This design comes from an exercise in tuning for small area on the open sky130 flow, not from production work. Only simulation tests tie the RTL to the original design; equivalence was not proved. Not every run is shown, and edits may drop behaviour that the tests do not exercise. The flow treats the clock pin as an ideal source, which a real chip does not have.

--- flow/design.v ---
`timescale 1ns / 1ps
module clk_divider(
	input clk_in,
	input rst,
	input [2:0] hit,
	output reg divided_clk,
	output tick
    );
parameter [24:0] toggle_value = 25'd400;
parameter [20:0] step_value = 21'd40;
reg[24:0] cnt;
wire wrap = (cnt == (toggle_value - (hit * step_value)));
assign tick = wrap && !divided_clk;
always@(posedge clk_in or posedge rst)
begin
	if (rst==1) begin
		cnt <= 0;
		divided_clk <= 0;
	end
	else begin
		if (wrap) begin
			cnt <= 0;
			divided_clk <= ~divided_clk;
		end
		else begin
			cnt <= cnt +1;
			divided_clk <= divided_clk;
		end
	end
end
endmodule
`timescale 1ns / 1ps
module debouncer1(
    input clk,
    input reset,
    input button_push,
    output reg clean
    );
    reg [19:0] deb_count;
    reg output_exist;
    parameter top_count=14'd20;
    reg [19:0] n_deb_count;
    reg n_clean;
    reg n_output_exist;
    always @(*) begin
        n_deb_count = deb_count;
        n_clean = clean;
        n_output_exist = output_exist;
        if (button_push == 1) begin
            if (n_output_exist == 0) begin
                if (n_deb_count != top_count)
                    n_deb_count = n_deb_count + 16'd1;
            end
            else begin
                n_clean = 0;
            end
        end
        else begin
            n_clean = 0;
            n_deb_count = 0;
            n_output_exist = 0;
        end
        if (n_deb_count == top_count) begin
            n_clean = 1;
            n_output_exist = 1;
            n_deb_count = 0;
        end
    end
    always @(posedge clk) begin
        if (reset) begin
            deb_count <= 0;
            clean <= 0;
            output_exist <= 0;
        end else begin
            deb_count <= n_deb_count;
            clean <= n_clean;
            output_exist <= n_output_exist;
        end
    end
endmodule
`timescale 1ns / 1ps
module mov_ball(
    input clk,
    input slow_tick,
    input reset,
    input button1,
    input button2,
    input squash_switch,
    output reg [15:0] led,
    output reg [1:0] player1_score,
    output reg [1:0] player2_score,
    output reg [2:0] hit,
    output reg [2:0] player1_match_score,
    output reg [2:0] player2_match_score
    );
    reg [2:0] hit_wire;
    reg [3:0] state;
    reg direction;
    reg [1:0] serving_player;
    reg [1:0] missed_player;
    reg [1:0] temp_player1_score;
    reg [1:0] temp_player2_score;
    reg button1_pressed;
    reg button2_pressed;
    reg [25:0] button_counter;
    reg [2:0] temp_match_score_p1;
    reg [2:0] temp_match_score_p2;
    reg [2:0] player1_pen_count;
    reg [2:0] player2_pen_count;
    parameter SERVE = 4'b0001,
              PLAY = 4'b0010,
              UPDATE_SCORE = 4'b0011,
              PENALTY = 4'b0100;
    parameter [25:0] PRESS_WINDOW = 26'd1000;
    reg n_b1p, n_b2p;
    reg [25:0] n_bcnt;
    always @(*) begin
        n_b1p = button1_pressed;
        n_b2p = button2_pressed;
        n_bcnt = button_counter;
        if((button1 == 1) && !n_b1p)
            n_b1p = 1;
        else if((button2 == 1) && !n_b2p)
            n_b2p = 1;
        if(n_bcnt >= PRESS_WINDOW) begin
            n_b1p = 0;
            n_b2p = 0;
            n_bcnt = 26'd0;
        end
        else begin
            if(n_b1p == 1 || n_b2p == 1)
                n_bcnt = n_bcnt + 1;
        end
    end
    always @(posedge clk) begin
        if(reset == 1) begin
            button1_pressed <= 0;
            button2_pressed <= 0;
            button_counter <= 0;
        end
        else begin
            button1_pressed <= n_b1p;
            button2_pressed <= n_b2p;
            button_counter <= n_bcnt;
        end
    end
    reg [15:0] n_led;
    reg [3:0] n_state;
    reg n_direction;
    reg [1:0] n_serving_player;
    reg [1:0] n_missed_player;
    reg [1:0] n_t1s, n_t2s;
    reg [1:0] n_p1s, n_p2s;
    reg [2:0] n_hit_wire, n_hit;
    reg [2:0] n_tm1, n_tm2;
    reg [2:0] n_p1m, n_p2m;
    reg [2:0] n_pc1, n_pc2;
    reg clr_pc1, clr_pc2;
    always @(*) begin
        n_led = led;
        n_state = state;
        n_direction = direction;
        n_serving_player = serving_player;
        n_missed_player = missed_player;
        n_t1s = temp_player1_score;
        n_t2s = temp_player2_score;
        n_p1s = player1_score;
        n_p2s = player2_score;
        n_hit_wire = hit_wire;
        n_hit = hit;
        n_tm1 = temp_match_score_p1;
        n_tm2 = temp_match_score_p2;
        n_p1m = player1_match_score;
        n_p2m = player2_match_score;
        n_pc1 = player1_pen_count;
        n_pc2 = player2_pen_count;
        clr_pc1 = 0;
        clr_pc2 = 0;
        if(squash_switch == 1) begin
            n_serving_player = 2'b10;
            if (n_pc2 == 3'b000) begin
                n_led = 16'b0000000000000001;
                n_pc2 = 3'b001;
                n_direction = 1;
            end
            else begin
                if(button2_pressed == 1 && n_led[0] == 1) begin
                    n_tm2 = n_tm2 + 1;
                    n_hit_wire = n_hit_wire + 1;
                    n_direction = ~n_direction;
                end
                if(n_direction == 0)
                    n_led = n_led << 1;
                if(n_led[15] == 1)
                    n_direction = ~n_direction;
                if(n_direction == 1)
                    n_led = n_led >> 1;
            end
            n_p2m = n_tm2;
            n_hit = n_hit_wire;
        end
        else begin
            case(state)
                SERVE: begin
                    if(serving_player == 2'b01)
                        n_led = 16'b1000000000000000;
                    else if(serving_player == 2'b10)
                        n_led = 16'b0000000000000001;
                    if(button1_pressed == 1) begin
                        n_direction = 0;
                        n_state = PLAY;
                    end
                    else if(button2_pressed == 1) begin
                        n_direction = 1;
                        n_state = PLAY;
                    end
                    n_pc1 = 3'b000;
                    n_pc2 = 3'b000;
                end
                PLAY: begin
                    if(n_direction == 1)
                        n_led = n_led << 1;
                    else
                        n_led = n_led >> 1;
                    if(n_led[15] == 1 && button1_pressed == 1) begin
                        n_direction = ~n_direction;
                        n_state = PLAY;
                        n_hit_wire = n_hit_wire + 1;
                        n_hit = n_hit_wire;
                        clr_pc1 = 1;
                    end
                    else if(n_led[15] == 0 && button1_pressed == 1) begin
                        if(n_pc1 < 3'b011) begin
                            n_pc1 = n_pc1 + 3'b001;
                            n_state = PLAY;
                        end
                        else begin
                            n_missed_player = 2'b01;
                            n_serving_player = 2'b01;
                            n_state = UPDATE_SCORE;
                            clr_pc1 = 1;
                            clr_pc2 = 1;
                        end
                    end
                    else if(n_led[15] == 1 && button1_pressed == 0) begin
                        n_missed_player = 2'b01;
                        clr_pc1 = 1;
                        clr_pc2 = 1;
                        n_state = UPDATE_SCORE;
                    end
                    if(n_led[0] == 1 && button2_pressed == 1) begin
                        n_direction = ~n_direction;
                        n_state = PLAY;
                        n_hit_wire = n_hit_wire + 1;
                        n_hit = n_hit_wire;
                        clr_pc2 = 1;
                        clr_pc1 = 1;
                    end
                    else if(n_led[0] == 0 && button2_pressed == 1) begin
                        if(n_pc2 < 3'b011) begin
                            n_pc2 = n_pc2 + 3'b001;
                            n_state = PLAY;
                        end
                        else begin
                            n_missed_player = 2'b10;
                            n_serving_player = 2'b10;
                            n_state = UPDATE_SCORE;
                            clr_pc2 = 1;
                            clr_pc1 = 1;
                        end
                    end
                    else if(n_led[0] == 1 && button2_pressed == 0) begin
                        n_missed_player = 2'b10;
                        clr_pc2 = 1;
                        clr_pc1 = 1;
                        n_state = UPDATE_SCORE;
                    end
                end
                UPDATE_SCORE: begin
                    n_pc1 = 3'b000;
                    n_pc2 = 3'b000;
                    if(missed_player == 2'b01) begin
                        n_t2s = n_t2s + 1;
                        n_state = SERVE;
                        if(n_t2s == 3) begin
                            n_tm2 = n_tm2 + 1;
                            n_t2s = 0;
                            n_t1s = 0;
                            n_p2m = n_tm2;
                        end
                    end
                    else if(missed_player == 2'b10) begin
                        n_t1s = n_t1s + 1;
                        n_state = SERVE;
                        if(n_t1s == 3) begin
                            n_tm1 = n_tm1 + 1;
                            n_t1s = 0;
                            n_t2s = 0;
                            n_p1m = n_tm1;
                        end
                    end
                    if(serving_player == 2'b01)
                        n_serving_player = 2'b10;
                    else
                        n_serving_player = 2'b01;
                    n_p1s = n_t1s;
                    n_p2s = n_t2s;
                end
                default: ;
            endcase
        end
        if(clr_pc1) n_pc1 = 3'b000;
        if(clr_pc2) n_pc2 = 3'b000;
    end
    always @(posedge clk or posedge reset) begin
        if(reset) begin
            state <= SERVE;
            led <= 16'b0000000000000001;
            direction <= 1'b0;
            serving_player <= 2'b10;
            temp_player1_score <= 2'b00;
            temp_player2_score <= 2'b00;
            player1_score <= 2'b00;
            player2_score <= 2'b00;
            player1_match_score <= 3'b000;
            player2_match_score <= 3'b000;
            temp_match_score_p1 <= 3'b000;
            temp_match_score_p2 <= 3'b000;
            hit_wire <= 3'b000;
            hit <= 3'b000;
            player1_pen_count <= 3'b000;
            player2_pen_count <= 3'b000;
        end
        else if(slow_tick) begin
            state <= n_state;
            led <= n_led;
            direction <= n_direction;
            serving_player <= n_serving_player;
            temp_player1_score <= n_t1s;
            temp_player2_score <= n_t2s;
            player1_score <= n_p1s;
            player2_score <= n_p2s;
            player1_match_score <= n_p1m;
            player2_match_score <= n_p2m;
            temp_match_score_p1 <= n_tm1;
            temp_match_score_p2 <= n_tm2;
            hit_wire <= n_hit_wire;
            hit <= n_hit;
            player1_pen_count <= n_pc1;
            player2_pen_count <= n_pc2;
        end
    end
    always @(posedge clk) begin
        if(!reset && slow_tick)
            missed_player <= n_missed_player;
    end
endmodule
`timescale 1ns / 1ps
module SevenSegmentLED(clk,rst,AN_In,C_In,AN_Out,C_Out);
input clk,rst;
input [55:0] C_In;
input [7:0] AN_In;
output reg [7:0] AN_Out;
output reg [6:0] C_Out;
reg [2:0] LEDCounter;
reg [16:0] clkCounter;
reg slowClk;
parameter TOGGLE = 17'd10;
wire slow_tick = !slowClk && (clkCounter != TOGGLE) && (clkCounter > TOGGLE/2);
always @ (posedge clk or posedge rst)
begin
    if(rst)
    begin
        AN_Out <= 0;
        C_Out <= 0;
        LEDCounter <= 0;
    end
    else if(slow_tick)
    begin
        LEDCounter <= LEDCounter + 1;
        AN_Out <= ~((8'd1 << LEDCounter)&AN_In);
        C_Out <= ~C_In[LEDCounter*7+:7];
    end
end
always @ (posedge clk or posedge rst)
begin
    if(rst)
    begin
        clkCounter <= 0;
        slowClk <= 0;
    end
    else
    begin
        if(clkCounter == TOGGLE)
        begin
            slowClk <= 0;
            clkCounter <= 0;
        end
        else if(clkCounter > TOGGLE/2)
        begin
            slowClk <= 1;
            clkCounter <= clkCounter + 1;
        end
        else
        begin
            slowClk <= 0;
            clkCounter <= clkCounter + 1;
        end
    end
end
endmodule
`timescale 1ns / 1ps
module SevenLEDDemo(clk,rst,player1_score, player2_score, player1_match_score, player2_match_score, squash_switch, AN_Out,C_Out);
input clk,rst;
input [1:0] player1_score;
input [1:0] player2_score;
input [2:0] player1_match_score;
input [2:0] player2_match_score;
input squash_switch;
output [7:0] AN_Out;
output [6:0] C_Out;
reg [7:0] AN_In; 
reg [55:0] C_In;
reg [4:0] condition;
parameter NUM_0 = 7'b0111111,
          NUM_1 = 7'b0000110, 
          NUM_2 = 7'b1011011,
          NUM_3 = 7'b1001111,
          NUM_4 = 7'b1100110,
          NUM_5 = 7'b1101101,
          NUM_6 = 7'b1111101,
          NUM_7 = 7'b1100111,
          NUM_8 = 7'b1111111,
          NUM_9 = 7'b1100111,
          CHAR_P = 7'b1110011;
reg [6:0] p1_match_variable, p2_match_variable;
reg [6:0] p1_score_variable, p2_score_variable;
reg [6:0] p1_win_p_variable, p2_win_p_variable;
reg normal_or_winning;
SevenSegmentLED SevenSegmentLED(.clk(clk),.rst(rst),.AN_In(AN_In),.C_In(C_In),.AN_Out(AN_Out),.C_Out(C_Out));
always @ (posedge clk or posedge rst)
begin
    if(rst)
    begin
        AN_In <= 8'h0;
        C_In <= 56'h0;
        C_In <= {NUM_0, 7'd0, NUM_0, 7'd0, 7'd0, NUM_0, 7'd0, NUM_0};
    end
    else begin
        if(squash_switch == 1) begin
            if(player2_match_score == 3'b000) begin
                p2_match_variable = NUM_0;
            end
            else if(player2_match_score == 3'b001) begin
                p2_match_variable = NUM_1;
            end
            else if(player2_match_score == 3'b010) begin
                p2_match_variable = NUM_2;
            end
            else if(player2_match_score == 3'b011) begin
                p2_match_variable = NUM_3;
            end
            else if(player2_match_score == 3'b100) begin
                p2_match_variable = NUM_4;
            end
            else if(player2_match_score == 3'b101) begin
                p2_match_variable = NUM_5;
            end
            else if(player2_match_score == 3'b110) begin
                p2_match_variable = NUM_6;
            end
            else if(player2_match_score == 3'b111) begin
                p2_match_variable = NUM_7;
            end
            AN_In <= 8'b11100111;
            C_In <= {7'd0, 7'd0, 7'd0, 7'd0, 7'd0, 7'd0, p2_match_variable, 7'd0};
        end
        else begin
            if(player1_match_score == 3'b011 || player2_match_score == 3'b011) begin
        if(player1_match_score == 3'b011) begin
            AN_In <= 8'b11100111;
            C_In <= {7'd0,CHAR_P,NUM_1,7'd0,7'd0, 7'd0,7'd0,7'd0};
        end
        else if(player2_match_score == 3'b011) begin
            AN_In <= 8'b11100111;
            C_In <= {7'd0,7'd0,7'd0,7'd0,7'd0, CHAR_P,NUM_2,7'd0};
        end
    end
    else begin 
        if(player1_match_score == 3'b000) begin
            p1_match_variable = 7'b0111111;  
        end
        else if(player1_match_score == 3'b001) begin
            p1_match_variable = 7'b0000110;  
        end
        else if(player1_match_score == 3'b010) begin
            p1_match_variable = 7'b1011011;
        end
        if(player2_match_score == 3'b000) begin
            p2_match_variable = 7'b0111111;  
        end
        else if(player2_match_score == 3'b001) begin
            p2_match_variable = 7'b0000110;  
        end
        else if(player2_match_score == 3'b010) begin
            p2_match_variable = 7'b1011011;
        end
        if(player1_score == 2'b00) begin 
            p1_score_variable = 7'b0111111;  
        end
        else if(player1_score == 2'b01) begin
            p1_score_variable = 7'b0000110;
        end
        else if(player1_score == 2'b010) begin
            p1_score_variable = NUM_2;
        end
        if(player2_score == 2'b00) begin 
            p2_score_variable = 7'b0111111;  
        end
        else if(player2_score == 2'b01) begin
            p2_score_variable = 7'b0000110;
        end
        else if(player2_score == 2'b010) begin
            p2_score_variable = NUM_2;
        end
        AN_In <= 8'b11100111;
        C_In <= {p1_match_variable,7'd0,p1_score_variable,7'd0,7'd0, p2_score_variable,7'd0,p2_match_variable};
    end
            end
        end
end
endmodule
`timescale 1ns / 1ps
module top_module(clk, reset, led, player1_button, player2_button, squash_switch, AN_Out, C_Out);
    input clk;
    input reset;
    input player1_button;
    input player2_button;
    input squash_switch;
    output wire [15:0] led;
    output [7:0] AN_Out;
    output [6:0] C_Out;
    wire divided_clk_output;
    wire slow_tick;
    wire player1_wire_output;
    wire player2_wire_output;
    wire [1:0] player1_score_wire;
    wire [1:0] player2_score_wire;
    wire [2:0] hit_wire;
    wire [2:0] player1_match_score_wire;
    wire [2:0] player2_match_score_wire;
    clk_divider c1(.clk_in(clk), .rst(reset), .hit(hit_wire), .divided_clk(divided_clk_output), .tick(slow_tick));
    mov_ball m1(.clk(clk), .slow_tick(slow_tick), .reset(reset), .button1(player1_wire_output), .button2(player2_wire_output), .squash_switch(squash_switch), .led(led), .player1_score(player1_score_wire), .player2_score(player2_score_wire), .hit(hit_wire), .player1_match_score(player1_match_score_wire), .player2_match_score(player2_match_score_wire));
    debouncer1 d2(.clk(clk), .reset(reset), .button_push(player1_button), .clean(player1_wire_output));
    debouncer1 d3(.clk(clk), .reset(reset), .button_push(player2_button), .clean(player2_wire_output));
    SevenLEDDemo s1(.clk(clk), .rst(reset), .player1_score(player1_score_wire), .player2_score(player2_score_wire), .player1_match_score(player1_match_score_wire), .player2_match_score(player2_match_score_wire), .squash_switch(squash_switch), .AN_Out(AN_Out), .C_Out(C_Out));
endmodule
--- flow/run.sh ---
#!/bin/bash
# synth_recipe.tcl (not shown) runs the flow's synth.tcl, then flattens the netlist and writes it again
# the make line also repeats each setting of config.mk as NAME=value (left out here)
make -C /OpenROAD-flow-scripts/flow DESIGN_CONFIG=/design/flow/config.mk WORK_HOME=/design/flow/orfs CLKGATE_MAP_FILE= SYNTH_SCRIPT=/design/flow/synth_recipe.tcl finish
--- flow/config.mk ---
export PLATFORM = sky130hd
export DESIGN_NAME = top_module
export DESIGN_NICKNAME = top_module
export VERILOG_FILES = /design/flow/design.v
export SDC_FILE = /design/flow/constraint.sdc
export NUM_CORES = 4
export LEC_CHECK = 0
export CAP_MARGIN = 20
export CORE_MARGIN = 2
export CORE_UTILIZATION = 40
export SLEW_MARGIN = 20
--- flow/constraint.sdc ---
create_clock -name core_clock -period 10.0 [get_ports {clk}]
set_input_delay 2.0000 -clock core_clock [delete_from_list [all_inputs] [get_ports {clk}]]
set_output_delay 2.0000 -clock core_clock [all_outputs]
set_load 0.01 [all_outputs]
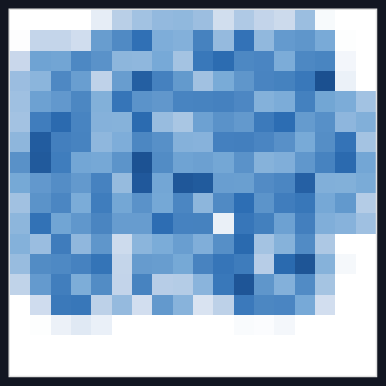
(run_1/density.png)
Drawn at 2 px/um. 18 x 18 tiles, from white (low) to dark blue (high), 0 to 100% covered.
tiles over 75% full = 5.9%
nearly empty tiles = 21%
mean over tiles = 42%

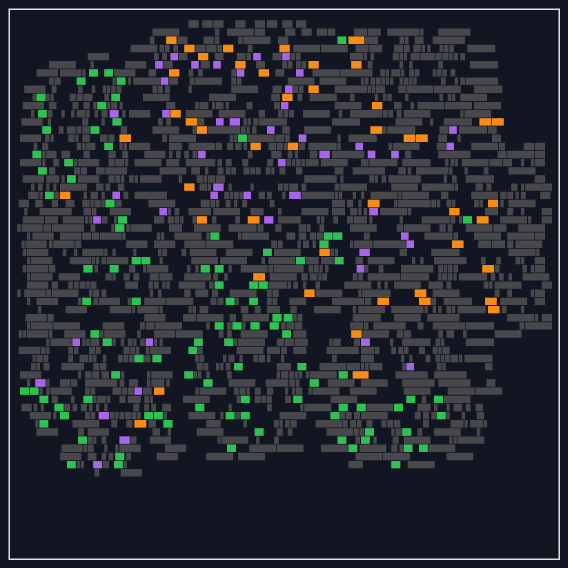
(run_1/gate_families.png)
Drawn at 3 px/um.
orange -> multiplexers  # cells 47, most used mux2i_1
purple -> AND-OR and OR-AND gates  # cells 47, most used o21a_1
green -> XOR/XNOR gates  # cells 100, most used xor2_1

==> impl_metrics.env, run 1 <==
export IMPL_via_per_inst=5.37
export IMPL_avgSynthCellArea_um2=9.38
export IMPL_synthFlopType="dfrtp_1"
export IMPL_stdcell_count=1801
export IMPL_synth_edf_count=30
export IMPL_final_hold_violation_count=0
export IMPL_track_usage=0.163
export IMPL_synth_cell_types=79
export IMPL_nFillCells=3050
export IMPL_max_slew_margin_rel=0.348
export IMPL_grt_antenna_before_repair=0
export IMPL_maxCapViolCount=0
export IMPL_cts_tree="yes"
export IMPL_netlist_area_mm2=0.0128
export IMPL_drt_wirelength_per_cell_um=14.8
export IMPL_die_area_mm2=0.0334
export IMPL_fin_nets=1424
export IMPL_cts_hold_buf=0
export IMPL_wirelength_mm=26.6
export IMPL_grt_pass1_wl_mm=46.1
export IMPL_vias=9668
export IMPL_async_flop_share=0.580
export IMPL_maxSlewViolCount=0
export IMPL_layout_commonest_cell="nor2_1"
export IMPL_mostFrequentLayoutCells="nor2_1, nand2_1, dfrtp_1"
export IMPL_rows=65
export IMPL_max_clock_freq_mhz=225
export IMPL_path_class="in -> reg"
export IMPL_startpoint_type="primary input"
export IMPL_grt_pass1_vias=9331
export IMPL_fin_util=0.457
export IMPL_place_gp_congestion=0.845
export IMPL_synth_warnings=5
export IMPL_required_ns=10.46
export IMPL_drive_gt1_frac=0.0886
export IMPL_design_core_area_mm2=0.0316
export IMPL_min_path_type="reg -> reg"
export IMPL_fp_dieW_um=183
export IMPL_status="timing/DRC/antenna clean"
export IMPL_cts_made_buffers=27
export IMPL_htree_levels=1
export IMPL_start_util=0.405
export IMPL_post_cts_setup_buffers=0
export IMPL_yosysSeqAreaShare=0.462
export IMPL_area_growth_pct=12.8
export IMPL_root_buffer="clkbuf_16"
export IMPL_setup_viol=0
export IMPL_grt_max_degree=93
export IMPL_drt_first_pass_iters=5
export IMPL_tns_ns=0
export IMPL_post_place_ws_ns=4.80
export IMPL_antenna_left=0
export IMPL_first_iter_violations=519
export IMPL_rsz0062_at_grt="no"
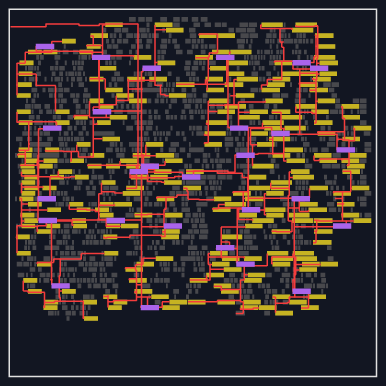
(run_1/clock_map.png)
Drawn at 2 px/um.
yellow -> flip-flops  # count 243
red -> clock wires  # length 3,170 um
purple -> cells driving clock nets  # count 27
routed clock nets = 28
worst-skew pair later-pin latency: 0.53 ns
clk_skew: 0.00986 ns

## run 1: kinds of logic after synthesis
family / count (synthesis) / share of synthesized area
muxes: 47 / 0.0394
other: 2 / 0.000587
DFF: 243 / 0.462
AOI/OAI and AO/OA: 288 / 0.147
xor gates and xnor gates: 100 / 0.0685
adders and majority gates: 40 / 0.0391
buffers and inverters: 119 / 0.0363
and+or+nand+nor: 525 / 0.208
## run 1: worst max-delay path, stage by stage
cell and delay, ns:
clkdlybuf4s50_1 0.39, buf_4 0.21, inv_6 0.58, buf_4 0.70
nand2_1 0.51, a41oi_1 0.33, nor2b_1 0.15
## run 1: layout make-up
cell class | count | area, um^2 | area share
flip-flops and latches | 243 | 5900 | 0.409
well taps | 402 | 503 | 0.0349
repair buffers | 41 | 395 | 0.0274
multi-input cells | 1017 | 6480 | 0.450
inverters | 49 | 189 | 0.0131
clock inverters | 12 | 191 | 0.0133
clock buffers | 37 | 753 | 0.0522
## run 1: state kept, by name (all words and copies together), names as in the netlist, 16 cells and up
register                       cells
m1.button_counter                 26
s1.SevenSegmentLED.clkCounter     17
m1.led                            16
c1.cnt                            25
s1.C_In                           36
d3.deb_count                      20
d2.deb_count                      20
## run 1: through the flow
step                      hold slack [ns]  area, um^2
final                               0.469       14400
after detailed placement            0.455       13500
after global routing                0.487       14400
after CTS                           0.469       14400
after global placement              0.447       13500
after floorplan                     0.434       12800
## run 1: worst paths after layout
path / to / startpoint / depth (start not counted) / slack, ns
max: d3.deb_count[4]$_SDFF_PP0_ / reset / 7 / 5.56
min reg2reg: m1.button_counter[9]$_SDFFE_PP0P_ / m1.button_counter[9]$_SDFFE_PP0P_ / 2 / 0.47
min in group asynchronous: c1.cnt[0]$_DFF_PP0_ / reset / 3 / 2.15
max in group asynchronous: s1.C_In[7]$_DFFE_PP0P_ / reset / 4 / 6.65
min: m1.button_counter[9]$_SDFFE_PP0P_ / m1.button_counter[9]$_SDFFE_PP0P_ / 2 / 0.47
max reg2reg: m1.player2_match_score[1]$_DFFE_PP0P_ / m1.hit[0]$_DFFE_PP0P_ / 12 / 5.95
## run 1: Yosys cell counts (5+ instances only)
cell | number | area [um^2]
mux2i_1 | 26 | 260
or3_1 | 9 | 56.3
or2_2 | 6 | 37.5
mux2_2 | 19 | 214
nand4_1 | 22 | 138
nand2b_1 | 14 | 87.6
inv_1 | 49 | 184
o221ai_1 | 15 | 131
xor2_1 | 54 | 473
and3_1 | 29 | 181
a211oi_1 | 14 | 105
nor4_1 | 16 | 100
dfxtp_1 | 72 | 1440
clkbuf_1 | 56 | 210
dfrtp_1 | 114 | 2850
nor4b_1 | 6 | 52.6
nand3_1 | 50 | 250
o31ai_1 | 7 | 52.6
ha_1 | 40 | 500
a41oi_1 | 5 | 43.8
xnor2_1 | 46 | 403
nor2b_1 | 19 | 119
nand2_1 | 115 | 432
a221oi_1 | 6 | 52.6
a31oi_1 | 8 | 50.1
and2_1 | 12 | 75.1
a21oi_1 | 102 | 510
buf_2 | 8 | 40.0
o21a_1 | 22 | 165
o21ai_0 | 60 | 300
and4_1 | 7 | 61.3
a21o_1 | 12 | 90.1
dfstp_2 | 27 | 709
nor3_1 | 33 | 165
nor2_1 | 158 | 593
edfxtp_1 | 30 | 901
## run 1: metal layers
metal	wire length, um	track usage	share of wire	vias to the layer above
met5	0	0	0	-
met4	636	0.0422	0.024	0
met3	887	0.0208	0.033	47
met2	12400	0.269	0.46	176
met1	12700	0.226	0.48	4607
li1	-	-	-	4838
==> run_1/pins.png <==
Drawn at 2 px/um. Pins as bars across the die edge, other pins in gray.
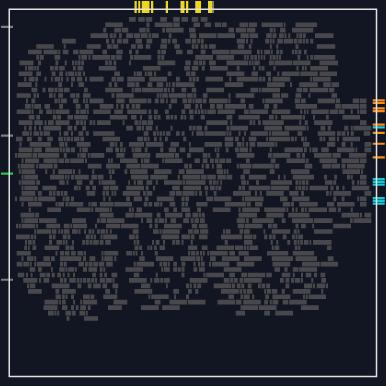

--- run 2 (changed files replaced; the others as in run 1) ---
==> flow/design.v <==
`timescale 1ns / 1ps
module clk_divider(
    input clk_in,
    input rst,
    input [2:0] hit,
    output tick
    );
reg [8:0] cnt;
reg half;
reg [8:0] limit;
always @(*) begin
    case (hit)
        3'd0: limit = 9'd400;
        3'd1: limit = 9'd360;
        3'd2: limit = 9'd320;
        3'd3: limit = 9'd280;
        3'd4: limit = 9'd240;
        3'd5: limit = 9'd200;
        3'd6: limit = 9'd160;
        default: limit = 9'd120;
    endcase
end
wire wrap = (cnt == limit);
assign tick = wrap && !half;
always @(posedge clk_in or posedge rst) begin
    if (rst) begin
        cnt <= 0;
        half <= 0;
    end
    else if (wrap) begin
        cnt <= 0;
        half <= ~half;
    end
    else
        cnt <= cnt + 1'b1;
end
endmodule
`timescale 1ns / 1ps
module debouncer1(
    input clk,
    input reset,
    input button_push,
    output clean
    );
    reg [4:0] c;
    assign clean = (c == 5'd20);
    always @(posedge clk) begin
        if (reset || !button_push)
            c <= 0;
        else if (c != 5'd21)
            c <= c + 1'b1;
    end
endmodule
`timescale 1ns / 1ps
module mov_ball(
    input clk,
    input slow_tick,
    input reset,
    input button1,
    input button2,
    input squash_switch,
    output [15:0] led,
    output reg [1:0] player1_score,
    output reg [1:0] player2_score,
    output reg [2:0] hit,
    output reg [2:0] player1_match_score,
    output reg [2:0] player2_match_score
    );
    localparam SERVE = 2'b00, PLAY = 2'b01, UPD1 = 2'b10, UPD2 = 2'b11;
    localparam [9:0] PRESS_WINDOW = 10'd1000;
    reg b1p, b2p;
    reg [9:0] bcnt;
    wire bwin = (bcnt == PRESS_WINDOW);
    wire set1 = button1 && !b1p;
    wire set2 = !set1 && button2 && !b2p;
    always @(posedge clk) begin
        if (reset || bwin) begin
            b1p <= 0;
            b2p <= 0;
            bcnt <= 0;
        end
        else begin
            if (set1) b1p <= 1;
            if (set2) b2p <= 1;
            if (b1p || b2p || set1 || set2)
                bcnt <= bcnt + 1'b1;
        end
    end
    reg [1:0] state;
    reg [3:0] pos;
    reg lit;
    reg dir;
    reg serve1;           
    reg [1:0] pc1, pc2;
    genvar gi;
    generate
        for (gi = 0; gi < 16; gi = gi + 1) begin : g_led
            assign led[gi] = lit && (pos == gi);
        end
    endgenerate
    reg [1:0] n_state;
    reg [3:0] n_pos;
    reg n_lit, n_dir, n_serve1;
    reg [1:0] n_pc1, n_pc2, n_t1s, n_t2s;
    reg [2:0] n_tm1, n_tm2, n_hit;
    reg clr1, clr2, l15, l0;
    always @(*) begin
        n_state = state;
        n_pos = pos;
        n_lit = lit;
        n_dir = dir;
        n_serve1 = serve1;
        n_pc1 = pc1;
        n_pc2 = pc2;
        n_t1s = player1_score;
        n_t2s = player2_score;
        n_tm1 = player1_match_score;
        n_tm2 = player2_match_score;
        n_hit = hit;
        clr1 = 0;
        clr2 = 0;
        l15 = 0;
        l0 = 0;
        if (squash_switch) begin
            n_serve1 = 0;
            if (pc2 == 2'd0) begin
                n_lit = 1;
                n_pos = 4'd0;
                n_pc2 = 2'd1;
                n_dir = 1;
            end
            else begin
                if (b2p && lit && pos == 4'd0) begin
                    n_tm2 = player2_match_score + 1'b1;
                    n_hit = hit + 1'b1;
                    n_dir = ~dir;
                end
                if (!n_dir) begin
                    n_lit = n_lit && (n_pos != 4'd15);
                    n_pos = n_pos + 1'b1;
                end
                if (n_lit && n_pos == 4'd15)
                    n_dir = ~n_dir;
                if (n_dir) begin
                    n_lit = n_lit && (n_pos != 4'd0);
                    n_pos = n_pos - 1'b1;
                end
            end
        end
        else begin
            case (state)
                SERVE: begin
                    n_lit = 1;
                    n_pos = serve1 ? 4'd15 : 4'd0;
                    if (b1p) begin
                        n_dir = 0;
                        n_state = PLAY;
                    end
                    else if (b2p) begin
                        n_dir = 1;
                        n_state = PLAY;
                    end
                    n_pc1 = 0;
                    n_pc2 = 0;
                end
                PLAY: begin
                    if (dir) begin
                        n_lit = lit && (pos != 4'd15);
                        n_pos = pos + 1'b1;
                    end
                    else begin
                        n_lit = lit && (pos != 4'd0);
                        n_pos = pos - 1'b1;
                    end
                    l15 = n_lit && (n_pos == 4'd15);
                    l0 = n_lit && (n_pos == 4'd0);
                    if (l15 && b1p) begin
                        n_dir = ~n_dir;
                        n_hit = n_hit + 1'b1;
                        clr1 = 1;
                    end
                    else if (!l15 && b1p) begin
                        if (pc1 != 2'd3)
                            n_pc1 = pc1 + 1'b1;
                        else begin
                            n_serve1 = 1;
                            n_state = UPD1;
                            clr1 = 1;
                            clr2 = 1;
                        end
                    end
                    else if (l15 && !b1p) begin
                        n_state = UPD1;
                        clr1 = 1;
                        clr2 = 1;
                    end
                    if (l0 && b2p) begin
                        n_dir = ~n_dir;
                        n_state = PLAY;
                        n_hit = n_hit + 1'b1;
                        clr1 = 1;
                        clr2 = 1;
                    end
                    else if (!l0 && b2p) begin
                        if (pc2 != 2'd3) begin
                            n_pc2 = pc2 + 1'b1;
                            n_state = PLAY;
                        end
                        else begin
                            n_serve1 = 0;
                            n_state = UPD2;
                            clr1 = 1;
                            clr2 = 1;
                        end
                    end
                    else if (l0 && !b2p) begin
                        n_state = UPD2;
                        clr1 = 1;
                        clr2 = 1;
                    end
                end
                default: begin   
                    n_pc1 = 0;
                    n_pc2 = 0;
                    if (state == UPD1) begin
                        n_t2s = player2_score + 1'b1;
                        if (n_t2s == 2'd3) begin
                            n_tm2 = player2_match_score + 1'b1;
                            n_t2s = 0;
                            n_t1s = 0;
                        end
                    end
                    else begin
                        n_t1s = player1_score + 1'b1;
                        if (n_t1s == 2'd3) begin
                            n_tm1 = player1_match_score + 1'b1;
                            n_t1s = 0;
                            n_t2s = 0;
                        end
                    end
                    n_state = SERVE;
                    n_serve1 = ~serve1;
                end
            endcase
        end
        if (clr1) n_pc1 = 0;
        if (clr2) n_pc2 = 0;
    end
    always @(posedge clk or posedge reset) begin
        if (reset) begin
            state <= SERVE;
            pos <= 4'd0;
            lit <= 1'b1;
            dir <= 1'b0;
            serve1 <= 1'b0;
            player1_score <= 2'd0;
            player2_score <= 2'd0;
            player1_match_score <= 3'd0;
            player2_match_score <= 3'd0;
            hit <= 3'd0;
            pc1 <= 2'd0;
            pc2 <= 2'd0;
        end
        else if (slow_tick) begin
            state <= n_state;
            pos <= n_pos;
            lit <= n_lit;
            dir <= n_dir;
            serve1 <= n_serve1;
            player1_score <= n_t1s;
            player2_score <= n_t2s;
            player1_match_score <= n_tm1;
            player2_match_score <= n_tm2;
            hit <= n_hit;
            pc1 <= n_pc1;
            pc2 <= n_pc2;
        end
    end
endmodule
`timescale 1ns / 1ps
module SevenSegmentLED(clk,rst,code_in,digit,AN_Out,C_Out);
input clk,rst;
input [3:0] code_in;
output [2:0] digit;
output [7:0] AN_Out;
output reg [6:0] C_Out;
reg [2:0] LEDCounter;
reg [3:0] clkCounter;
reg [3:0] shown;
assign digit = LEDCounter;
wire slow_tick = (clkCounter == 4'd6);
wire [2:0] on = LEDCounter - 1'b1;
wire started = (shown != 4'b1111);
assign AN_Out = started ? ~((8'd1 << on) & 8'b11100111) : 8'h00;
always @(*) begin
    case (shown)
        4'b0000: C_Out = ~7'b0111111;
        4'b0001: C_Out = ~7'b0000110;
        4'b0010: C_Out = ~7'b1011011;
        4'b0011: C_Out = ~7'b1001111;
        4'b0100: C_Out = ~7'b1100110;
        4'b0101: C_Out = ~7'b1101101;
        4'b0110: C_Out = ~7'b1111101;
        4'b0111: C_Out = ~7'b1100111;
        4'b1001: C_Out = ~7'b1110011;
        4'b1111: C_Out = 7'b0000000;
        default: C_Out = 7'b1111111;
    endcase
end
always @(posedge clk or posedge rst)
begin
    if(rst)
    begin
        LEDCounter <= 0;
        shown <= 4'b1111;
    end
    else if(slow_tick)
    begin
        LEDCounter <= LEDCounter + 1'b1;
        shown <= code_in;
    end
end
always @(posedge clk or posedge rst)
begin
    if(rst)
        clkCounter <= 0;
    else if (clkCounter == 4'd10)
        clkCounter <= 0;
    else
        clkCounter <= clkCounter + 1'b1;
end
endmodule
`timescale 1ns / 1ps
module SevenLEDDemo(clk,rst,player1_score, player2_score, player1_match_score, player2_match_score, squash_switch, AN_Out,C_Out);
input clk,rst;
input [1:0] player1_score;
input [1:0] player2_score;
input [2:0] player1_match_score;
input [2:0] player2_match_score;
input squash_switch;
output [7:0] AN_Out;
output [6:0] C_Out;
localparam [3:0] BLANK = 4'b1000, CHAR_P = 4'b1001;
reg [1:0] p1_match_last;
reg [2:0] p2_match_last;
reg [3:0] code;
wire [2:0] digit;
wire banner1 = (player1_match_score == 3'd3);
wire banner2 = (player2_match_score == 3'd3);
wire normal = !squash_switch && !banner1 && !banner2;
wire [1:0] p1_match_now = (normal && !player1_match_score[2]) ?
                          player1_match_score[1:0] : p1_match_last;
wire [2:0] p2_match_now = (squash_switch || (normal && !player2_match_score[2])) ?
                          player2_match_score : p2_match_last;
reg [3:0] n_code;
always @(*) begin
    n_code = BLANK;
    if (squash_switch) begin
        if (digit == 3'd1) n_code = {1'b0, player2_match_score};
    end
    else if (banner1) begin
        if (digit == 3'd6) n_code = CHAR_P;
        else if (digit == 3'd5) n_code = 4'd1;
    end
    else if (banner2) begin
        if (digit == 3'd2) n_code = CHAR_P;
        else if (digit == 3'd1) n_code = 4'd2;
    end
    else begin
        case (digit)
            3'd7: n_code = {2'b00, p1_match_now};
            3'd5: n_code = {2'b00, player1_score};
            3'd2: n_code = {2'b00, player2_score};
            3'd0: n_code = {1'b0, p2_match_now};
            default: n_code = BLANK;
        endcase
    end
end
always @(posedge clk) begin
    code <= n_code;
    if (!rst) begin
        p1_match_last <= p1_match_now;
        p2_match_last <= p2_match_now;
    end
end
SevenSegmentLED SevenSegmentLED(.clk(clk),.rst(rst),.code_in(code),.digit(digit),.AN_Out(AN_Out),.C_Out(C_Out));
endmodule
`timescale 1ns / 1ps
module top_module(clk, reset, led, player1_button, player2_button, squash_switch, AN_Out, C_Out);
    input clk;
    input reset;
    input player1_button;
    input player2_button;
    input squash_switch;
    output wire [15:0] led;
    output [7:0] AN_Out;
    output [6:0] C_Out;
    wire slow_tick;
    wire player1_clean;
    wire player2_clean;
    wire [1:0] player1_score;
    wire [1:0] player2_score;
    wire [2:0] hit;
    wire [2:0] player1_match_score;
    wire [2:0] player2_match_score;
    clk_divider c1(.clk_in(clk), .rst(reset), .hit(hit), .tick(slow_tick));
    mov_ball m1(.clk(clk), .slow_tick(slow_tick), .reset(reset), .button1(player1_clean), .button2(player2_clean),
                .squash_switch(squash_switch), .led(led), .player1_score(player1_score), .player2_score(player2_score),
                .hit(hit), .player1_match_score(player1_match_score), .player2_match_score(player2_match_score));
    debouncer1 d2(.clk(clk), .reset(reset), .button_push(player1_button), .clean(player1_clean));
    debouncer1 d3(.clk(clk), .reset(reset), .button_push(player2_button), .clean(player2_clean));
    SevenLEDDemo s1(.clk(clk), .rst(reset), .player1_score(player1_score), .player2_score(player2_score),
                    .player1_match_score(player1_match_score), .player2_match_score(player2_match_score),
                    .squash_switch(squash_switch), .AN_Out(AN_Out), .C_Out(C_Out));
endmodule
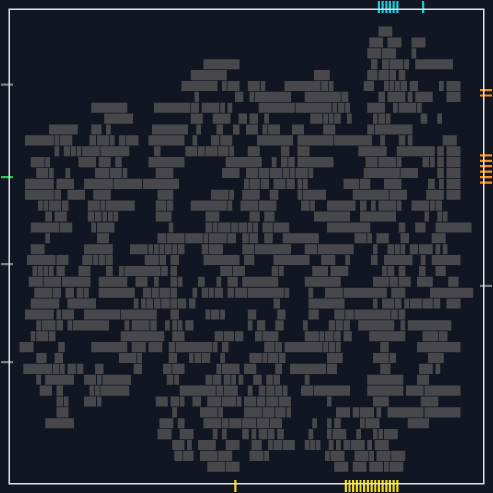
(run_2/pins.png)
Drawn at 4 px/um. Pins as bars across the die edge, other pins in gray.
cyan -> C_Out  # pins 7, direction output, edge top
orange -> AN_Out  # pins 8, direction output, edge right
yellow -> led  # pins 16, direction output, edge bottom
green -> player2_button  # pins 1, direction input, edge left
all pins by edge = 16 bottom, 9 right, 7 top, 4 left
IO Port Bufs: 35
Vert. Die Dim: 118 um

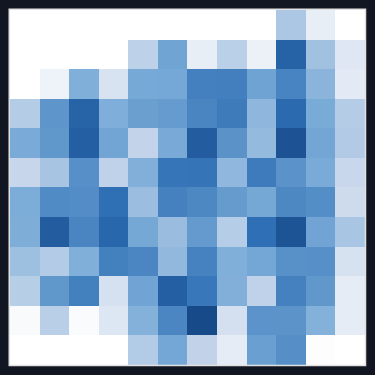
(run_2/density.png)
Drawn at 3 px/um. 12 x 12 tiles, from white (low) to dark blue (high), 0 to 100% covered.
fullest tile = 90%
mean over tiles = 41%
nearly empty tiles = 15%
emptiest ninth of the die = upper left
tiles over 75% full = 7.6%
final core area utilization: 0.474
area of the core: 0.0127 mm^2

==> impl_metrics.env, run 2 <==
export IMPL_status="timing/DRC/antenna clean"
export IMPL_busiest_layer="met2"
export IMPL_synthTopCellsByCount="nor2_1, nand2_1, ha_1"
export IMPL_regArea_mm2=0.00185
export IMPL_setup_viol=0
export IMPL_wirelength_mm=11.6
export IMPL_r2r_start="m1.pos[0]$_DFFE_PP0P_"
export IMPL_synth_most_common_cell="nor2_1"
export IMPL_netlist_area_mm2=0.00522
export IMPL_drive_gt1_frac=0.0702
export IMPL_grt_pass1_wl_mm=20.6
export IMPL_multi_input_area_mm2=0.00313
export IMPL_async_flop_share=0.603
export IMPL_nFillCells=1240
export IMPL_met2_usage=0.290
export IMPL_grt_max_degree=55
export IMPL_critPathMaxStageDelay_ns=0.62
export IMPL_path_cells="inv_1, ha_1, nor4bb_1, clkdlybuf4s50_1"
export IMPL_max_clock_freq_mhz=234
export IMPL_final_hold_violation_count=0
export IMPL_worstReg2RegEnd="m1.pos[2]$_DFFE_PP0P_"
export IMPL_largest_register="m1.bcnt"
export IMPL_path_delay_family="buffers and inverters"
export IMPL_ys_top_cells_by_area="dfrtp_1, ha_1, dfxtp_1, nor2_1, a21oi_1"
export IMPL_die_area_mm2=0.0140
export IMPL_maxSlewViolCount=0
export IMPL_grtUsageMet3=0.0362
export IMPL_synth_top_cell_by_area="dfrtp_1"
export IMPL_avgSynthCellArea_um2=8.55
export IMPL_finalClockSkew_ns=0.00589
export IMPL_cp_depth=4
export IMPL_largest_reg_flops=10
export IMPL_clock_latency_ns=0.34
export IMPL_hold_slack_ns=0.411
[run 2: changes by cell type after synthesis, moves of 34 or more]
cell,before,now
dfrtp_1,114,42
a21oi_1,102,38
nor2_1,158,83
dfxtp_1,72,26
clkbuf_1,56,20
xor2_1,54,20
nand2_1,115,48
[run 2: logic make-up (layout without fill, tap and decap cells)]
logic type	Yosys count	in the layout	share of synthesized area
buffers and inverters	63	93	0.0469
xor gates and xnor gates	41	41	0.0687
adders and majority gates	44	44	0.105
muxes	26	26	0.0537
and+or+nand+nor	234	234	0.217
DFF	78	78	0.355
AOI/OAI and AO/OA	125	125	0.153
[run 2: final cells by class]
cell class              count  share of cell area
multi-input cells         470               0.521
flip-flops and latches     78               0.309
repair buffers             38              0.0621
clock buffers              10              0.0381
well taps                 172              0.0358
inverters                  39              0.0244
clock inverters             6              0.0104
[run 2: worst min-delay path by stage]
stage | slack, ns | cells past startpoint | end | startpoint
after floorplan | 0.39 | 2 | s1.SevenSegmentLED.shown[0]$_DFFE_PP1N_ | s1.code[0]$_DFF_P_
after global placement | 0.40 | 2 | s1.SevenSegmentLED.shown[2]$_DFFE_PP1N_ | s1.code[2]$_DFF_P_
after detailed placement | 0.41 | 2 | s1.SevenSegmentLED.shown[2]$_DFFE_PP1N_ | s1.code[2]$_DFF_P_
after CTS | 0.42 | 2 | s1.SevenSegmentLED.shown[2]$_DFFE_PP1N_ | s1.code[2]$_DFF_P_
after global routing | 0.45 | 2 | s1.SevenSegmentLED.shown[2]$_DFFE_PP1N_ | s1.code[2]$_DFF_P_
final | 0.41 | 2 | s1.SevenSegmentLED.shown[2]$_DFFE_PP1N_ | s1.code[2]$_DFF_P_
[run 2: metrics by stage]
step | area [um^2] | worst slack, ns
2_1_floorplan | 5220 | 6.26
3_3_place_gp | 5710 | 5.83
3_5_place_dp | 5710 | 5.88
4_1_cts | 6000 | 5.71
5_1_grt | 6000 | 5.49
6_report | 6000 | 5.72
[run 2: worst min-delay path, stage by stage, from the launching register on]
cell and delay [ns]:
dfxtp_1 0.29, nand2_1 0.04, o21ai_0 0.07
[run 2: layer usage]
metal  vias to the layer above  part of all wire  wire length (um)
li1                       2194                 -                 -
met1                      2124              0.46              5350
met2                       100              0.49              5680
met3                        15             0.035               401
met4                         0             0.015               173
met5                         -                 0                 0
==> run_2/gate_families.png <==
Drawn at 4 px/um.
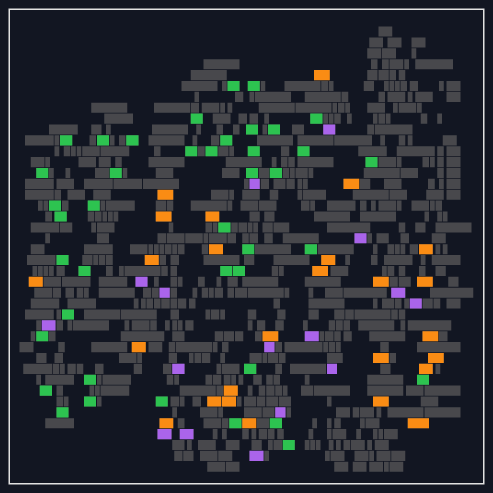

==> inputs of run 3 (changes only) <==
--- a/flow/design.v
+++ b/flow/design.v
@@ -2,37 +2,40 @@
 module clk_divider(
     input clk_in,
     input rst,
-    input [2:0] hit,
+    input [2:0] hit_next,
     output tick
     );
+localparam [8:0] END = 9'b011100001;
+localparam [8:0] START0 = 9'b111001000;
 reg [8:0] cnt;
 reg half;
-reg [8:0] limit;
+reg [8:0] start;
 always @(*) begin
-    case (hit)
-        3'd0: limit = 9'd400;
-        3'd1: limit = 9'd360;
-        3'd2: limit = 9'd320;
-        3'd3: limit = 9'd280;
-        3'd4: limit = 9'd240;
-        3'd5: limit = 9'd200;
-        3'd6: limit = 9'd160;
-        default: limit = 9'd120;
+    case (hit_next)
+        3'd0: start = 9'b111001000;    
+        3'd1: start = 9'b011000000;    
+        3'd2: start = 9'b101100110;    
+        3'd3: start = 9'b000000010;    
+        3'd4: start = 9'b110000010;    
+        3'd5: start = 9'b010010100;    
+        3'd6: start = 9'b101000100;    
+        3'd7: start = 9'b010101110;    
+        default: start = 9'b0;
     endcase
 end
-wire wrap = (cnt == limit);
+wire wrap = (cnt == END);
 assign tick = wrap && !half;
 always @(posedge clk_in or posedge rst) begin
     if (rst) begin
-        cnt <= 0;
+        cnt <= START0;
         half <= 0;
     end
     else if (wrap) begin
-        cnt <= 0;
+        cnt <= start;
         half <= ~half;
     end
     else
-        cnt <= cnt + 1'b1;
+        cnt <= {cnt[7:0], ~(cnt[8] ^ cnt[4])};
 end
 endmodule
 `timescale 1ns / 1ps
@@ -43,12 +46,13 @@
     output clean
     );
     reg [4:0] c;
-    assign clean = (c == 5'd20);
+    wire fb = !((c[0] && !c[2] && !c[4]) || (c[2] && c[4]));
+    assign clean = (c == 5'b10111);
     always @(posedge clk) begin
         if (reset || !button_push)
-            c <= 0;
-        else if (c != 5'd21)
-            c <= c + 1'b1;
+            c <= 5'b00000;
+        else
+            c <= {c[3:0], fb};
     end
 endmodule
 `timescale 1ns / 1ps
@@ -63,28 +67,30 @@
     output reg [1:0] player1_score,
     output reg [1:0] player2_score,
     output reg [2:0] hit,
+    output [2:0] hit_next,
     output reg [2:0] player1_match_score,
     output reg [2:0] player2_match_score
     );
     localparam SERVE = 2'b00, PLAY = 2'b01, UPD1 = 2'b10, UPD2 = 2'b11;
-    localparam [9:0] PRESS_WINDOW = 10'd1000;
+    localparam [9:0] WINDOW_END = 10'b0101100100;
     reg b1p, b2p;
     reg [9:0] bcnt;
-    wire bwin = (bcnt == PRESS_WINDOW);
+    wire bwin = (bcnt == WINDOW_END);
     wire set1 = button1 && !b1p;
     wire set2 = !set1 && button2 && !b2p;
     always @(posedge clk) begin
         if (reset || bwin) begin
             b1p <= 0;
             b2p <= 0;
-            bcnt <= 0;
         end
         else begin
             if (set1) b1p <= 1;
             if (set2) b2p <= 1;
-            if (b1p || b2p || set1 || set2)
-                bcnt <= bcnt + 1'b1;
         end
+        if (reset || bwin || !(b1p || b2p || button1 || button2))
+            bcnt <= 10'd0;
+        else
+            bcnt <= {bcnt[8:0], ~(bcnt[9] ^ bcnt[6])};
     end
     reg [1:0] state;
     reg [3:0] pos;
@@ -246,6 +252,7 @@
         if (clr1) n_pc1 = 0;
         if (clr2) n_pc2 = 0;
     end
+    assign hit_next = slow_tick ? n_hit : hit;
     always @(posedge clk or posedge reset) begin
         if (reset) begin
             state <= SERVE;
@@ -288,7 +295,14 @@
 reg [3:0] clkCounter;
 reg [3:0] shown;
 assign digit = LEDCounter;
-wire slow_tick = (clkCounter == 4'd6);
+wire slow_tick = clkCounter[0] && clkCounter[2] && !clkCounter[3];
+reg cc_fb;
+always @(*) begin
+    case ({clkCounter[3], clkCounter[1], clkCounter[0]})
+        3'b000, 3'b011, 3'b101: cc_fb = 1'b1;
+        default: cc_fb = 1'b0;
+    endcase
+end
 wire [2:0] on = LEDCounter - 1'b1;
 wire started = (shown != 4'b1111);
 assign AN_Out = started ? ~((8'd1 << on) & 8'b11100111) : 8'h00;
@@ -324,10 +338,8 @@
 begin
     if(rst)
         clkCounter <= 0;
-    else if (clkCounter == 4'd10)
-        clkCounter <= 0;
     else
-        clkCounter <= clkCounter + 1'b1;
+        clkCounter <= {clkCounter[2:0], cc_fb};
 end
 endmodule
 `timescale 1ns / 1ps
@@ -401,12 +413,13 @@
     wire [1:0] player1_score;
     wire [1:0] player2_score;
     wire [2:0] hit;
+    wire [2:0] hit_next;
     wire [2:0] player1_match_score;
     wire [2:0] player2_match_score;
-    clk_divider c1(.clk_in(clk), .rst(reset), .hit(hit), .tick(slow_tick));
+    clk_divider c1(.clk_in(clk), .rst(reset), .hit_next(hit_next), .tick(slow_tick));
     mov_ball m1(.clk(clk), .slow_tick(slow_tick), .reset(reset), .button1(player1_clean), .button2(player2_clean),
                 .squash_switch(squash_switch), .led(led), .player1_score(player1_score), .player2_score(player2_score),
-                .hit(hit), .player1_match_score(player1_match_score), .player2_match_score(player2_match_score));
+                .hit(hit), .hit_next(hit_next), .player1_match_score(player1_match_score), .player2_match_score(player2_match_score));
     debouncer1 d2(.clk(clk), .reset(reset), .button_push(player1_button), .clean(player1_clean));
     debouncer1 d3(.clk(clk), .reset(reset), .button_push(player2_button), .clean(player2_clean));
     SevenLEDDemo s1(.clk(clk), .rst(reset), .player1_score(player1_score), .player2_score(player2_score),
--- a/flow/config.mk
+++ b/flow/config.mk
@@ -8,4 +8,7 @@
 export CAP_MARGIN = 20
 export CORE_MARGIN = 2
 export CORE_UTILIZATION = 40
+export CTS_BUF_LIST = sky130_fd_sc_hd__clkbuf_8
+export CTS_CLUSTER_DIAMETER = 100
+export CTS_CLUSTER_SIZE = 40
 export SLEW_MARGIN = 20
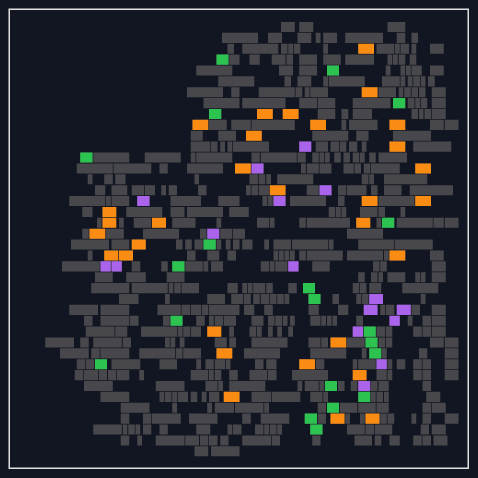
(run_3/gate_families.png)
Drawn at 4 px/um.
orange -> multiplexers  # cells 31, most used mux2_2
purple -> AND-OR and OR-AND gates  # cells 16
green -> XOR/XNOR gates  # cells 20, most used xnor2_1
final cell count without fillers: 701
multi-input combinational area share: 0.506

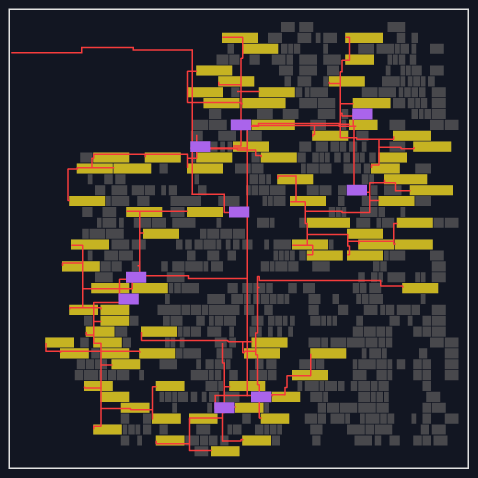
(run_3/clock_map.png)
Drawn at 4 px/um.
purple -> cells driving clock nets  # count 9
red -> clock wires  # length 1,040 um
yellow -> flip-flops  # count 78
flops lie = all over the die
routed clock nets = 10
worst-skew pair later-pin latency: 0.37 ns

==> impl_metrics.env, run 3 <==
export IMPL_grt_pass1_vias=3706
export IMPL_synth_warnings=5
export IMPL_synthFlopType="dfrtp_1"
export IMPL_startpoint_type="primary input"
export IMPL_r2r_cells=13
export IMPL_grt_antenna_before_repair=0
export IMPL_synth_most_common_cell="nand2_1"
export IMPL_via_per_inst=5.54
export IMPL_synth_top_cell_by_area="dfrtp_1"
export IMPL_hold_slack_ns=0.381
export IMPL_htree_levels=3
export IMPL_critPathMaxStageDelay_ns=0.51
export IMPL_antenna_left=0
export IMPL_place_gp_congestion=0.869
export IMPL_die_area_mm2=0.0131
export IMPL_max_slew_margin_rel=0.548
export IMPL_rows=40
export IMPL_r2r_start="m1.pos[0]$_DFFE_PP0P_"
export IMPL_wirelength_mm=10.4
export IMPL_worstReg2RegEnd="c1.cnt[8]$_DFF_PP1_"
export IMPL_required_ns=10.24
export IMPL_path_delay_family="buffers and inverters"
export IMPL_start_util=0.408
export IMPL_fin_ws_ns=5.66
export IMPL_yosysSeqAreaShare=0.381
export IMPL_finalClockSkew_ns=0.0167
export IMPL_design_core_area_mm2=0.0120
export IMPL_crit_end="c1.cnt[1]$_DFF_PP0_"
export IMPL_post_place_ws_ns=5.33
export IMPL_vias=3882
export IMPL_cp_depth=10
export IMPL_rsz0062_at_grt="no"
export IMPL_grt_pass1_wl_mm=17.9
export IMPL_cts_made_buffers=9
export IMPL_mostFrequentLayoutCells="nand2_1, nor2_1, dfrtp_1"
export IMPL_tns_ns=0
export IMPL_top_regs="m1.bcnt (10), c1.cnt (9)"
export IMPL_cts_tree="yes"
export IMPL_netlist_area_mm2=0.00488
export IMPL_area_growth_pct=12.1
export IMPL_maxSlewViolCount=0
export IMPL_whs_path_depth=0
export IMPL_drive_gt1_frac=0.105
export IMPL_cp_slowest_cell="a21oi_1"
export IMPL_status="timing/DRC/antenna clean"
-- run 3: changes by cell type in the layout (fill, tap and decap cells not counted), sizes merged, moves of 7 or more --
cell   change
a21oi      -9
nand2      -7
and2      +16
xnor2      -9
nor2      -44
ha         -9
nand3     -15
xor2      -12
and3      +12
mux2       +7
-- run 3: worst min path at each step --
| stage | from | end | slack [ns] |
|---|---|---|---|
| after floorplan | s1.SevenSegmentLED.clkCounter[2]$_DFF_PP0_ | s1.SevenSegmentLED.clkCounter[3]$_DFF_PP0_ | 0.35 |
| after global placement | s1.SevenSegmentLED.clkCounter[2]$_DFF_PP0_ | s1.SevenSegmentLED.clkCounter[3]$_DFF_PP0_ | 0.36 |
| after detailed placement | s1.SevenSegmentLED.clkCounter[2]$_DFF_PP0_ | s1.SevenSegmentLED.clkCounter[3]$_DFF_PP0_ | 0.37 |
| after CTS | s1.SevenSegmentLED.clkCounter[2]$_DFF_PP0_ | s1.SevenSegmentLED.clkCounter[3]$_DFF_PP0_ | 0.39 |
| after global routing | s1.SevenSegmentLED.clkCounter[2]$_DFF_PP0_ | s1.SevenSegmentLED.clkCounter[3]$_DFF_PP0_ | 0.41 |
| final | s1.SevenSegmentLED.clkCounter[2]$_DFF_PP0_ | s1.SevenSegmentLED.clkCounter[3]$_DFF_PP0_ | 0.38 |
-- run 3: cell families after synthesis --
logic type / after synthesis / synth area share
flops: 78 / 0.381
xor+xnor: 20 / 0.0359
fa+ha+maj: 35 / 0.0898
compound gates: 114 / 0.154
simple gates: 191 / 0.219
mux: 31 / 0.0688
buf+inv: 61 / 0.0511
-- run 3: metal layers --
layer / vias up / track usage / part of all wire
met4: 0 / 0.0537 / 0.013
met3: 11 / 0.0302 / 0.042
met2: 80 / 0.283 / 0.47
met5: - / 0 / 0
li1: 1914 / - / -
met1: 1877 / 0.222 / 0.47
-- run 3: worst reg2reg max path, delay by kind of cell (launching register included) --
| kind | cells | cell delay (ns) |
|---|---|---|
| AO/OA/AOI/OAI | 3 | 0.59 |
| adder cells (fa/ha/maj) | 3 | 1.16 |
| XOR/XNOR | 2 | 0.55 |
| AND/OR/NAND/NOR | 3 | 0.80 |
| multiplexers | 2 | 0.55 |
| flip-flops | 1 | 0.57 |
-- run 3: layout make-up --
class | instances | area (um^2) | area share
Clock inverter | 7 | 47.5 | 0.00870
Timing Repair Buffer | 37 | 365 | 0.0668
Clock buffer | 9 | 124 | 0.0227
Tap cell | 147 | 184 | 0.0336
Multi-Input combinational cell | 391 | 2770 | 0.506
Sequential cell | 78 | 1860 | 0.340
Inverter | 32 | 120 | 0.0220
==> run_3/cts_layout.png <==
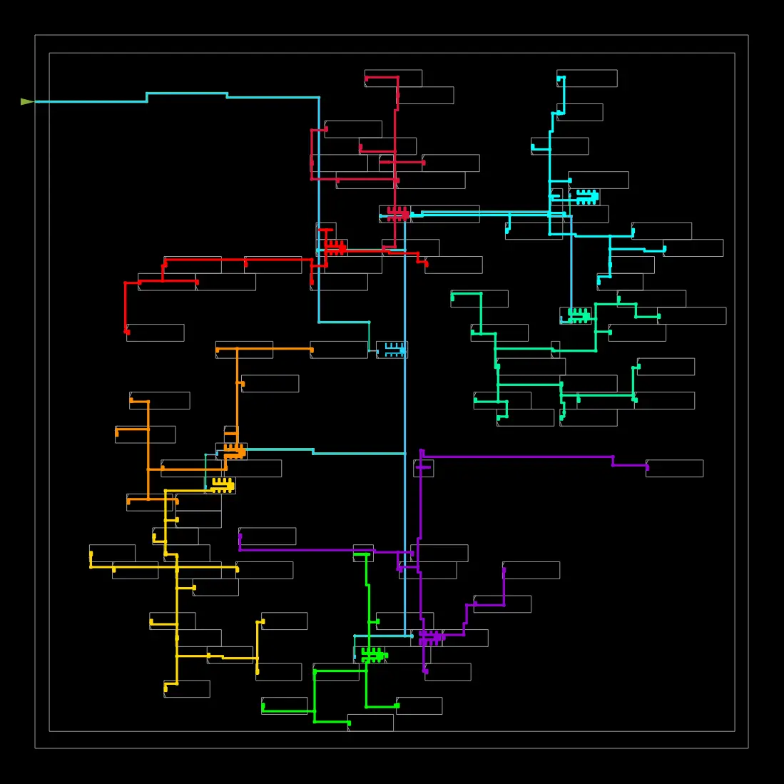

==> inputs of run 4 (changes only) <==
==> flow/flow/run.sh (new file) <==
#!/bin/bash
# Own layout flow: the standard synthesis, then the combinational logic
# of its netlist re-mapped for area with ABC (every flip-flop instance is
# kept as it is), then the standard layout steps with smaller port buffers
# and a clock tree without dummy loads. Each tool's output goes to a log
# file of its own in the work folder.
set -euo pipefail
W=$PWD
R=$W/orfs/results/$FLOW_PLATFORM/top_module/base
LIB=$FLOW_HOME/platforms/$FLOW_PLATFORM/lib/sky130_fd_sc_hd__tt_025C_1v80.lib

# 1. standard synthesis (the standard flow's own script, unchanged)
bash standard.sh "$R/1_2_yosys.v" > "$W/std_synth.log" 2>&1
cp "$R/1_2_yosys.v" "$W/std_synth.v"

# 2. re-map the combinational logic
LIB="$LIB" IN="$W/std_synth.v" OUT="$W/resynth.v" ABCSCRIPT="$W/flow/area.abc" \
  DONT_USE="$(cat "$W/flow/dont_use.txt")" \
  yosys -c "$W/flow/resynth.tcl" > "$W/resynth.log" 2>&1
cp "$W/resynth.v" "$R/1_2_yosys.v"
touch "$R/1_2_yosys.v"

# 3. the rest of the standard flow
export BUFFER_PORTS_ARGS="-buffer_cell sky130_fd_sc_hd__buf_1"
export CTS_ARGS="$(cat "$W/flow/cts_args.txt")"
bash standard.sh > "$W/layout.log" 2>&1
==> flow/flow/area.abc (new file) <==
strash
&get -n
&deepsyn -T 60
&put
dch -f
&get -n
&nf -R 1000
&put
topo
==> flow/flow/cts_args.txt (new file) <==
-sink_clustering_enable -repair_clock_nets -buf_list sky130_fd_sc_hd__clkbuf_8 -sink_clustering_size 40 -sink_clustering_max_diameter 100 -dont_use_dummy_load
==> flow/flow/dont_use.txt (new file) <==
sky130_fd_sc_hd__probe_p_8 sky130_fd_sc_hd__probec_p_8 sky130_fd_sc_hd__lpflow_bleeder_1 sky130_fd_sc_hd__lpflow_clkbufkapwr_1 sky130_fd_sc_hd__lpflow_clkbufkapwr_16 sky130_fd_sc_hd__lpflow_clkbufkapwr_2 sky130_fd_sc_hd__lpflow_clkbufkapwr_4 sky130_fd_sc_hd__lpflow_clkbufkapwr_8 sky130_fd_sc_hd__lpflow_clkinvkapwr_1 sky130_fd_sc_hd__lpflow_clkinvkapwr_16 sky130_fd_sc_hd__lpflow_clkinvkapwr_2 sky130_fd_sc_hd__lpflow_clkinvkapwr_4 sky130_fd_sc_hd__lpflow_clkinvkapwr_8 sky130_fd_sc_hd__lpflow_decapkapwr_12 sky130_fd_sc_hd__lpflow_decapkapwr_3 sky130_fd_sc_hd__lpflow_decapkapwr_4 sky130_fd_sc_hd__lpflow_decapkapwr_6 sky130_fd_sc_hd__lpflow_decapkapwr_8 sky130_fd_sc_hd__lpflow_inputiso0n_1 sky130_fd_sc_hd__lpflow_inputiso0p_1 sky130_fd_sc_hd__lpflow_inputiso1n_1 sky130_fd_sc_hd__lpflow_inputiso1p_1 sky130_fd_sc_hd__lpflow_inputisolatch_1 sky130_fd_sc_hd__lpflow_isobufsrc_1 sky130_fd_sc_hd__lpflow_isobufsrc_16 sky130_fd_sc_hd__lpflow_isobufsrc_2 sky130_fd_sc_hd__lpflow_isobufsrc_4 sky130_fd_sc_hd__lpflow_isobufsrc_8 sky130_fd_sc_hd__lpflow_isobufsrckapwr_16 sky130_fd_sc_hd__lpflow_lsbuf_lh_hl_isowell_tap_1 sky130_fd_sc_hd__lpflow_lsbuf_lh_hl_isowell_tap_2 sky130_fd_sc_hd__lpflow_lsbuf_lh_hl_isowell_tap_4 sky130_fd_sc_hd__lpflow_lsbuf_lh_isowell_4 sky130_fd_sc_hd__lpflow_lsbuf_lh_isowell_tap_1 sky130_fd_sc_hd__lpflow_lsbuf_lh_isowell_tap_2 sky130_fd_sc_hd__lpflow_lsbuf_lh_isowell_tap_4 
==> flow/flow/resynth.tcl (new file) <==
# Re-map the combinational cells of a synthesized netlist with ABC. The
# flip-flop (and tie) cells stay black boxes, so every register instance
# keeps its name and cell type.
set lib $::env(LIB)
set dont {}
foreach c $::env(DONT_USE) { lappend dont -dont_use $c }
yosys read_liberty -ignore_miss_func $lib
yosys blackbox =sky130_fd_sc_hd__df* =sky130_fd_sc_hd__edf* =sky130_fd_sc_hd__sdf* =sky130_fd_sc_hd__dl* =sky130_fd_sc_hd__conb_1
yosys read_verilog $::env(IN)
yosys hierarchy -top top_module
yosys flatten
yosys opt_clean -purge
yosys tee -o $::env(OUT).before.stat stat
yosys abc -liberty $lib {*}$dont -script $::env(ABCSCRIPT)
yosys opt_clean -purge
yosys hilomap -singleton -hicell sky130_fd_sc_hd__conb_1 HI -locell sky130_fd_sc_hd__conb_1 LO
yosys splitnets
yosys opt_clean -purge
yosys insbuf -buf sky130_fd_sc_hd__buf_1 A X
yosys tee -o $::env(OUT).stat stat -liberty $lib
yosys write_verilog -noattr -nohex -nodec $::env(OUT)
==> flow/standard.sh (new file) <==
#!/bin/bash
# synth_recipe.tcl (not shown) runs the flow's synth.tcl, then flattens the netlist and writes it again
# the make line also repeats each setting of config.mk as NAME=value (left out here)
make -C /OpenROAD-flow-scripts/flow DESIGN_CONFIG=/design/flow/config.mk WORK_HOME=/design/flow/orfs CLKGATE_MAP_FILE= SYNTH_SCRIPT=/design/flow/synth_recipe.tcl "${@:-finish}"
--- a/flow/config.mk
+++ b/flow/config.mk
@@ -8,7 +8,4 @@
 export CAP_MARGIN = 20
 export CORE_MARGIN = 2
 export CORE_UTILIZATION = 40
-export CTS_BUF_LIST = sky130_fd_sc_hd__clkbuf_8
-export CTS_CLUSTER_DIAMETER = 100
-export CTS_CLUSTER_SIZE = 40
 export SLEW_MARGIN = 20
removed: flow/run.sh
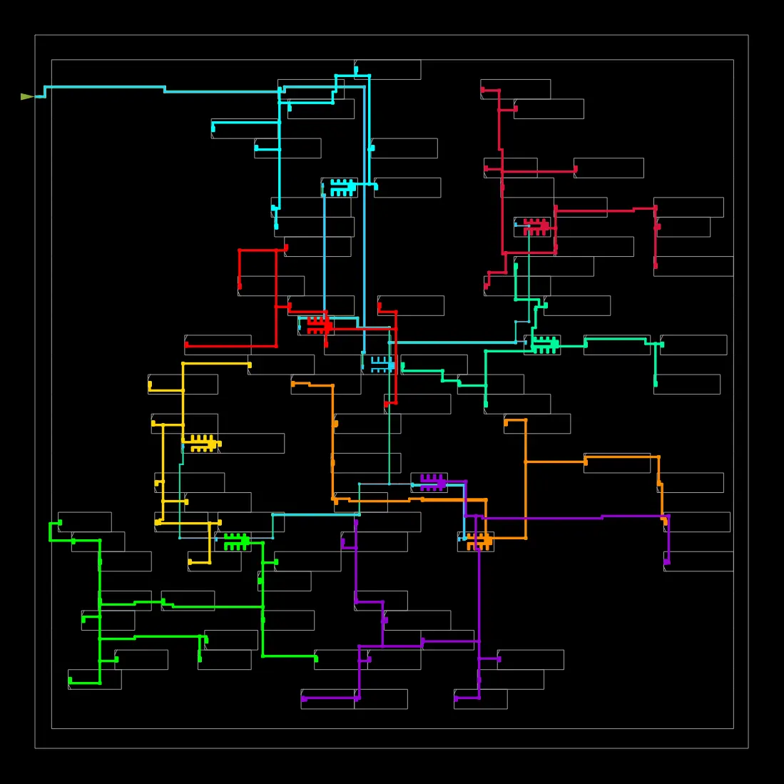
(run_4/cts_layout.png)
Root Driver: clkbuf_8
CTS sink cnt: 78

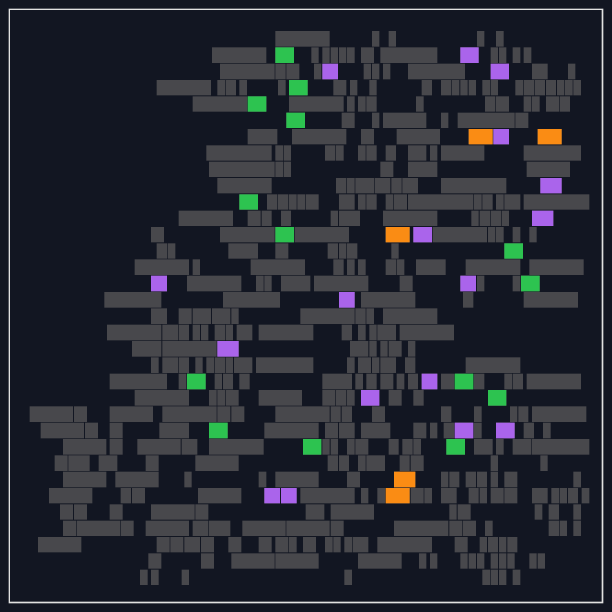
(run_4/gate_families.png)
Drawn at 6 px/um.
purple -> AND-OR and OR-AND gates  # cells 17, most used o21a_1
orange -> multiplexers  # cells 5, most used mux2_1
green -> XOR/XNOR gates  # cells 14, most used xnor2_1

==> impl_metrics.env, run 4 <==
export IMPL_fin_nets=439
export IMPL_htree_levels=3
export IMPL_path_class="in -> reg"
export IMPL_max_slew_margin_rel=0.436
export IMPL_fp_dieW_um=98.6
export IMPL_maxSlewViolCount=0
export IMPL_min_path_type="reg -> reg"
export IMPL_finalClockSkew_ns=0.0255
export IMPL_max_clock_freq_mhz=217
export IMPL_avgSynthCellArea_um2=9.23
export IMPL_drt_first_pass_iters=5
export IMPL_cts_tree="yes"
export IMPL_worstReg2RegEnd="c1.cnt[5]$_DFF_PP0_"
export IMPL_r2r_cells=14
export IMPL_regArea_mm2=0.00186
export IMPL_rows=34
export IMPL_post_cts_setup_buffers=0
export IMPL_rsz0062_at_grt="no"
export IMPL_grt_max_degree=53
export IMPL_antenna_left=0
export IMPL_whs_path_depth=0
export IMPL_area_growth_pct=11.0
export IMPL_busiest_layer="met2"
export IMPL_startpoint_type="primary input"
export IMPL_netlist_area_mm2=0.00358
export IMPL_largest_register="m1.bcnt"
export IMPL_hp_start="s1.SevenSegmentLED.clkCounter[0]$_DFF_PP0_"
export IMPL_clock_latency_ns=0.35
export IMPL_place_gp_congestion=0.837
export IMPL_track_usage=0.153
export IMPL_met2_usage=0.227
export IMPL_maxCapViolCount=0
export IMPL_required_ns=10.26
export IMPL_design_core_area_mm2=0.00872
export IMPL_cts_hold_buf=0
export IMPL_grt_pass1_vias=2686
export IMPL_layout_commonest_cell="nor2_1"
export IMPL_drt_wirelength_per_cell_um=12.9
export IMPL_final_hold_violation_count=0
export IMPL_r2r_start="c1.cnt[1]$_DFF_PP0_"
export IMPL_die_h_um=98.6
export IMPL_first_iter_violations=106
export IMPL_nFillCells=843
export IMPL_numPortBuffers=35
export IMPL_status="timing/DRC/antenna clean"
export IMPL_multi_input_area_mm2=0.00166
export IMPL_setup_viol=0
export IMPL_vias=2863
export IMPL_synth_warnings=5
export IMPL_start_util=0.411
export IMPL_grtUsageMet1=0.217
export IMPL_grt_pass1_wl_mm=12.2
==> run 4: worst max-delay path: stages <==
cell      delay (ns)
buf_1           0.62
nor2_1          0.32
and2_0          0.32
nor2_1          0.58
nand4_1         0.27
clkinv_1        0.14
nor2_1          0.10
nand3_1         0.13
nand2_1         0.08
a221o_1         0.30
==> run 4: metrics by stage <==
step / cell area [um^2] / utilization / cells / worst slack [ns]
finish: 3980 / 0.456 / 540 / 5.39
global route: 3980 / 0.456 / 540 / 5.01
CTS: 3980 / 0.456 / 540 / 5.43
detailed placement: 3850 / 0.442 / 531 / 5.06
global placement: 3850 / 0.442 / 531 / 5.16
floorplan: 3580 / - / 388 / 6.22
==> run 4: worst max path at each step <==
stage	startpoint	end	slack (ns)
global route	squash_switch	c1.cnt[5]$_DFF_PP0_	5.01
CTS	squash_switch	c1.cnt[5]$_DFF_PP0_	5.43
finish	squash_switch	c1.cnt[3]$_DFF_PP1_	5.39
floorplan	s1.SevenSegmentLED.shown[0]$_DFFE_PP1P_	C_Out[3]	6.22
global placement	squash_switch	c1.cnt[3]$_DFF_PP1_	5.16
detailed placement	squash_switch	c1.cnt[3]$_DFF_PP1_	5.06
==> run 4: area by class of cell <==
cell class                      instances  area share
Clock buffer                            9      0.0312
Inverter                               17      0.0160
Multi-Input combinational cell        292       0.417
Sequential cell                        78       0.467
Tap cell                              108      0.0340
Timing Repair Buffer                   36      0.0349
==> run 4: routing by layer <==
layer / routed length [um] / vias up / share of wire
met5: 0 / - / 0
met4: 61 / 0 / 0.0087
met3: 263 / 6 / 0.038
met2: 3090 / 58 / 0.44
met1: 3560 / 1354 / 0.51
li1: - / 1445 / -
==> run_4/clock_map.png <==
Drawn at 4 px/um.
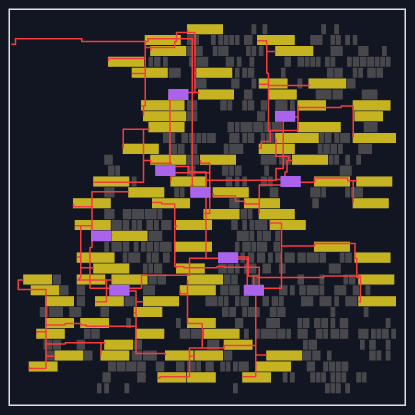

==> inputs of run 5 (changes only) <==
--- a/flow/design.v
+++ b/flow/design.v
@@ -11,7 +11,7 @@
 reg half;
 reg [8:0] start;
 always @(*) begin
-    case (hit_next)
+    case (hsel)
         3'd0: start = 9'b111001000;    
         3'd1: start = 9'b011000000;    
         3'd2: start = 9'b101100110;    
@@ -25,15 +25,12 @@
 end
 wire wrap = (cnt == END);
 assign tick = wrap && !half;
-always @(posedge clk_in or posedge rst) begin
-    if (rst) begin
-        cnt <= START0;
-        half <= 0;
-    end
-    else if (wrap) begin
+wire [2:0] hsel = rst ? 3'd0 : hit_next;
+wire load = wrap || rst;
+always @(posedge clk_in) begin
+    half <= !rst && (half ^ wrap);
+    if (load)
         cnt <= start;
-        half <= ~half;
-    end
     else
         cnt <= {cnt[7:0], ~(cnt[8] ^ cnt[4])};
 end
@@ -255,9 +252,17 @@
     assign hit_next = slow_tick ? n_hit : hit;
     always @(posedge clk or posedge reset) begin
         if (reset) begin
-            state <= SERVE;
             pos <= 4'd0;
             lit <= 1'b1;
+        end
+        else if (slow_tick) begin
+            pos <= n_pos;
+            lit <= n_lit;
+        end
+    end
+    always @(posedge clk) begin
+        if (reset) begin
+            state <= SERVE;
             dir <= 1'b0;
             serve1 <= 1'b0;
             player1_score <= 2'd0;
@@ -270,8 +275,6 @@
         end
         else if (slow_tick) begin
             state <= n_state;
-            pos <= n_pos;
-            lit <= n_lit;
             dir <= n_dir;
             serve1 <= n_serve1;
             player1_score <= n_t1s;
@@ -334,7 +337,7 @@
         shown <= code_in;
     end
 end
-always @(posedge clk or posedge rst)
+always @(posedge clk)
 begin
     if(rst)
         clkCounter <= 0;
==> flow/flow/cts_args.txt (replaced) <==
-sink_clustering_enable -repair_clock_nets -buf_list sky130_fd_sc_hd__clkbuf_16 -sink_clustering_size 80 -sink_clustering_max_diameter 500 -dont_use_dummy_load
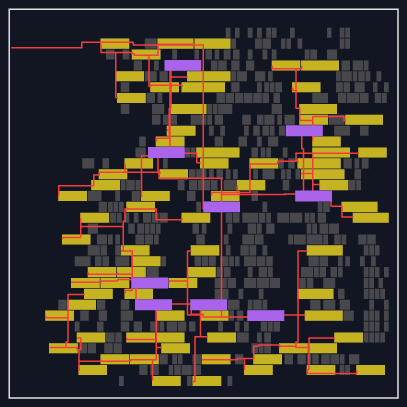
(run_5/clock_map.png)
Drawn at 4 px/um.
yellow -> flip-flops  # count 78
purple -> cells driving clock nets  # count 9
red -> clock wires  # length 863 um
flops lie = all over the die
routed clock nets = 10
clk_skew: 0.0177 ns
worst-skew pair later-pin latency: 0.33 ns

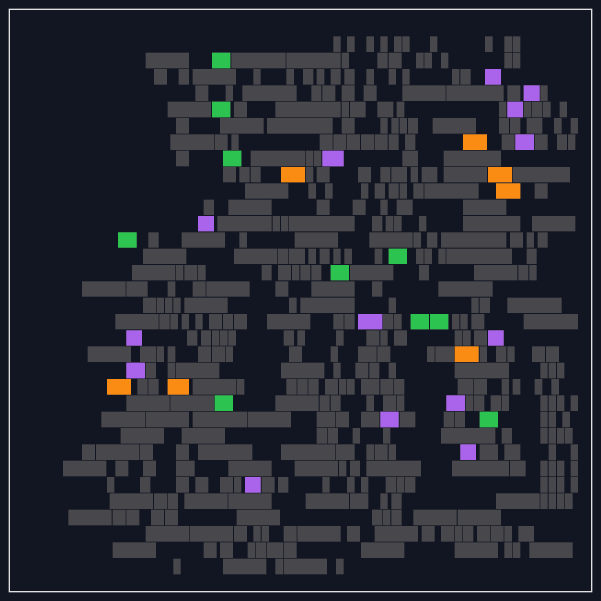
(run_5/gate_families.png)
Drawn at 6 px/um.
purple -> AND-OR and OR-AND gates  # cells 14, most used o21a_1
orange -> multiplexers  # cells 7, most used mux2_1
green -> XOR/XNOR gates  # cells 10, most used xnor2_1

==> impl_metrics.env, run 5 <==
export IMPL_first_iter_violations=116
export IMPL_grt_pass1_vias=2725
export IMPL_post_cts_setup_buffers=0
export IMPL_cts_num_sinks=78
export IMPL_max_clock_freq_mhz=208
export IMPL_synth_warnings=5
export IMPL_max_slew_margin_rel=0.489
export IMPL_fin_nets=455
export IMPL_path_delay_family="compound AO/OA/AOI/OAI gates"
export IMPL_syn_inst=404
export IMPL_status="timing/DRC/antenna clean"
export IMPL_met2_usage=0.249
export IMPL_vias=2918
export IMPL_cts_hold_buf=0
export IMPL_antenna_left=0
export IMPL_mostFrequentLayoutCells="nor2_1, dfxtp_1, nand2_1"
export IMPL_min_path_type="reg -> reg"
export IMPL_start_util=0.415
export IMPL_tns_ns=0
export IMPL_die_h_um=96.8
export IMPL_cp_slowest_cell="buf_1"
export IMPL_final_hold_violation_count=0
export IMPL_required_ns=10.21
export IMPL_path_class="in -> reg"
export IMPL_place_gp_congestion=0.830
export IMPL_critPathMaxStageDelay_ns=0.51
export IMPL_die_area_mm2=0.00937
export IMPL_grt_pass1_wl_mm=12.2
export IMPL_design_core_area_mm2=0.00830
export IMPL_fin_util=0.474
export IMPL_largest_reg_flops=10
export IMPL_htree_levels=3
export IMPL_startpoint_type="primary input"
export IMPL_grtUsageMet1=0.205
export IMPL_grtUsageMet3=0.0354
export IMPL_maxCapViolCount=0
export IMPL_path_buf_inv=1
export IMPL_via_per_inst=5.28
export IMPL_drive_gt1_frac=0.0335
export IMPL_area_growth_pct=14.3
export IMPL_track_usage=0.156
export IMPL_maxSlewViolCount=0
export IMPL_drt_wirelength_per_cell_um=12.8
export IMPL_grt_max_degree=27
export IMPL_numPortBuffers=35
export IMPL_rows=33
export IMPL_root_buffer="clkbuf_16"
## run 5: worst register-to-register path, delay by kind of cell (launching register included)
kind	cells	cell delay, ns
DFF	1	0.33
muxes	1	0.28
and+or+nand+nor	8	2.13
AOI/OAI and AO/OA	4	1.16
## run 5: stage by stage
step | hold slack (ns) | cells | area (um^2) | setup WS (ns)
6_report | 0.426 | 553 | 3940 | 5.19
5_1_grt | 0.463 | 553 | 3940 | 4.74
4_1_cts | 0.429 | 553 | 3940 | 5.18
3_5_place_dp | 0.422 | 544 | 3710 | 4.85
3_3_place_gp | 0.416 | 544 | 3710 | 4.96
2_1_floorplan | 0.409 | 404 | 3450 | 5.94
## run 5: worst paths after layout
check / start / end / slack (ns) / cells after the start
worst max-delay path: squash_switch / c1.cnt[4]$_DFF_P_ / 5.19 / 12
worst min-delay path: s1.code[3]$_DFF_P_ / s1.SevenSegmentLED.shown[3]$_DFFE_PP1P_ / 0.43 / 2
worst max register to register: c1.cnt[4]$_DFF_P_ / c1.cnt[4]$_DFF_P_ / 5.98 / 13
worst min register to register: s1.code[3]$_DFF_P_ / s1.SevenSegmentLED.shown[3]$_DFFE_PP1P_ / 0.43 / 2
max in group asynchronous: reset / s1.SevenSegmentLED.shown[0]$_DFFE_PP1P_ / 7.64 / 3
min in group asynchronous: reset / s1.SevenSegmentLED.LEDCounter[2]$_DFFE_PP0P_ / 1.97 / 3
## run 5: final cells by class
class / instances / area, um^2 / share of cell area
well taps: 105 / 131 / 0.0334
multi-input cells: 316 / 1730 / 0.439
flip-flops and latches: 78 / 1680 / 0.426
clock buffers: 9 / 225 / 0.0572
inverters: 9 / 33.8 / 0.00858
repair buffers: 36 / 139 / 0.0353
## run 5: layer usage
layer | routed length [um] | part of all wire | up-vias
met5 | 0 | 0 | -
met4 | 97 | 0.014 | 0
met3 | 281 | 0.040 | 8
met2 | 3120 | 0.44 | 70
met1 | 3560 | 0.50 | 1335
li1 | - | - | 1505
==> run_5/pins.png <==
Drawn at 4 px/um. Pins as bars across the die edge, other pins in gray.
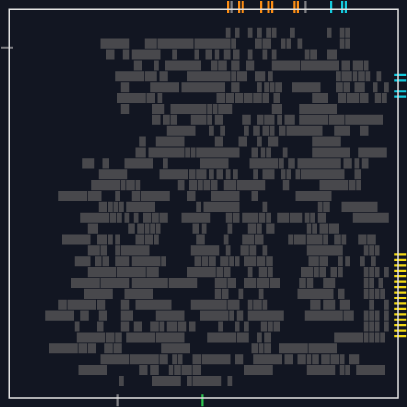

==> inputs of run 6 (changes only) <==
==> flow/flow/cts_args.txt (replaced) <==
-sink_clustering_enable -repair_clock_nets -buf_list sky130_fd_sc_hd__clkbuf_8 -sink_clustering_size 80 -sink_clustering_max_diameter 500 -dont_use_dummy_load
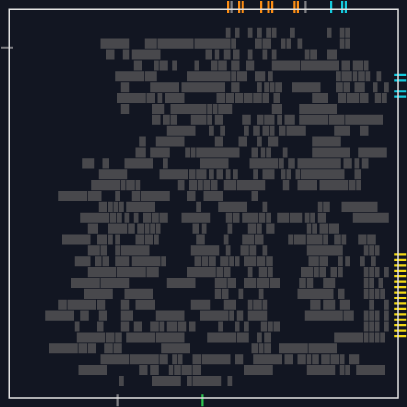
(run_6/pins.png)
Drawn at 4 px/um. Pins as bars across the die edge, other pins in gray.
orange -> AN_Out  # pins 8, direction output, edge top
cyan -> C_Out  # pins 7, direction output, edge 4 right, 3 top
green -> player2_button  # pins 1, direction input, edge bottom
yellow -> led  # pins 16, direction output, edge right
all pins by edge = 20 right, 13 top, 2 bottom, 1 left
Vert. Die Dim: 96.8 um
chip width: 96.8 um

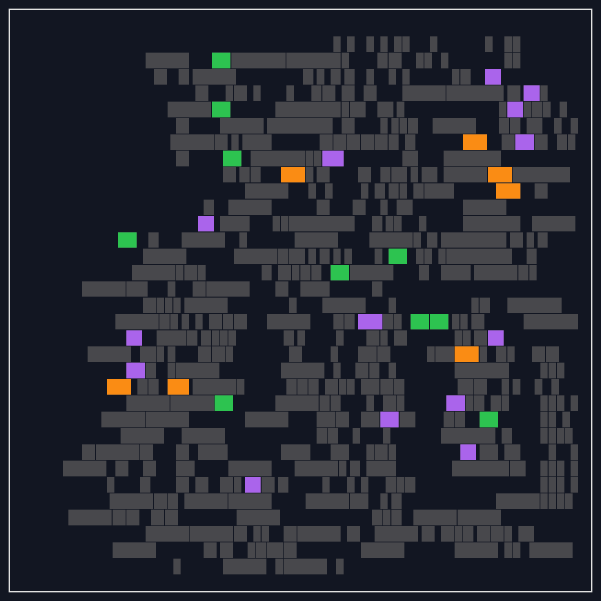
(run_6/gate_families.png)
Drawn at 6 px/um.
green -> XOR/XNOR gates  # cells 10, most used xnor2_1
purple -> AND-OR and OR-AND gates  # cells 14, most used o21a_1
orange -> multiplexers  # cells 7, most used mux2_1
multi-input combinational area share: 0.451
most common cell after layout, fill and taps aside: nor2_1
final cell count without fillers: 553

==> impl_metrics.env, run 6 <==
export IMPL_placedCellCount=544
export IMPL_antenna_left=0
export IMPL_first_iter_violations=114
export IMPL_area_growth_pct=11.3
export IMPL_root_buffer="clkbuf_8"
export IMPL_placed_area_mm2=0.00371
export IMPL_rows=33
export IMPL_netlist_area_mm2=0.00345
export IMPL_grt_max_degree=27
export IMPL_dr_max_layer_used="met4"
export IMPL_critPathMaxStageDelay_ns=0.52
export IMPL_max_clock_freq_mhz=208
export IMPL_avgSynthCellArea_um2=8.53
export IMPL_fin_util=0.462
export IMPL_maxCapViolCount=0
export IMPL_fin_nets=455
export IMPL_max_slew_margin_rel=0.479
export IMPL_path_cells="buf_1, nor2_1, nand2_1, nand2_1, o41a_1, nor2b_1, and2_0, nor2_1, o21ai_0, o21ai_0, o22a_1, mux2_1"
export IMPL_cts_tree="yes"
export IMPL_finalClockSkew_ns=0.0251
export IMPL_htree_levels=3
export IMPL_path_buf_inv=1
export IMPL_status="timing/DRC/antenna clean"
export IMPL_largest_reg_flops=10
export IMPL_path_class="in -> reg"
export IMPL_startpoint_type="primary input"
export IMPL_required_ns=10.23
export IMPL_place_gp_congestion=0.830
export IMPL_setup_viol=0
export IMPL_cts_num_sinks=78
export IMPL_cp_slowest_cell="buf_1"
export IMPL_mostFrequentLayoutCells="nor2_1, dfxtp_1, nand2_1"
export IMPL_dr_wl_met2_mm=3.13
## run 6: metal layers
metal,track usage,vias up
met1,0.205,1355
met5,0,-
met4,0.0509,0
li1,-,1508
met2,0.249,68
met3,0.0397,7
## run 6: per-stage QoR
step	hold WS [ns]	setup slack [ns]
floorplan	0.409	5.94
global placement	0.416	4.96
detailed placement	0.422	4.85
CTS	0.431	5.21
global route	0.458	4.77
finish	0.428	5.20
## run 6: worst register-to-register path, delay by kind of cell (launching register included)
| family | cells | cell delay, ns |
|---|---|---|
| AO/OA/AOI/OAI | 4 | 1.14 |
| multiplexers | 1 | 0.28 |
| AND/OR/NAND/NOR | 8 | 2.18 |
| flip-flops | 1 | 0.33 |
## run 6: final timing paths
check,start,to,cells after the start
hold reg to reg,s1.code[3]$_DFF_P_,s1.SevenSegmentLED.shown[3]$_DFFE_PP1P_,2
setup reg to reg,c1.cnt[4]$_DFF_P_,c1.cnt[4]$_DFF_P_,13
min in group asynchronous,reset,s1.SevenSegmentLED.LEDCounter[2]$_DFFE_PP0P_,3
hold / removal,s1.code[3]$_DFF_P_,s1.SevenSegmentLED.shown[3]$_DFFE_PP1P_,2
setup / recovery,squash_switch,c1.cnt[4]$_DFF_P_,12
max in group asynchronous,reset,s1.SevenSegmentLED.shown[0]$_DFFE_PP1P_,3
## run 6: cell type report
| type | instances | area (um^2) | share of cell area |
|---|---|---|---|
| flip-flops and latches | 78 | 1680 | 0.437 |
| multi-input cells | 316 | 1730 | 0.451 |
| repair buffers | 36 | 139 | 0.0362 |
| inverters | 9 | 33.8 | 0.00881 |
| well taps | 105 | 131 | 0.0342 |
| clock buffers | 9 | 124 | 0.0323 |
==> run_6/clock_map.png <==
Drawn at 4 px/um.
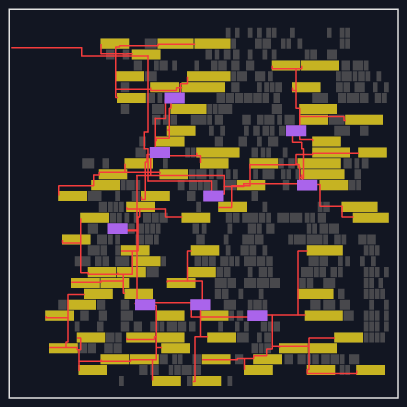

==> inputs of run 7 (changes only) <==
--- a/flow/design.v
+++ b/flow/design.v
@@ -307,7 +307,7 @@
     endcase
 end
 wire [2:0] on = LEDCounter - 1'b1;
-wire started = (shown != 4'b1111);
+wire started = (shown != 4'b1010);
 assign AN_Out = started ? ~((8'd1 << on) & 8'b11100111) : 8'h00;
 always @(*) begin
     case (shown)
@@ -319,9 +319,10 @@
         4'b0101: C_Out = ~7'b1101101;
         4'b0110: C_Out = ~7'b1111101;
         4'b0111: C_Out = ~7'b1100111;
-        4'b1001: C_Out = ~7'b1110011;
-        4'b1111: C_Out = 7'b0000000;
-        default: C_Out = 7'b1111111;
+        4'b1101: C_Out = ~7'b1110011;    
+        4'b1010: C_Out = 7'b0000000;     
+        4'b1001: C_Out = 7'b1111111;     
+        default: C_Out = 7'b1111111;     
     endcase
 end
 always @(posedge clk or posedge rst)
@@ -329,7 +330,7 @@
     if(rst)
     begin
         LEDCounter <= 0;
-        shown <= 4'b1111;
+        shown <= 4'b1010;
     end
     else if(slow_tick)
     begin
@@ -355,7 +356,7 @@
 input squash_switch;
 output [7:0] AN_Out;
 output [6:0] C_Out;
-localparam [3:0] BLANK = 4'b1000, CHAR_P = 4'b1001;
+localparam [3:0] BLANK = 4'b1001, CHAR_P = 4'b1101;
 reg [1:0] p1_match_last;
 reg [2:0] p2_match_last;
 reg [3:0] code;
@@ -363,10 +364,10 @@
 wire banner1 = (player1_match_score == 3'd3);
 wire banner2 = (player2_match_score == 3'd3);
 wire normal = !squash_switch && !banner1 && !banner2;
-wire [1:0] p1_match_now = (normal && !player1_match_score[2]) ?
-                          player1_match_score[1:0] : p1_match_last;
-wire [2:0] p2_match_now = (squash_switch || (normal && !player2_match_score[2])) ?
-                          player2_match_score : p2_match_last;
+wire take1 = !rst && normal && !player1_match_score[2];
+wire take2 = !rst && (squash_switch || (normal && !player2_match_score[2]));
+wire [1:0] p1_match_now = take1 ? player1_match_score[1:0] : p1_match_last;
+wire [2:0] p2_match_now = take2 ? player2_match_score : p2_match_last;
 reg [3:0] n_code;
 always @(*) begin
     n_code = BLANK;
@@ -393,10 +394,8 @@
 end
 always @(posedge clk) begin
     code <= n_code;
-    if (!rst) begin
-        p1_match_last <= p1_match_now;
-        p2_match_last <= p2_match_now;
-    end
+    p1_match_last <= (player1_match_score[1:0] & {2{take1}}) | (p1_match_last & {2{!take1}});
+    p2_match_last <= (player2_match_score & {3{take2}}) | (p2_match_last & {3{!take2}});
 end
 SevenSegmentLED SevenSegmentLED(.clk(clk),.rst(rst),.code_in(code),.digit(digit),.AN_Out(AN_Out),.C_Out(C_Out));
 endmodule
==> flow/flow/run.sh (replaced) <==
#!/bin/bash
# Own layout flow: the standard synthesis, then the combinational logic
# of its netlist re-mapped for area with ABC (every flip-flop instance is
# kept as it is; several ABC seeds run side by side and the smallest
# netlist is kept), then the standard layout steps with buf_1 port buffers
# and a clock tree without dummy loads. Each tool's output goes to a log
# file of its own in the work folder.
set -euo pipefail
W=$PWD
R=$W/orfs/results/$FLOW_PLATFORM/top_module/base
LIB=$FLOW_HOME/platforms/$FLOW_PLATFORM/lib/sky130_fd_sc_hd__tt_025C_1v80.lib

# 1. standard synthesis (the standard flow's own script, unchanged)
bash standard.sh "$R/1_2_yosys.v" > "$W/std_synth.log" 2>&1
cp "$R/1_2_yosys.v" "$W/std_synth.v"

# 2. re-map the combinational logic with a few ABC seeds
SEEDS="1 2 3"
for s in $SEEDS; do
  sed "s/@SEED@/$s/" "$W/flow/area.abc" > "$W/area_$s.abc"
  LIB="$LIB" IN="$W/std_synth.v" OUT="$W/resynth_$s.v" ABCSCRIPT="$W/area_$s.abc" \
    DONT_USE="$(cat "$W/flow/dont_use.txt")" \
    yosys -c "$W/flow/resynth.tcl" > "$W/resynth_$s.log" 2>&1 &
done
wait
best=""; barea=""
for s in $SEEDS; do
  a=$(awk '/Chip area/ {print $NF}' "$W/resynth_$s.v.stat")
  echo "seed $s area $a" >> "$W/resynth_pick.log"
  if [[ -z "$best" ]] || awk -v a="$a" -v b="$barea" 'BEGIN {exit !(a < b)}'; then best=$s; barea=$a; fi
done
echo "picked seed $best ($barea)" >> "$W/resynth_pick.log"
cp "$W/resynth_$best.v" "$R/1_2_yosys.v"
touch "$R/1_2_yosys.v"

# 3. the rest of the standard flow
export BUFFER_PORTS_ARGS="-buffer_cell sky130_fd_sc_hd__buf_1"
export CTS_ARGS="$(cat "$W/flow/cts_args.txt")"
bash standard.sh > "$W/layout.log" 2>&1
==> flow/flow/area.abc (replaced) <==
strash
&get -n
&deepsyn -T 120 -S @SEED@
&dch -f
&nf -R 1000
&put
topo
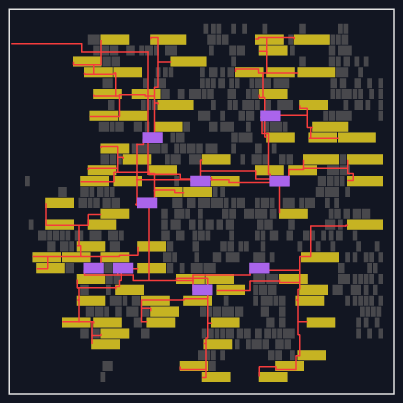
(run_7/clock_map.png)
Drawn at 4 px/um.
yellow -> flip-flops  # count 78
red -> clock wires  # length 812 um
purple -> cells driving clock nets  # count 9
routed clock nets = 10

==> impl_metrics.env, run 7 <==
export IMPL_status="timing/DRC/antenna clean"
export IMPL_largest_reg_flops=10
export IMPL_rrSetupSlack_ns=6.99
export IMPL_critPathMaxStageDelay_ns=0.55
export IMPL_syn_inst=403
export IMPL_drt_wirelength_per_cell_um=12.5
export IMPL_wirelength_mm=6.93
export IMPL_grt_pass1_wl_mm=11.4
export IMPL_root_buffer="clkbuf_8"
export IMPL_min_path_type="reg -> reg"
export IMPL_fin_nets=454
export IMPL_crit_path_frequent_cell="o21ai_0"
export IMPL_cts_hold_buf=0
export IMPL_placed_area_mm2=0.00364
export IMPL_startpoint_type="register"
export IMPL_r2r_start="c1.cnt[1]$_DFF_P_"
export IMPL_drt_first_pass_iters=4
export IMPL_worstReg2RegEnd="m1.player1_match_score[2]$_SDFFE_PP0P_"
export IMPL_path_buf_inv=2
export IMPL_mostFrequentLayoutCells="nor2_1, dfxtp_1, nand2_1"
export IMPL_drive_gt1_frac=0.0291
export IMPL_avgSynthCellArea_um2=8.37
export IMPL_path_cells="clkinv_1, nor3_1, and2_0, nor2_1, o21ai_0, a31o_1, o21ai_0, buf_1"
export IMPL_antenna_left=0
export IMPL_final_hold_violation_count=0
export IMPL_required_ns=8.00
export IMPL_crit_start="s1.SevenSegmentLED.shown[1]$_DFFE_PP1P_"
export IMPL_rows=33
export IMPL_rsz0062_at_grt="no"
export IMPL_die_h_um=95.8
export IMPL_top_regs="m1.bcnt (10), c1.cnt (9)"
export IMPL_synth_warnings=5
export IMPL_crit_end="C_Out[3]"
export IMPL_cts_num_sinks=78
export IMPL_netlist_area_mm2=0.00337
export IMPL_finalClockSkew_ns=0.0164
export IMPL_tns_ns=0
export IMPL_grt_pass1_vias=2436
export IMPL_start_util=0.412
export IMPL_post_place_ws_ns=5.78
export IMPL_grt_max_degree=32
export IMPL_vias=2931
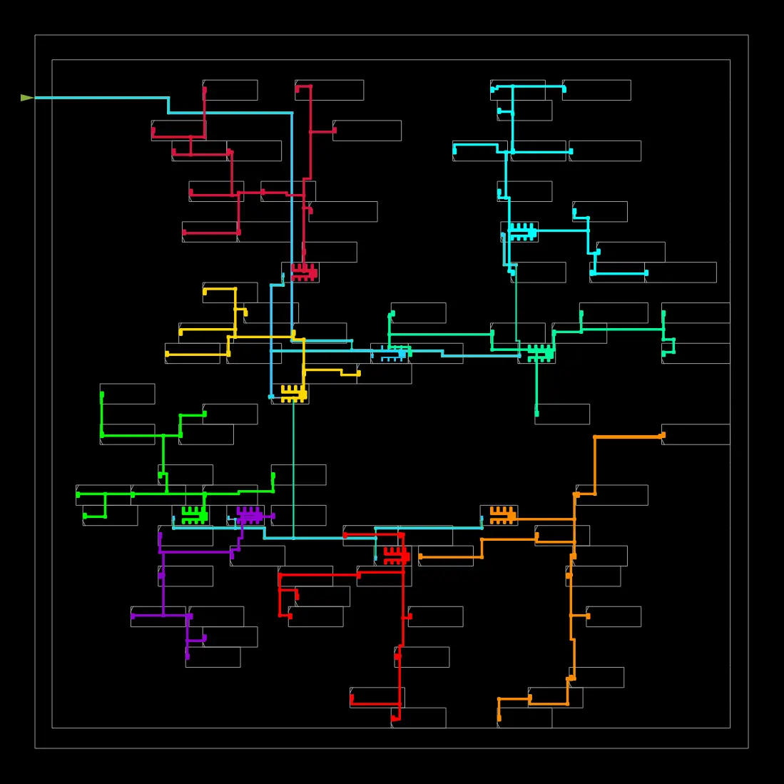
(run_7/cts_layout.png)
FFs & Latches: 78
CTS H-tree lvls: 3
number of CTS-inserted buffers: 9

[run 7: layer usage]
layer | vias to the layer above | global-route usage | part of all wire
met4 | 0 | 0.0476 | 0.0065
met1 | 1343 | 0.223 | 0.50
li1 | 1505 | - | -
met3 | 5 | 0.0399 | 0.054
met2 | 78 | 0.240 | 0.44
met5 | - | 0 | 0
[run 7: metrics by stage]
step / utilization / cells
6_report: 0.460 / 552
5_1_grt: 0.460 / 552
4_1_cts: 0.460 / 552
3_5_place_dp: 0.445 / 543
3_3_place_gp: 0.445 / 543
2_1_floorplan: - / 403
[run 7: worst min path at each step]
stage	endpoint	depth (start not counted)	slack, ns
after floorplan	s1.SevenSegmentLED.shown[1]$_DFFE_PP1P_	2	0.41
after global placement	s1.SevenSegmentLED.shown[3]$_DFFE_PP1P_	1	0.43
after detailed placement	s1.SevenSegmentLED.shown[1]$_DFFE_PP1P_	2	0.43
after CTS	s1.SevenSegmentLED.shown[1]$_DFFE_PP1P_	2	0.44
after global routing	s1.SevenSegmentLED.shown[1]$_DFFE_PP1P_	2	0.46
final	s1.SevenSegmentLED.shown[1]$_DFFE_PP1P_	2	0.44
[run 7: final cells by class]
type | instances | area [um^2]
flip-flops and latches | 78 | 1630
clock buffers | 9 | 124
inverters | 19 | 71.3
well taps | 105 | 131
repair buffers | 36 | 139
fillers | 841 | 4410
multi-input cells | 305 | 1670
[run 7: worst min-delay path, stage by stage, from the launching register on]
cell and delay (ns):
dfxtp_1 0.30, nor2_1 0.09, a21oi_1 0.05
==> run_7/gate_families.png <==
Drawn at 6 px/um.
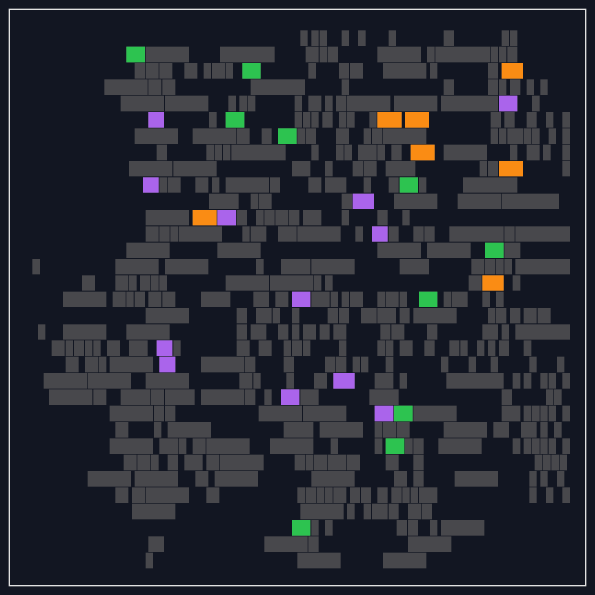

==> inputs of run 8 (changes only) <==
--- a/flow/design.v
+++ b/flow/design.v
@@ -91,7 +91,8 @@
     end
     reg [1:0] state;
     reg [3:0] pos;
-    reg lit;
+    reg dark;             
+    wire lit = !dark;
     reg dir;
     reg serve1;           
     reg [1:0] pc1, pc2;
@@ -106,11 +107,10 @@
     reg n_lit, n_dir, n_serve1;
     reg [1:0] n_pc1, n_pc2, n_t1s, n_t2s;
     reg [2:0] n_tm1, n_tm2, n_hit;
-    reg clr1, clr2, l15, l0;
+    reg clr1, clr2, l15, l0, hitq, d1;
+    reg ld, ld15, mv_up, mv_dn;
     always @(*) begin
         n_state = state;
-        n_pos = pos;
-        n_lit = lit;
         n_dir = dir;
         n_serve1 = serve1;
         n_pc1 = pc1;
@@ -124,37 +124,49 @@
         clr2 = 0;
         l15 = 0;
         l0 = 0;
+        hitq = 0;
+        d1 = 0;
+        ld = 0;
+        ld15 = 0;
+        mv_up = 0;
+        mv_dn = 0;
         if (squash_switch) begin
             n_serve1 = 0;
             if (pc2 == 2'd0) begin
-                n_lit = 1;
-                n_pos = 4'd0;
+                ld = 1;
                 n_pc2 = 2'd1;
                 n_dir = 1;
             end
             else begin
-                if (b2p && lit && pos == 4'd0) begin
+                hitq = b2p && lit && pos == 4'd0;
+                if (hitq) begin
                     n_tm2 = player2_match_score + 1'b1;
                     n_hit = hit + 1'b1;
-                    n_dir = ~dir;
                 end
-                if (!n_dir) begin
-                    n_lit = n_lit && (n_pos != 4'd15);
-                    n_pos = n_pos + 1'b1;
-                end
-                if (n_lit && n_pos == 4'd15)
-                    n_dir = ~n_dir;
-                if (n_dir) begin
-                    n_lit = n_lit && (n_pos != 4'd0);
-                    n_pos = n_pos - 1'b1;
+                d1 = dir ^ hitq;
+                if (!d1) begin
+                    if (lit && pos == 4'd14)
+                        n_dir = 1;
+                    else begin
+                        mv_up = 1;
+                        n_dir = 0;
+                    end
+                end
+                else begin
+                    if (lit && pos == 4'd15)
+                        n_dir = 0;
+                    else begin
+                        mv_dn = 1;
+                        n_dir = 1;
+                    end
                 end
             end
         end
         else begin
             case (state)
                 SERVE: begin
-                    n_lit = 1;
-                    n_pos = serve1 ? 4'd15 : 4'd0;
+                    ld = 1;
+                    ld15 = serve1;
                     if (b1p) begin
                         n_dir = 0;
                         n_state = PLAY;
@@ -167,16 +179,10 @@
                     n_pc2 = 0;
                 end
                 PLAY: begin
-                    if (dir) begin
-                        n_lit = lit && (pos != 4'd15);
-                        n_pos = pos + 1'b1;
-                    end
-                    else begin
-                        n_lit = lit && (pos != 4'd0);
-                        n_pos = pos - 1'b1;
-                    end
-                    l15 = n_lit && (n_pos == 4'd15);
-                    l0 = n_lit && (n_pos == 4'd0);
+                    mv_up = dir;
+                    mv_dn = !dir;
+                    l15 = dir && lit && pos == 4'd14;
+                    l0 = !dir && lit && pos == 4'd1;
                     if (l15 && b1p) begin
                         n_dir = ~n_dir;
                         n_hit = n_hit + 1'b1;
@@ -248,16 +254,32 @@
         end
         if (clr1) n_pc1 = 0;
         if (clr2) n_pc2 = 0;
+        if (ld) begin
+            n_pos = {4{ld15}};
+            n_lit = 1;
+        end
+        else if (mv_up) begin
+            n_pos = pos + 1'b1;
+            n_lit = lit && (pos != 4'd15);
+        end
+        else if (mv_dn) begin
+            n_pos = pos - 1'b1;
+            n_lit = lit && (pos != 4'd0);
+        end
+        else begin
+            n_pos = pos;
+            n_lit = lit;
+        end
     end
     assign hit_next = slow_tick ? n_hit : hit;
     always @(posedge clk or posedge reset) begin
         if (reset) begin
             pos <= 4'd0;
-            lit <= 1'b1;
+            dark <= 1'b0;
         end
         else if (slow_tick) begin
             pos <= n_pos;
-            lit <= n_lit;
+            dark <= !n_lit;
         end
     end
     always @(posedge clk) begin
@@ -296,7 +318,8 @@
 output reg [6:0] C_Out;
 reg [2:0] LEDCounter;
 reg [3:0] clkCounter;
-reg [3:0] shown;
+reg [3:0] shown_x;    
+wire [3:0] shown = shown_x ^ 4'b1010;
 assign digit = LEDCounter;
 wire slow_tick = clkCounter[0] && clkCounter[2] && !clkCounter[3];
 reg cc_fb;
@@ -330,12 +353,12 @@
     if(rst)
     begin
         LEDCounter <= 0;
-        shown <= 4'b1010;
+        shown_x <= 4'b0000;
     end
     else if(slow_tick)
     begin
         LEDCounter <= LEDCounter + 1'b1;
-        shown <= code_in;
+        shown_x <= code_in ^ 4'b1010;
     end
 end
 always @(posedge clk)
--- a/flow/flow/run.sh
+++ b/flow/flow/run.sh
@@ -3,7 +3,7 @@
 # of its netlist re-mapped for area with ABC (every flip-flop instance is
 # kept as it is; several ABC seeds run side by side and the smallest
 # netlist is kept), then the standard layout steps with buf_1 port buffers
-# and a clock tree without dummy loads. Each tool's output goes to a log
+# and a clock tree without dummy loads whose buffers are then sized down. Each tool's output goes to a log
 # file of its own in the work folder.
 set -euo pipefail
 W=$PWD
@@ -15,7 +15,7 @@
 cp "$R/1_2_yosys.v" "$W/std_synth.v"
 
 # 2. re-map the combinational logic with a few ABC seeds
-SEEDS="1 2 3"
+SEEDS="1 2 3 4"
 for s in $SEEDS; do
   sed "s/@SEED@/$s/" "$W/flow/area.abc" > "$W/area_$s.abc"
   LIB="$LIB" IN="$W/std_synth.v" OUT="$W/resynth_$s.v" ABCSCRIPT="$W/area_$s.abc" \
@@ -36,4 +36,8 @@
 # 3. the rest of the standard flow
 export BUFFER_PORTS_ARGS="-buffer_cell sky130_fd_sc_hd__buf_1"
 export CTS_ARGS="$(cat "$W/flow/cts_args.txt")"
+# after clock_tree_synthesis: resize the clock buffers (flow/cts_opt.tcl)
+export POST_CTS_TCL="$W/flow/cts_opt.tcl"
+export CTS_MERGE=1
+export CTS_SLEW_TARGET=0.100
 bash standard.sh > "$W/layout.log" 2>&1
==> flow/flow/area.abc (replaced) <==
strash
&get -n
&deepsyn -T 90 -S @SEED@
&dch -f
&nf -R 1000
&put
topo
==> flow/flow/cts_opt.tcl (new file) <==
# Post-CTS clock tree trim: merge the leaf buffers of the clock tree into
# groups of CTS_MERGE neighbours, move each kept buffer to the centre of its
# flip-flops, then give each buffer the smallest clkbuf size whose
# flip-flop clock pins stay under CTS_SLEW_TARGET (ns). All flip-flops keep
# the same number of buffers on their clock path.
set ctsdb [ord::get_db]
set ctsblock [ord::get_db_block]
set target $::env(CTS_SLEW_TARGET)
set gsize $::env(CTS_MERGE)
set sizes {sky130_fd_sc_hd__clkbuf_2 sky130_fd_sc_hd__clkbuf_4 sky130_fd_sc_hd__clkbuf_8 sky130_fd_sc_hd__clkbuf_16}
proc cts_loc {i} { set b [$i getBBox]; return [list [expr {([$b xMin]+[$b xMax])/2}] [expr {([$b yMin]+[$b yMax])/2}]] }
set clknet [$ctsblock findNet clk]
set root ""
foreach it [$clknet getITerms] { set root [$it getInst] }
set rootnet [[$root findITerm X] getNet]
set leaves {}
foreach it [$rootnet getITerms] { if {[$it getInst] != $root} { lappend leaves [$it getInst] } }
puts "cts_opt: root [$root getName], [llength $leaves] leaf buffers"
set left $leaves
set kept {}
while {[llength $left] > 0} {
  set a [lindex $left 0]; set left [lrange $left 1 end]
  set g [list $a]
  while {[llength $g] < $gsize && [llength $left] > 0} {
    set la [cts_loc $a]; set best ""; set bd 1e18
    foreach b $left { set lb [cts_loc $b]; set d [expr {abs([lindex $la 0]-[lindex $lb 0]) + abs([lindex $la 1]-[lindex $lb 1])}]; if {$d < $bd} {set bd $d; set best $b} }
    lappend g $best
    set i [lsearch -exact $left $best]; set left [lreplace $left $i $i]
  }
  set anet [[$a findITerm X] getNet]
  foreach b [lrange $g 1 end] {
    set bnet [[$b findITerm X] getNet]
    foreach it [$bnet getITerms] { if {[$it getInst] == $b} continue; $it disconnect; $it connect $anet }
    [$b findITerm A] disconnect; [$b findITerm X] disconnect
    odb::dbInst_destroy $b; odb::dbNet_destroy $bnet
  }
  set sx 0; set sy 0; set n 0
  foreach it [$anet getITerms] { if {[$it getInst] == $a} continue; set l [cts_loc [$it getInst]]; set sx [expr {$sx+[lindex $l 0]}]; set sy [expr {$sy+[lindex $l 1]}]; incr n }
  $a setLocation [expr {$sx/$n}] [expr {$sy/$n}]
  lappend kept $a
}
detailed_placement
proc cts_leaf_slew {a} {
  set w 0
  foreach it [[[$a findITerm X] getNet] getITerms] {
    if {[$it getInst] == $a} continue
    set p [get_pins [[$it getInst] getName]/[[$it getMTerm] getName]]
    set s [get_property $p slew_max]
    if {$s > $w} {set w $s}
  }
  return $w
}
foreach a [concat $kept [list $root]] {
  foreach m $sizes {
    $a swapMaster [$ctsdb findMaster $m]
    estimate_parasitics -placement
    set ok 1
    if {$a == $root} { foreach k $kept { if {[cts_leaf_slew $k] > $target} {set ok 0} } } else { if {[cts_leaf_slew $a] > $target} {set ok 0} }
    if {$ok} break
  }
  puts "cts_opt: [$a getName] -> [[$a getMaster] getName]"
}
detailed_placement
estimate_parasitics -placement
set w 0; foreach k $kept { set s [cts_leaf_slew $k]; if {$s > $w} {set w $s} }
puts "cts_opt: worst clock-pin slew $w"
--- a/flow/config.mk
+++ b/flow/config.mk
@@ -7,5 +7,5 @@
 export LEC_CHECK = 0
 export CAP_MARGIN = 20
 export CORE_MARGIN = 2
-export CORE_UTILIZATION = 40
+export CORE_UTILIZATION = 65
 export SLEW_MARGIN = 20
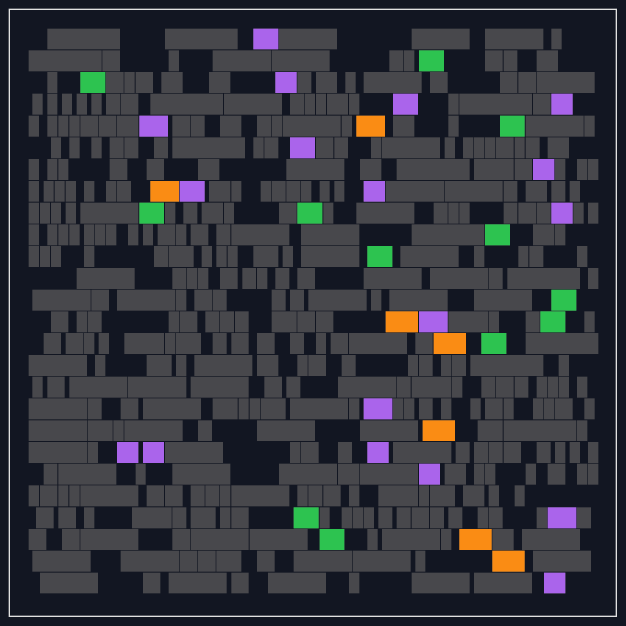
(run_8/gate_families.png)
Drawn at 8 px/um.
purple -> AND-OR and OR-AND gates  # cells 18, most used o21a_1, where all over the die
green -> XOR/XNOR gates  # cells 12, most used xnor2_1, where all over the die
orange -> multiplexers  # cells 7, most used mux2_1

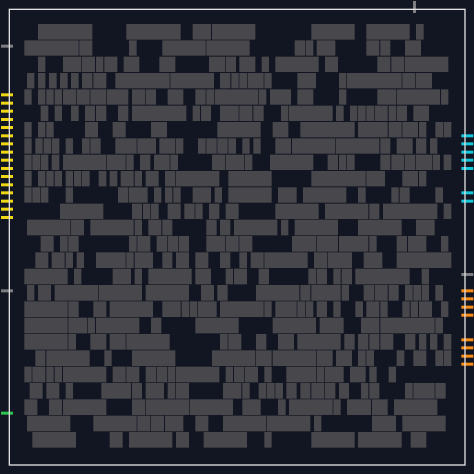
(run_8/pins.png)
Drawn at 6 px/um. Pins as bars across the die edge, other pins in gray.
green -> player2_button  # pins 1, direction input, edge left
yellow -> led  # pins 16, direction output, edge left
orange -> AN_Out  # pins 8, direction output, edge right
cyan -> C_Out  # pins 7, direction output, edge right
all pins by edge = 19 left, 16 right, 1 top

==> impl_metrics.env, run 8 <==
export IMPL_rsz0062_at_grt="no"
export IMPL_status="timing/DRC/antenna clean"
export IMPL_layout_commonest_cell="nor2_1"
export IMPL_area_growth_pct=9.73
export IMPL_mostFrequentLayoutCells="nor2_1, dfxtp_1, nand2_1"
export IMPL_final_hold_violation_count=0
export IMPL_start_util=0.663
export IMPL_path_class="reg -> out"
export IMPL_fin_ws_ns=5.67
export IMPL_grt_pass1_wl_mm=10.9
export IMPL_via_per_inst=5.66
export IMPL_clock_latency_ns=0.52
export IMPL_startpoint_type="register"
export IMPL_maxCapViolCount=0
export IMPL_drive_gt1_frac=0.0230
export IMPL_min_path_type="reg -> reg"
export IMPL_maxSlewViolCount=0
export IMPL_numPortBuffers=35
export IMPL_required_ns=8.00
export IMPL_place_gp_congestion=0.847
export IMPL_drt_first_pass_iters=4
export IMPL_tns_ns=0
export IMPL_grt_pass1_vias=2557
export IMPL_cts_tree="yes"
export IMPL_cts_num_sinks=78
export IMPL_dp_hpwl_mm=4.78
export IMPL_avgSynthCellArea_um2=8.57
export IMPL_wirelength_mm=6.57
export IMPL_finalClockSkew_ns=0.0234
export IMPL_rows=26
export IMPL_die_h_um=75.7
export IMPL_synth_warnings=5
export IMPL_netlist_area_mm2=0.00334
export IMPL_largest_reg_flops=10
export IMPL_vias=2854
export IMPL_max_slew_margin_rel=0.294
export IMPL_first_iter_violations=115
export IMPL_grt_max_degree=29
export IMPL_fin_nets=441
export IMPL_post_place_ws_ns=5.40
export IMPL_grt_antenna_before_repair=0
export IMPL_design_core_area_mm2=0.00504
export IMPL_setup_viol=0
export IMPL_antenna_left=0
export IMPL_syn_inst=390
export IMPL_stdcell_count=504
export IMPL_fp_dieW_um=75.7
export IMPL_top_regs="m1.bcnt (10), c1.cnt (9)"
export IMPL_drt_wirelength_per_cell_um=13.0
export IMPL_placedCellCount=495
==> run 8: cell types whose count changed in the layout (fill, tap and decap cells not counted), sizes merged, moves of 4 or more <==
cell,delta
clkinv,-5
a21oi,-6
nor2b,-4
o211ai,-4
or3,+6
xnor2,+5
nor4,-4
o21ai,+4
nand2,-5
nor3,-4
nand3,-5
==> run 8: final cells by class <==
class | count | area [um^2]
Fill cell | 426 | 1380
Clock buffer | 9 | 103
Timing Repair Buffer | 36 | 139
Inverter | 14 | 52.6
Sequential cell | 78 | 1620
Tap cell | 70 | 87.6
Multi-Input combinational cell | 297 | 1660
==> run 8: path summary, 6_finish.rpt <==
| check | from | endpoint | slack, ns | depth (start not counted) |
|---|---|---|---|---|
| max | s1.SevenSegmentLED.shown_x[3]$_DFFE_PP0P_ | AN_Out[4] | 5.67 | 3 |
| max in group asynchronous | reset | s1.SevenSegmentLED.shown_x[3]$_DFFE_PP0P_ | 7.93 | 3 |
| min | s1.code[1]$_DFF_P_ | s1.SevenSegmentLED.shown_x[1]$_DFFE_PP0P_ | 0.39 | 1 |
| max reg2reg | c1.cnt[2]$_DFF_P_ | m1.hit[2]$_DFF_P_ | 6.42 | 15 |
| min reg2reg | s1.code[1]$_DFF_P_ | s1.SevenSegmentLED.shown_x[1]$_DFFE_PP0P_ | 0.39 | 1 |
| min in group asynchronous | reset | m1.dark$_DFFE_PP0P_ | 1.72 | 3 |
==> run 8: metal layers <==
metal | part of all wire | track usage | up-vias | routed length [um]
met1 | 0.47 | 0.311 | 1312 | 3070
li1 | - | - | 1461 | -
met4 | 0.019 | 0.111 | 0 | 123
met5 | 0 | 0 | - | 0
met2 | 0.47 | 0.412 | 69 | 3070
met3 | 0.046 | 0.0635 | 12 | 301
==> run 8: metrics by stage <==
stage               utilization  cell area [um^2]  hold slack [ns]
floorplan                     -              3340            0.378
global placement          0.707              3560            0.384
detailed placement        0.707              3560            0.387
global route              0.727              3670            0.409
finish                    0.727              3670            0.395
==> run 8: critical path: stages (launching register included) <==
cell and delay, ns:
dfrtp_1 0.48, nor4_1 0.92, clkinv_1 0.24, buf_1 0.19
==> run_8/density.png <==
Drawn at 4 px/um. 8 x 8 tiles, from white (low) to dark blue (high), 0 to 100% covered.
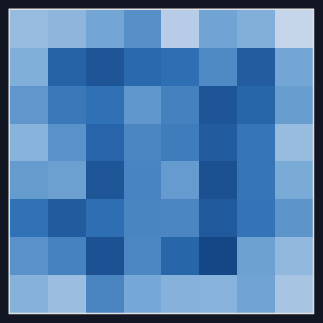

==> inputs of run 9 (changes only) <==
--- a/flow/config.mk
+++ b/flow/config.mk
@@ -7,5 +7,5 @@
 export LEC_CHECK = 0
 export CAP_MARGIN = 20
 export CORE_MARGIN = 2
-export CORE_UTILIZATION = 65
+export CORE_UTILIZATION = 40
 export SLEW_MARGIN = 20
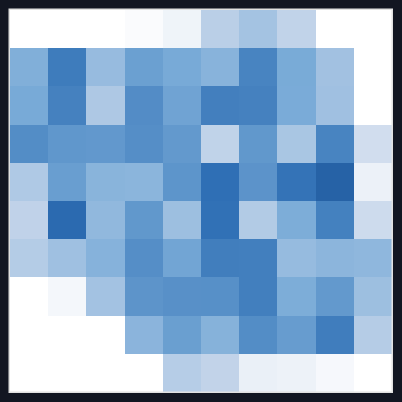
(run_9/density.png)
Drawn at 4 px/um. 10 x 10 tiles, from white (low) to dark blue (high), 0 to 100% covered.
nearly empty tiles = 16%
emptiest ninth of the die = lower left
densest ninth of the die = center
mean over tiles = 39%
area of the core: 0.00818 mm^2
final core area utilization: 0.454

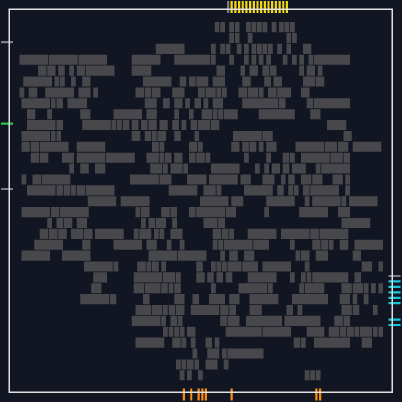
(run_9/pins.png)
Drawn at 4 px/um. Pins as bars across the die edge, other pins in gray.
cyan -> C_Out  # pins 7, direction output, edge right
orange -> AN_Out  # pins 8, direction output, edge bottom
green -> player2_button  # pins 1, direction input, edge left
yellow -> led  # pins 16, direction output, edge top
all pins by edge = 17 top, 8 bottom, 8 right, 3 left

==> impl_metrics.env, run 9 <==
export IMPL_status="timing/DRC/antenna clean"
export IMPL_grt_pass1_wl_mm=11.3
export IMPL_rows=33
export IMPL_maxSlewViolCount=0
export IMPL_whs_path_depth=1
export IMPL_grt_antenna_before_repair=0
export IMPL_r2r_cells=16
export IMPL_drt_first_pass_iters=4
export IMPL_first_iter_violations=128
export IMPL_drive_gt1_frac=0.0253
export IMPL_hold_slack_ns=0.401
export IMPL_cts_num_sinks=78
export IMPL_drt_wirelength_per_cell_um=12.4
export IMPL_die_h_um=95.4
export IMPL_grtUsageMet3=0.0498
export IMPL_grtUsageMet1=0.208
export IMPL_dp_hpwl_mm=4.77
export IMPL_cp_slowest_cell="nor3_1"
export IMPL_grt_max_degree=29
export IMPL_critPathMaxStageDelay_ns=0.49
export IMPL_final_hold_violation_count=0
export IMPL_track_usage=0.161
export IMPL_start_util=0.409
export IMPL_top_regs="m1.bcnt (10), c1.cnt (9)"
export IMPL_path_cells="buf_1, nor3_1, and2_0, nand2_1, o21ai_0, nand2_1, nand2_1, and2_0, a21oi_1, o21ai_0, clkinv_1, a21oi_1, o21ai_0, o22a_1"
export IMPL_required_ns=10.25
export IMPL_tns_ns=0
export IMPL_min_path_type="reg -> reg"
export IMPL_mostFrequentLayoutCells="nor2_1, dfxtp_1, nand2_1"
export IMPL_via_per_inst=5.14
export IMPL_avgSynthCellArea_um2=8.57
export IMPL_syn_inst=390
export IMPL_die_area_mm2=0.00910
export IMPL_maxCapViolCount=0
export IMPL_largest_reg_flops=10
export IMPL_clock_latency_ns=0.35
export IMPL_hp_start="s1.code[3]$_DFF_P_"
export IMPL_setup_viol=0
export IMPL_path_buf_inv=2
export IMPL_fp_dieW_um=95.4
export IMPL_numPortBuffers=35
export IMPL_worstHoldEndpoint="s1.SevenSegmentLED.shown_x[3]$_DFFE_PP0P_"
export IMPL_largest_register="m1.bcnt"
export IMPL_max_clock_freq_mhz=230
## run 9: stage by stage
step	instance area [um^2]	utilization	worst slack, ns	instances
final	3710	0.454	5.65	539
after global routing	3710	0.454	5.36	539
after detailed placement	3610	0.441	5.32	530
after global placement	3610	0.441	5.42	530
after floorplan	3340	-	5.95	390
## run 9: area by class of cell
class | instances | area (um^2)
clock buffer | 9 | 98.8
inverter | 14 | 52.6
fill | 817 | 4460
multi-input combinational | 297 | 1670
tap | 105 | 131
timing repair buffer | 36 | 139
sequential | 78 | 1620
## run 9: layer usage
metal,vias up,part of all wire
li1,1467,-
met1,1261,0.50
met2,34,0.45
met3,10,0.033
met4,0,0.016
met5,-,0
## run 9: worst max-delay path by stage
stage,slack (ns),end,from,cells after the start
after detailed placement,5.32,m1.hit[2]$_DFF_P_,squash_switch,14
final,5.65,m1.hit[2]$_DFF_P_,squash_switch,14
after global placement,5.42,m1.hit[2]$_DFF_P_,squash_switch,14
after global routing,5.36,c1.cnt[6]$_DFF_P_,squash_switch,14
after floorplan,5.95,m1.hit[2]$_DFF_P_,squash_switch,13
==> run_9/clock_map.png <==
Drawn at 4 px/um.
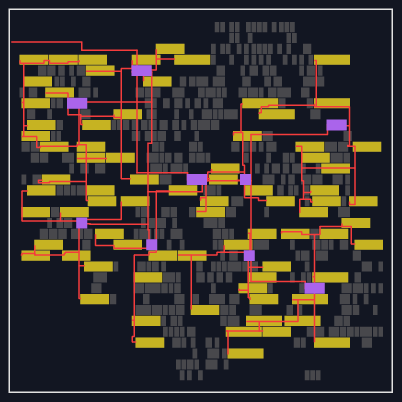

==> inputs of run 10 (changes only) <==
--- a/flow/design.v
+++ b/flow/design.v
@@ -23,7 +23,7 @@
         default: start = 9'b0;
     endcase
 end
-wire wrap = (cnt == END);
+wire wrap = ({cnt[8:6], cnt[4:0]} == {END[8:6], END[4:0]});
 assign tick = wrap && !half;
 wire [2:0] hsel = rst ? 3'd0 : hit_next;
 wire load = wrap || rst;
@@ -232,16 +232,16 @@
                     n_pc1 = 0;
                     n_pc2 = 0;
                     if (state == UPD1) begin
-                        n_t2s = player2_score + 1'b1;
-                        if (n_t2s == 2'd3) begin
+                        n_t2s = {player2_score[0], 1'b1};
+                        if (player2_score[1]) begin
                             n_tm2 = player2_match_score + 1'b1;
                             n_t2s = 0;
                             n_t1s = 0;
                         end
                     end
                     else begin
-                        n_t1s = player1_score + 1'b1;
-                        if (n_t1s == 2'd3) begin
+                        n_t1s = {player1_score[0], 1'b1};
+                        if (player1_score[1]) begin
                             n_tm1 = player1_match_score + 1'b1;
                             n_t1s = 0;
                             n_t2s = 0;
@@ -372,7 +372,7 @@
 `timescale 1ns / 1ps
 module SevenLEDDemo(clk,rst,player1_score, player2_score, player1_match_score, player2_match_score, squash_switch, AN_Out,C_Out);
 input clk,rst;
-input [1:0] player1_score;
+input [1:0] player1_score;    
 input [1:0] player2_score;
 input [2:0] player1_match_score;
 input [2:0] player2_match_score;
@@ -408,8 +408,8 @@
     else begin
         case (digit)
             3'd7: n_code = {2'b00, p1_match_now};
-            3'd5: n_code = {2'b00, player1_score};
-            3'd2: n_code = {2'b00, player2_score};
+            3'd5: n_code = {2'b00, player1_score[1], player1_score[0] & !player1_score[1]};
+            3'd2: n_code = {2'b00, player2_score[1], player2_score[0] & !player2_score[1]};
             3'd0: n_code = {1'b0, p2_match_now};
             default: n_code = BLANK;
         endcase
--- a/flow/config.mk
+++ b/flow/config.mk
@@ -7,5 +7,5 @@
 export LEC_CHECK = 0
 export CAP_MARGIN = 20
 export CORE_MARGIN = 2
-export CORE_UTILIZATION = 40
+export CORE_UTILIZATION = 65
 export SLEW_MARGIN = 20
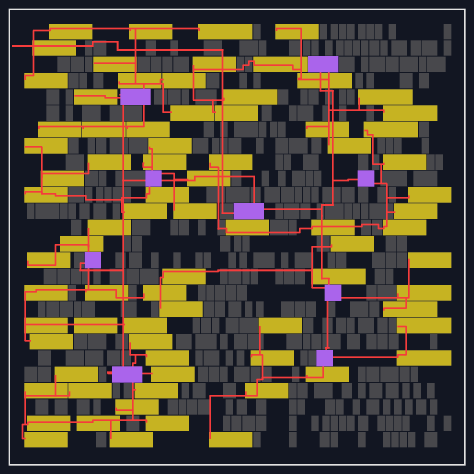
(run_10/clock_map.png)
Drawn at 6 px/um.
yellow -> flip-flops  # count 78
red -> clock wires  # length 834 um
purple -> cells driving clock nets  # count 9
flops lie = all over the die
routed clock nets = 10
worst-skew pair later-pin latency: 0.35 ns

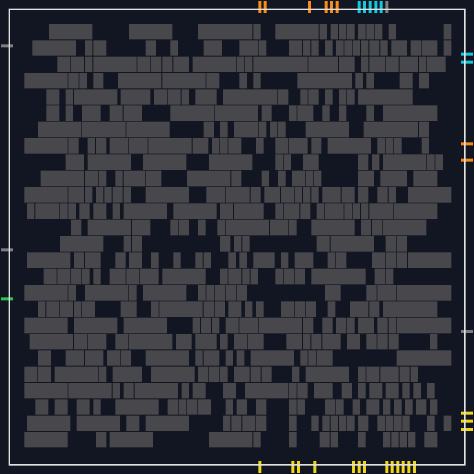
(run_10/pins.png)
Drawn at 6 px/um. Pins as bars across the die edge, other pins in gray.
green -> player2_button  # pins 1, direction input, edge left
yellow -> led  # pins 16, direction output, edge 13 bottom, 3 right
orange -> AN_Out  # pins 8, direction output, edge 6 top, 2 right
cyan -> C_Out  # pins 7, direction output, edge 5 top, 2 right
all pins by edge = 13 bottom, 12 top, 8 right, 3 left
chip width: 75.7 um
Vert. Die Dim: 75.7 um

==> impl_metrics.env, run 10 <==
export IMPL_status="timing/DRC/antenna clean"
export IMPL_fin_nets=454
export IMPL_tns_ns=0
export IMPL_design_core_area_mm2=0.00504
export IMPL_grt_antenna_before_repair=0
export IMPL_largest_register="m1.bcnt"
export IMPL_mostFrequentLayoutCells="dfxtp_1, nor2_1, nand2_1"
export IMPL_maxCapViolCount=0
export IMPL_setup_viol=0
export IMPL_crit_path_frequent_cell="nor2_1"
export IMPL_cts_num_sinks=78
export IMPL_path_cells="buf_1, nor4_1, nand3_1, o21ai_0, nor2_1, nor3_1, and3_1, nor2_1, o22ai_1"
export IMPL_cp_slowest_cell="nor4_1"
export IMPL_largest_reg_flops=10
export IMPL_min_path_type="reg -> reg"
export IMPL_placed_area_mm2=0.00356
export IMPL_syn_inst=403
export IMPL_die_area_mm2=0.00573
export IMPL_drive_gt1_frac=0.0246
export IMPL_critPathMaxStageDelay_ns=0.86
export IMPL_place_gp_congestion=0.892
export IMPL_netlist_area_mm2=0.00334
export IMPL_design_area_mm2=0.00366
export IMPL_dp_hpwl_mm=4.94
export IMPL_finalClockSkew_ns=0.0296
export IMPL_max_slew_margin_rel=0.379
export IMPL_layout_commonest_cell="dfxtp_1"
export IMPL_vias=2956
export IMPL_drt_first_pass_iters=5
export IMPL_rsz0062_at_grt="no"
export IMPL_synth_warnings=5
export IMPL_via_per_inst=5.72
## run 10: final timing paths
path | start | to | slack, ns | cells past startpoint
worst min register to register | s1.code[0]$_DFF_P_ | s1.SevenSegmentLED.shown_x[0]$_DFFE_PP0P_ | 0.42 | 2
min in group asynchronous | reset | s1.SevenSegmentLED.shown_x[1]$_DFFE_PP0P_ | 1.88 | 3
worst min-delay path | s1.code[0]$_DFF_P_ | s1.SevenSegmentLED.shown_x[0]$_DFFE_PP0P_ | 0.42 | 2
worst max register to register | c1.cnt[2]$_DFF_P_ | c1.cnt[3]$_DFF_P_ | 6.43 | 10
max in group asynchronous | reset | s1.SevenSegmentLED.shown_x[2]$_DFFE_PP0P_ | 7.80 | 3
worst max-delay path | squash_switch | c1.cnt[3]$_DFF_P_ | 5.56 | 9
## run 10: area by class of cell
cell class / count / area (um^2)
Tap cell: 70 / 87.6
Multi-Input combinational cell: 307 / 1660
Inverter: 17 / 63.8
Fill cell: 420 / 1380
Sequential cell: 78 / 1620
Timing Repair Buffer: 36 / 139
Clock buffer: 9 / 92.6
## run 10: critical path: cells and delay by family
family	cells	cell delay, ns
AO/OA/AOI/OAI	2	0.33
AND/OR/NAND/NOR	6	2.15
buffers and inverters	1	0.24
## run 10: layer usage
metal / vias up / part of all wire / global-route usage
li1: 1508 / - / -
met1: 1343 / 0.47 / 0.343
met2: 90 / 0.46 / 0.413
met3: 15 / 0.048 / 0.0529
met4: 0 / 0.018 / 0.113
met5: - / 0 / 0
## run 10: through the flow
stage	instances	setup WS, ns
6_report	517	5.56
2_1_floorplan	403	6.13
3_5_place_dp	508	5.26
3_3_place_gp	508	5.47
5_1_grt	517	5.31

[re-timing with driven ports]
How much do the figures lean on ideal ports? The routed layouts below were timed once more, with nothing changed but the port constraints.
Step 1 sets driving cells, clkbuf_16 on the clock port and buf_2 on the other inputs (assumed; they add their load-dependent delay and slew).
Step 2 moves the port delays by t, midway between the first and last clock arrival at a register: inputs arrive t later, outputs are due t later. That takes back most of the time a late clock gives input paths.
Slacks: ideal ports / drivers / drivers and shift; pairs: ideal ports / drivers.
run	shift t [ns]	slack for setup (ns)	worst setup path after step 2	worst data-port slew with drivers (ns)
run 1	0.569	5.557 / 5.585 / 5.016	input to register	0.04
run 2	0.370	5.723 / 5.686 / 5.833	input to register	0.03
run 3	0.389	5.658 / 5.638 / 5.278	input to register	0.03
run 4	0.364	5.392 / 5.390 / 5.026	input to register	0.03
run 5	0.354	5.192 / 5.202 / 4.847	input to register	0.03
run 6	0.361	5.200 / 5.203 / 4.842	input to register	0.03
run 7	0.352	5.597 / 5.566 / 5.753	input to register	0.03
run 8	0.537	5.673 / 5.645 / 5.360	input to register	0.03
run 9	0.366	5.648 / 5.657 / 5.291	input to register	0.03
run 10	0.363	5.561 / 5.567 / 5.203	input to register	0.03
After both steps every run listed still meets setup and hold. For run 1, which loses most, drivers alone change the setup slack by +0.028 ns; drivers and shift together by -0.541 ns.
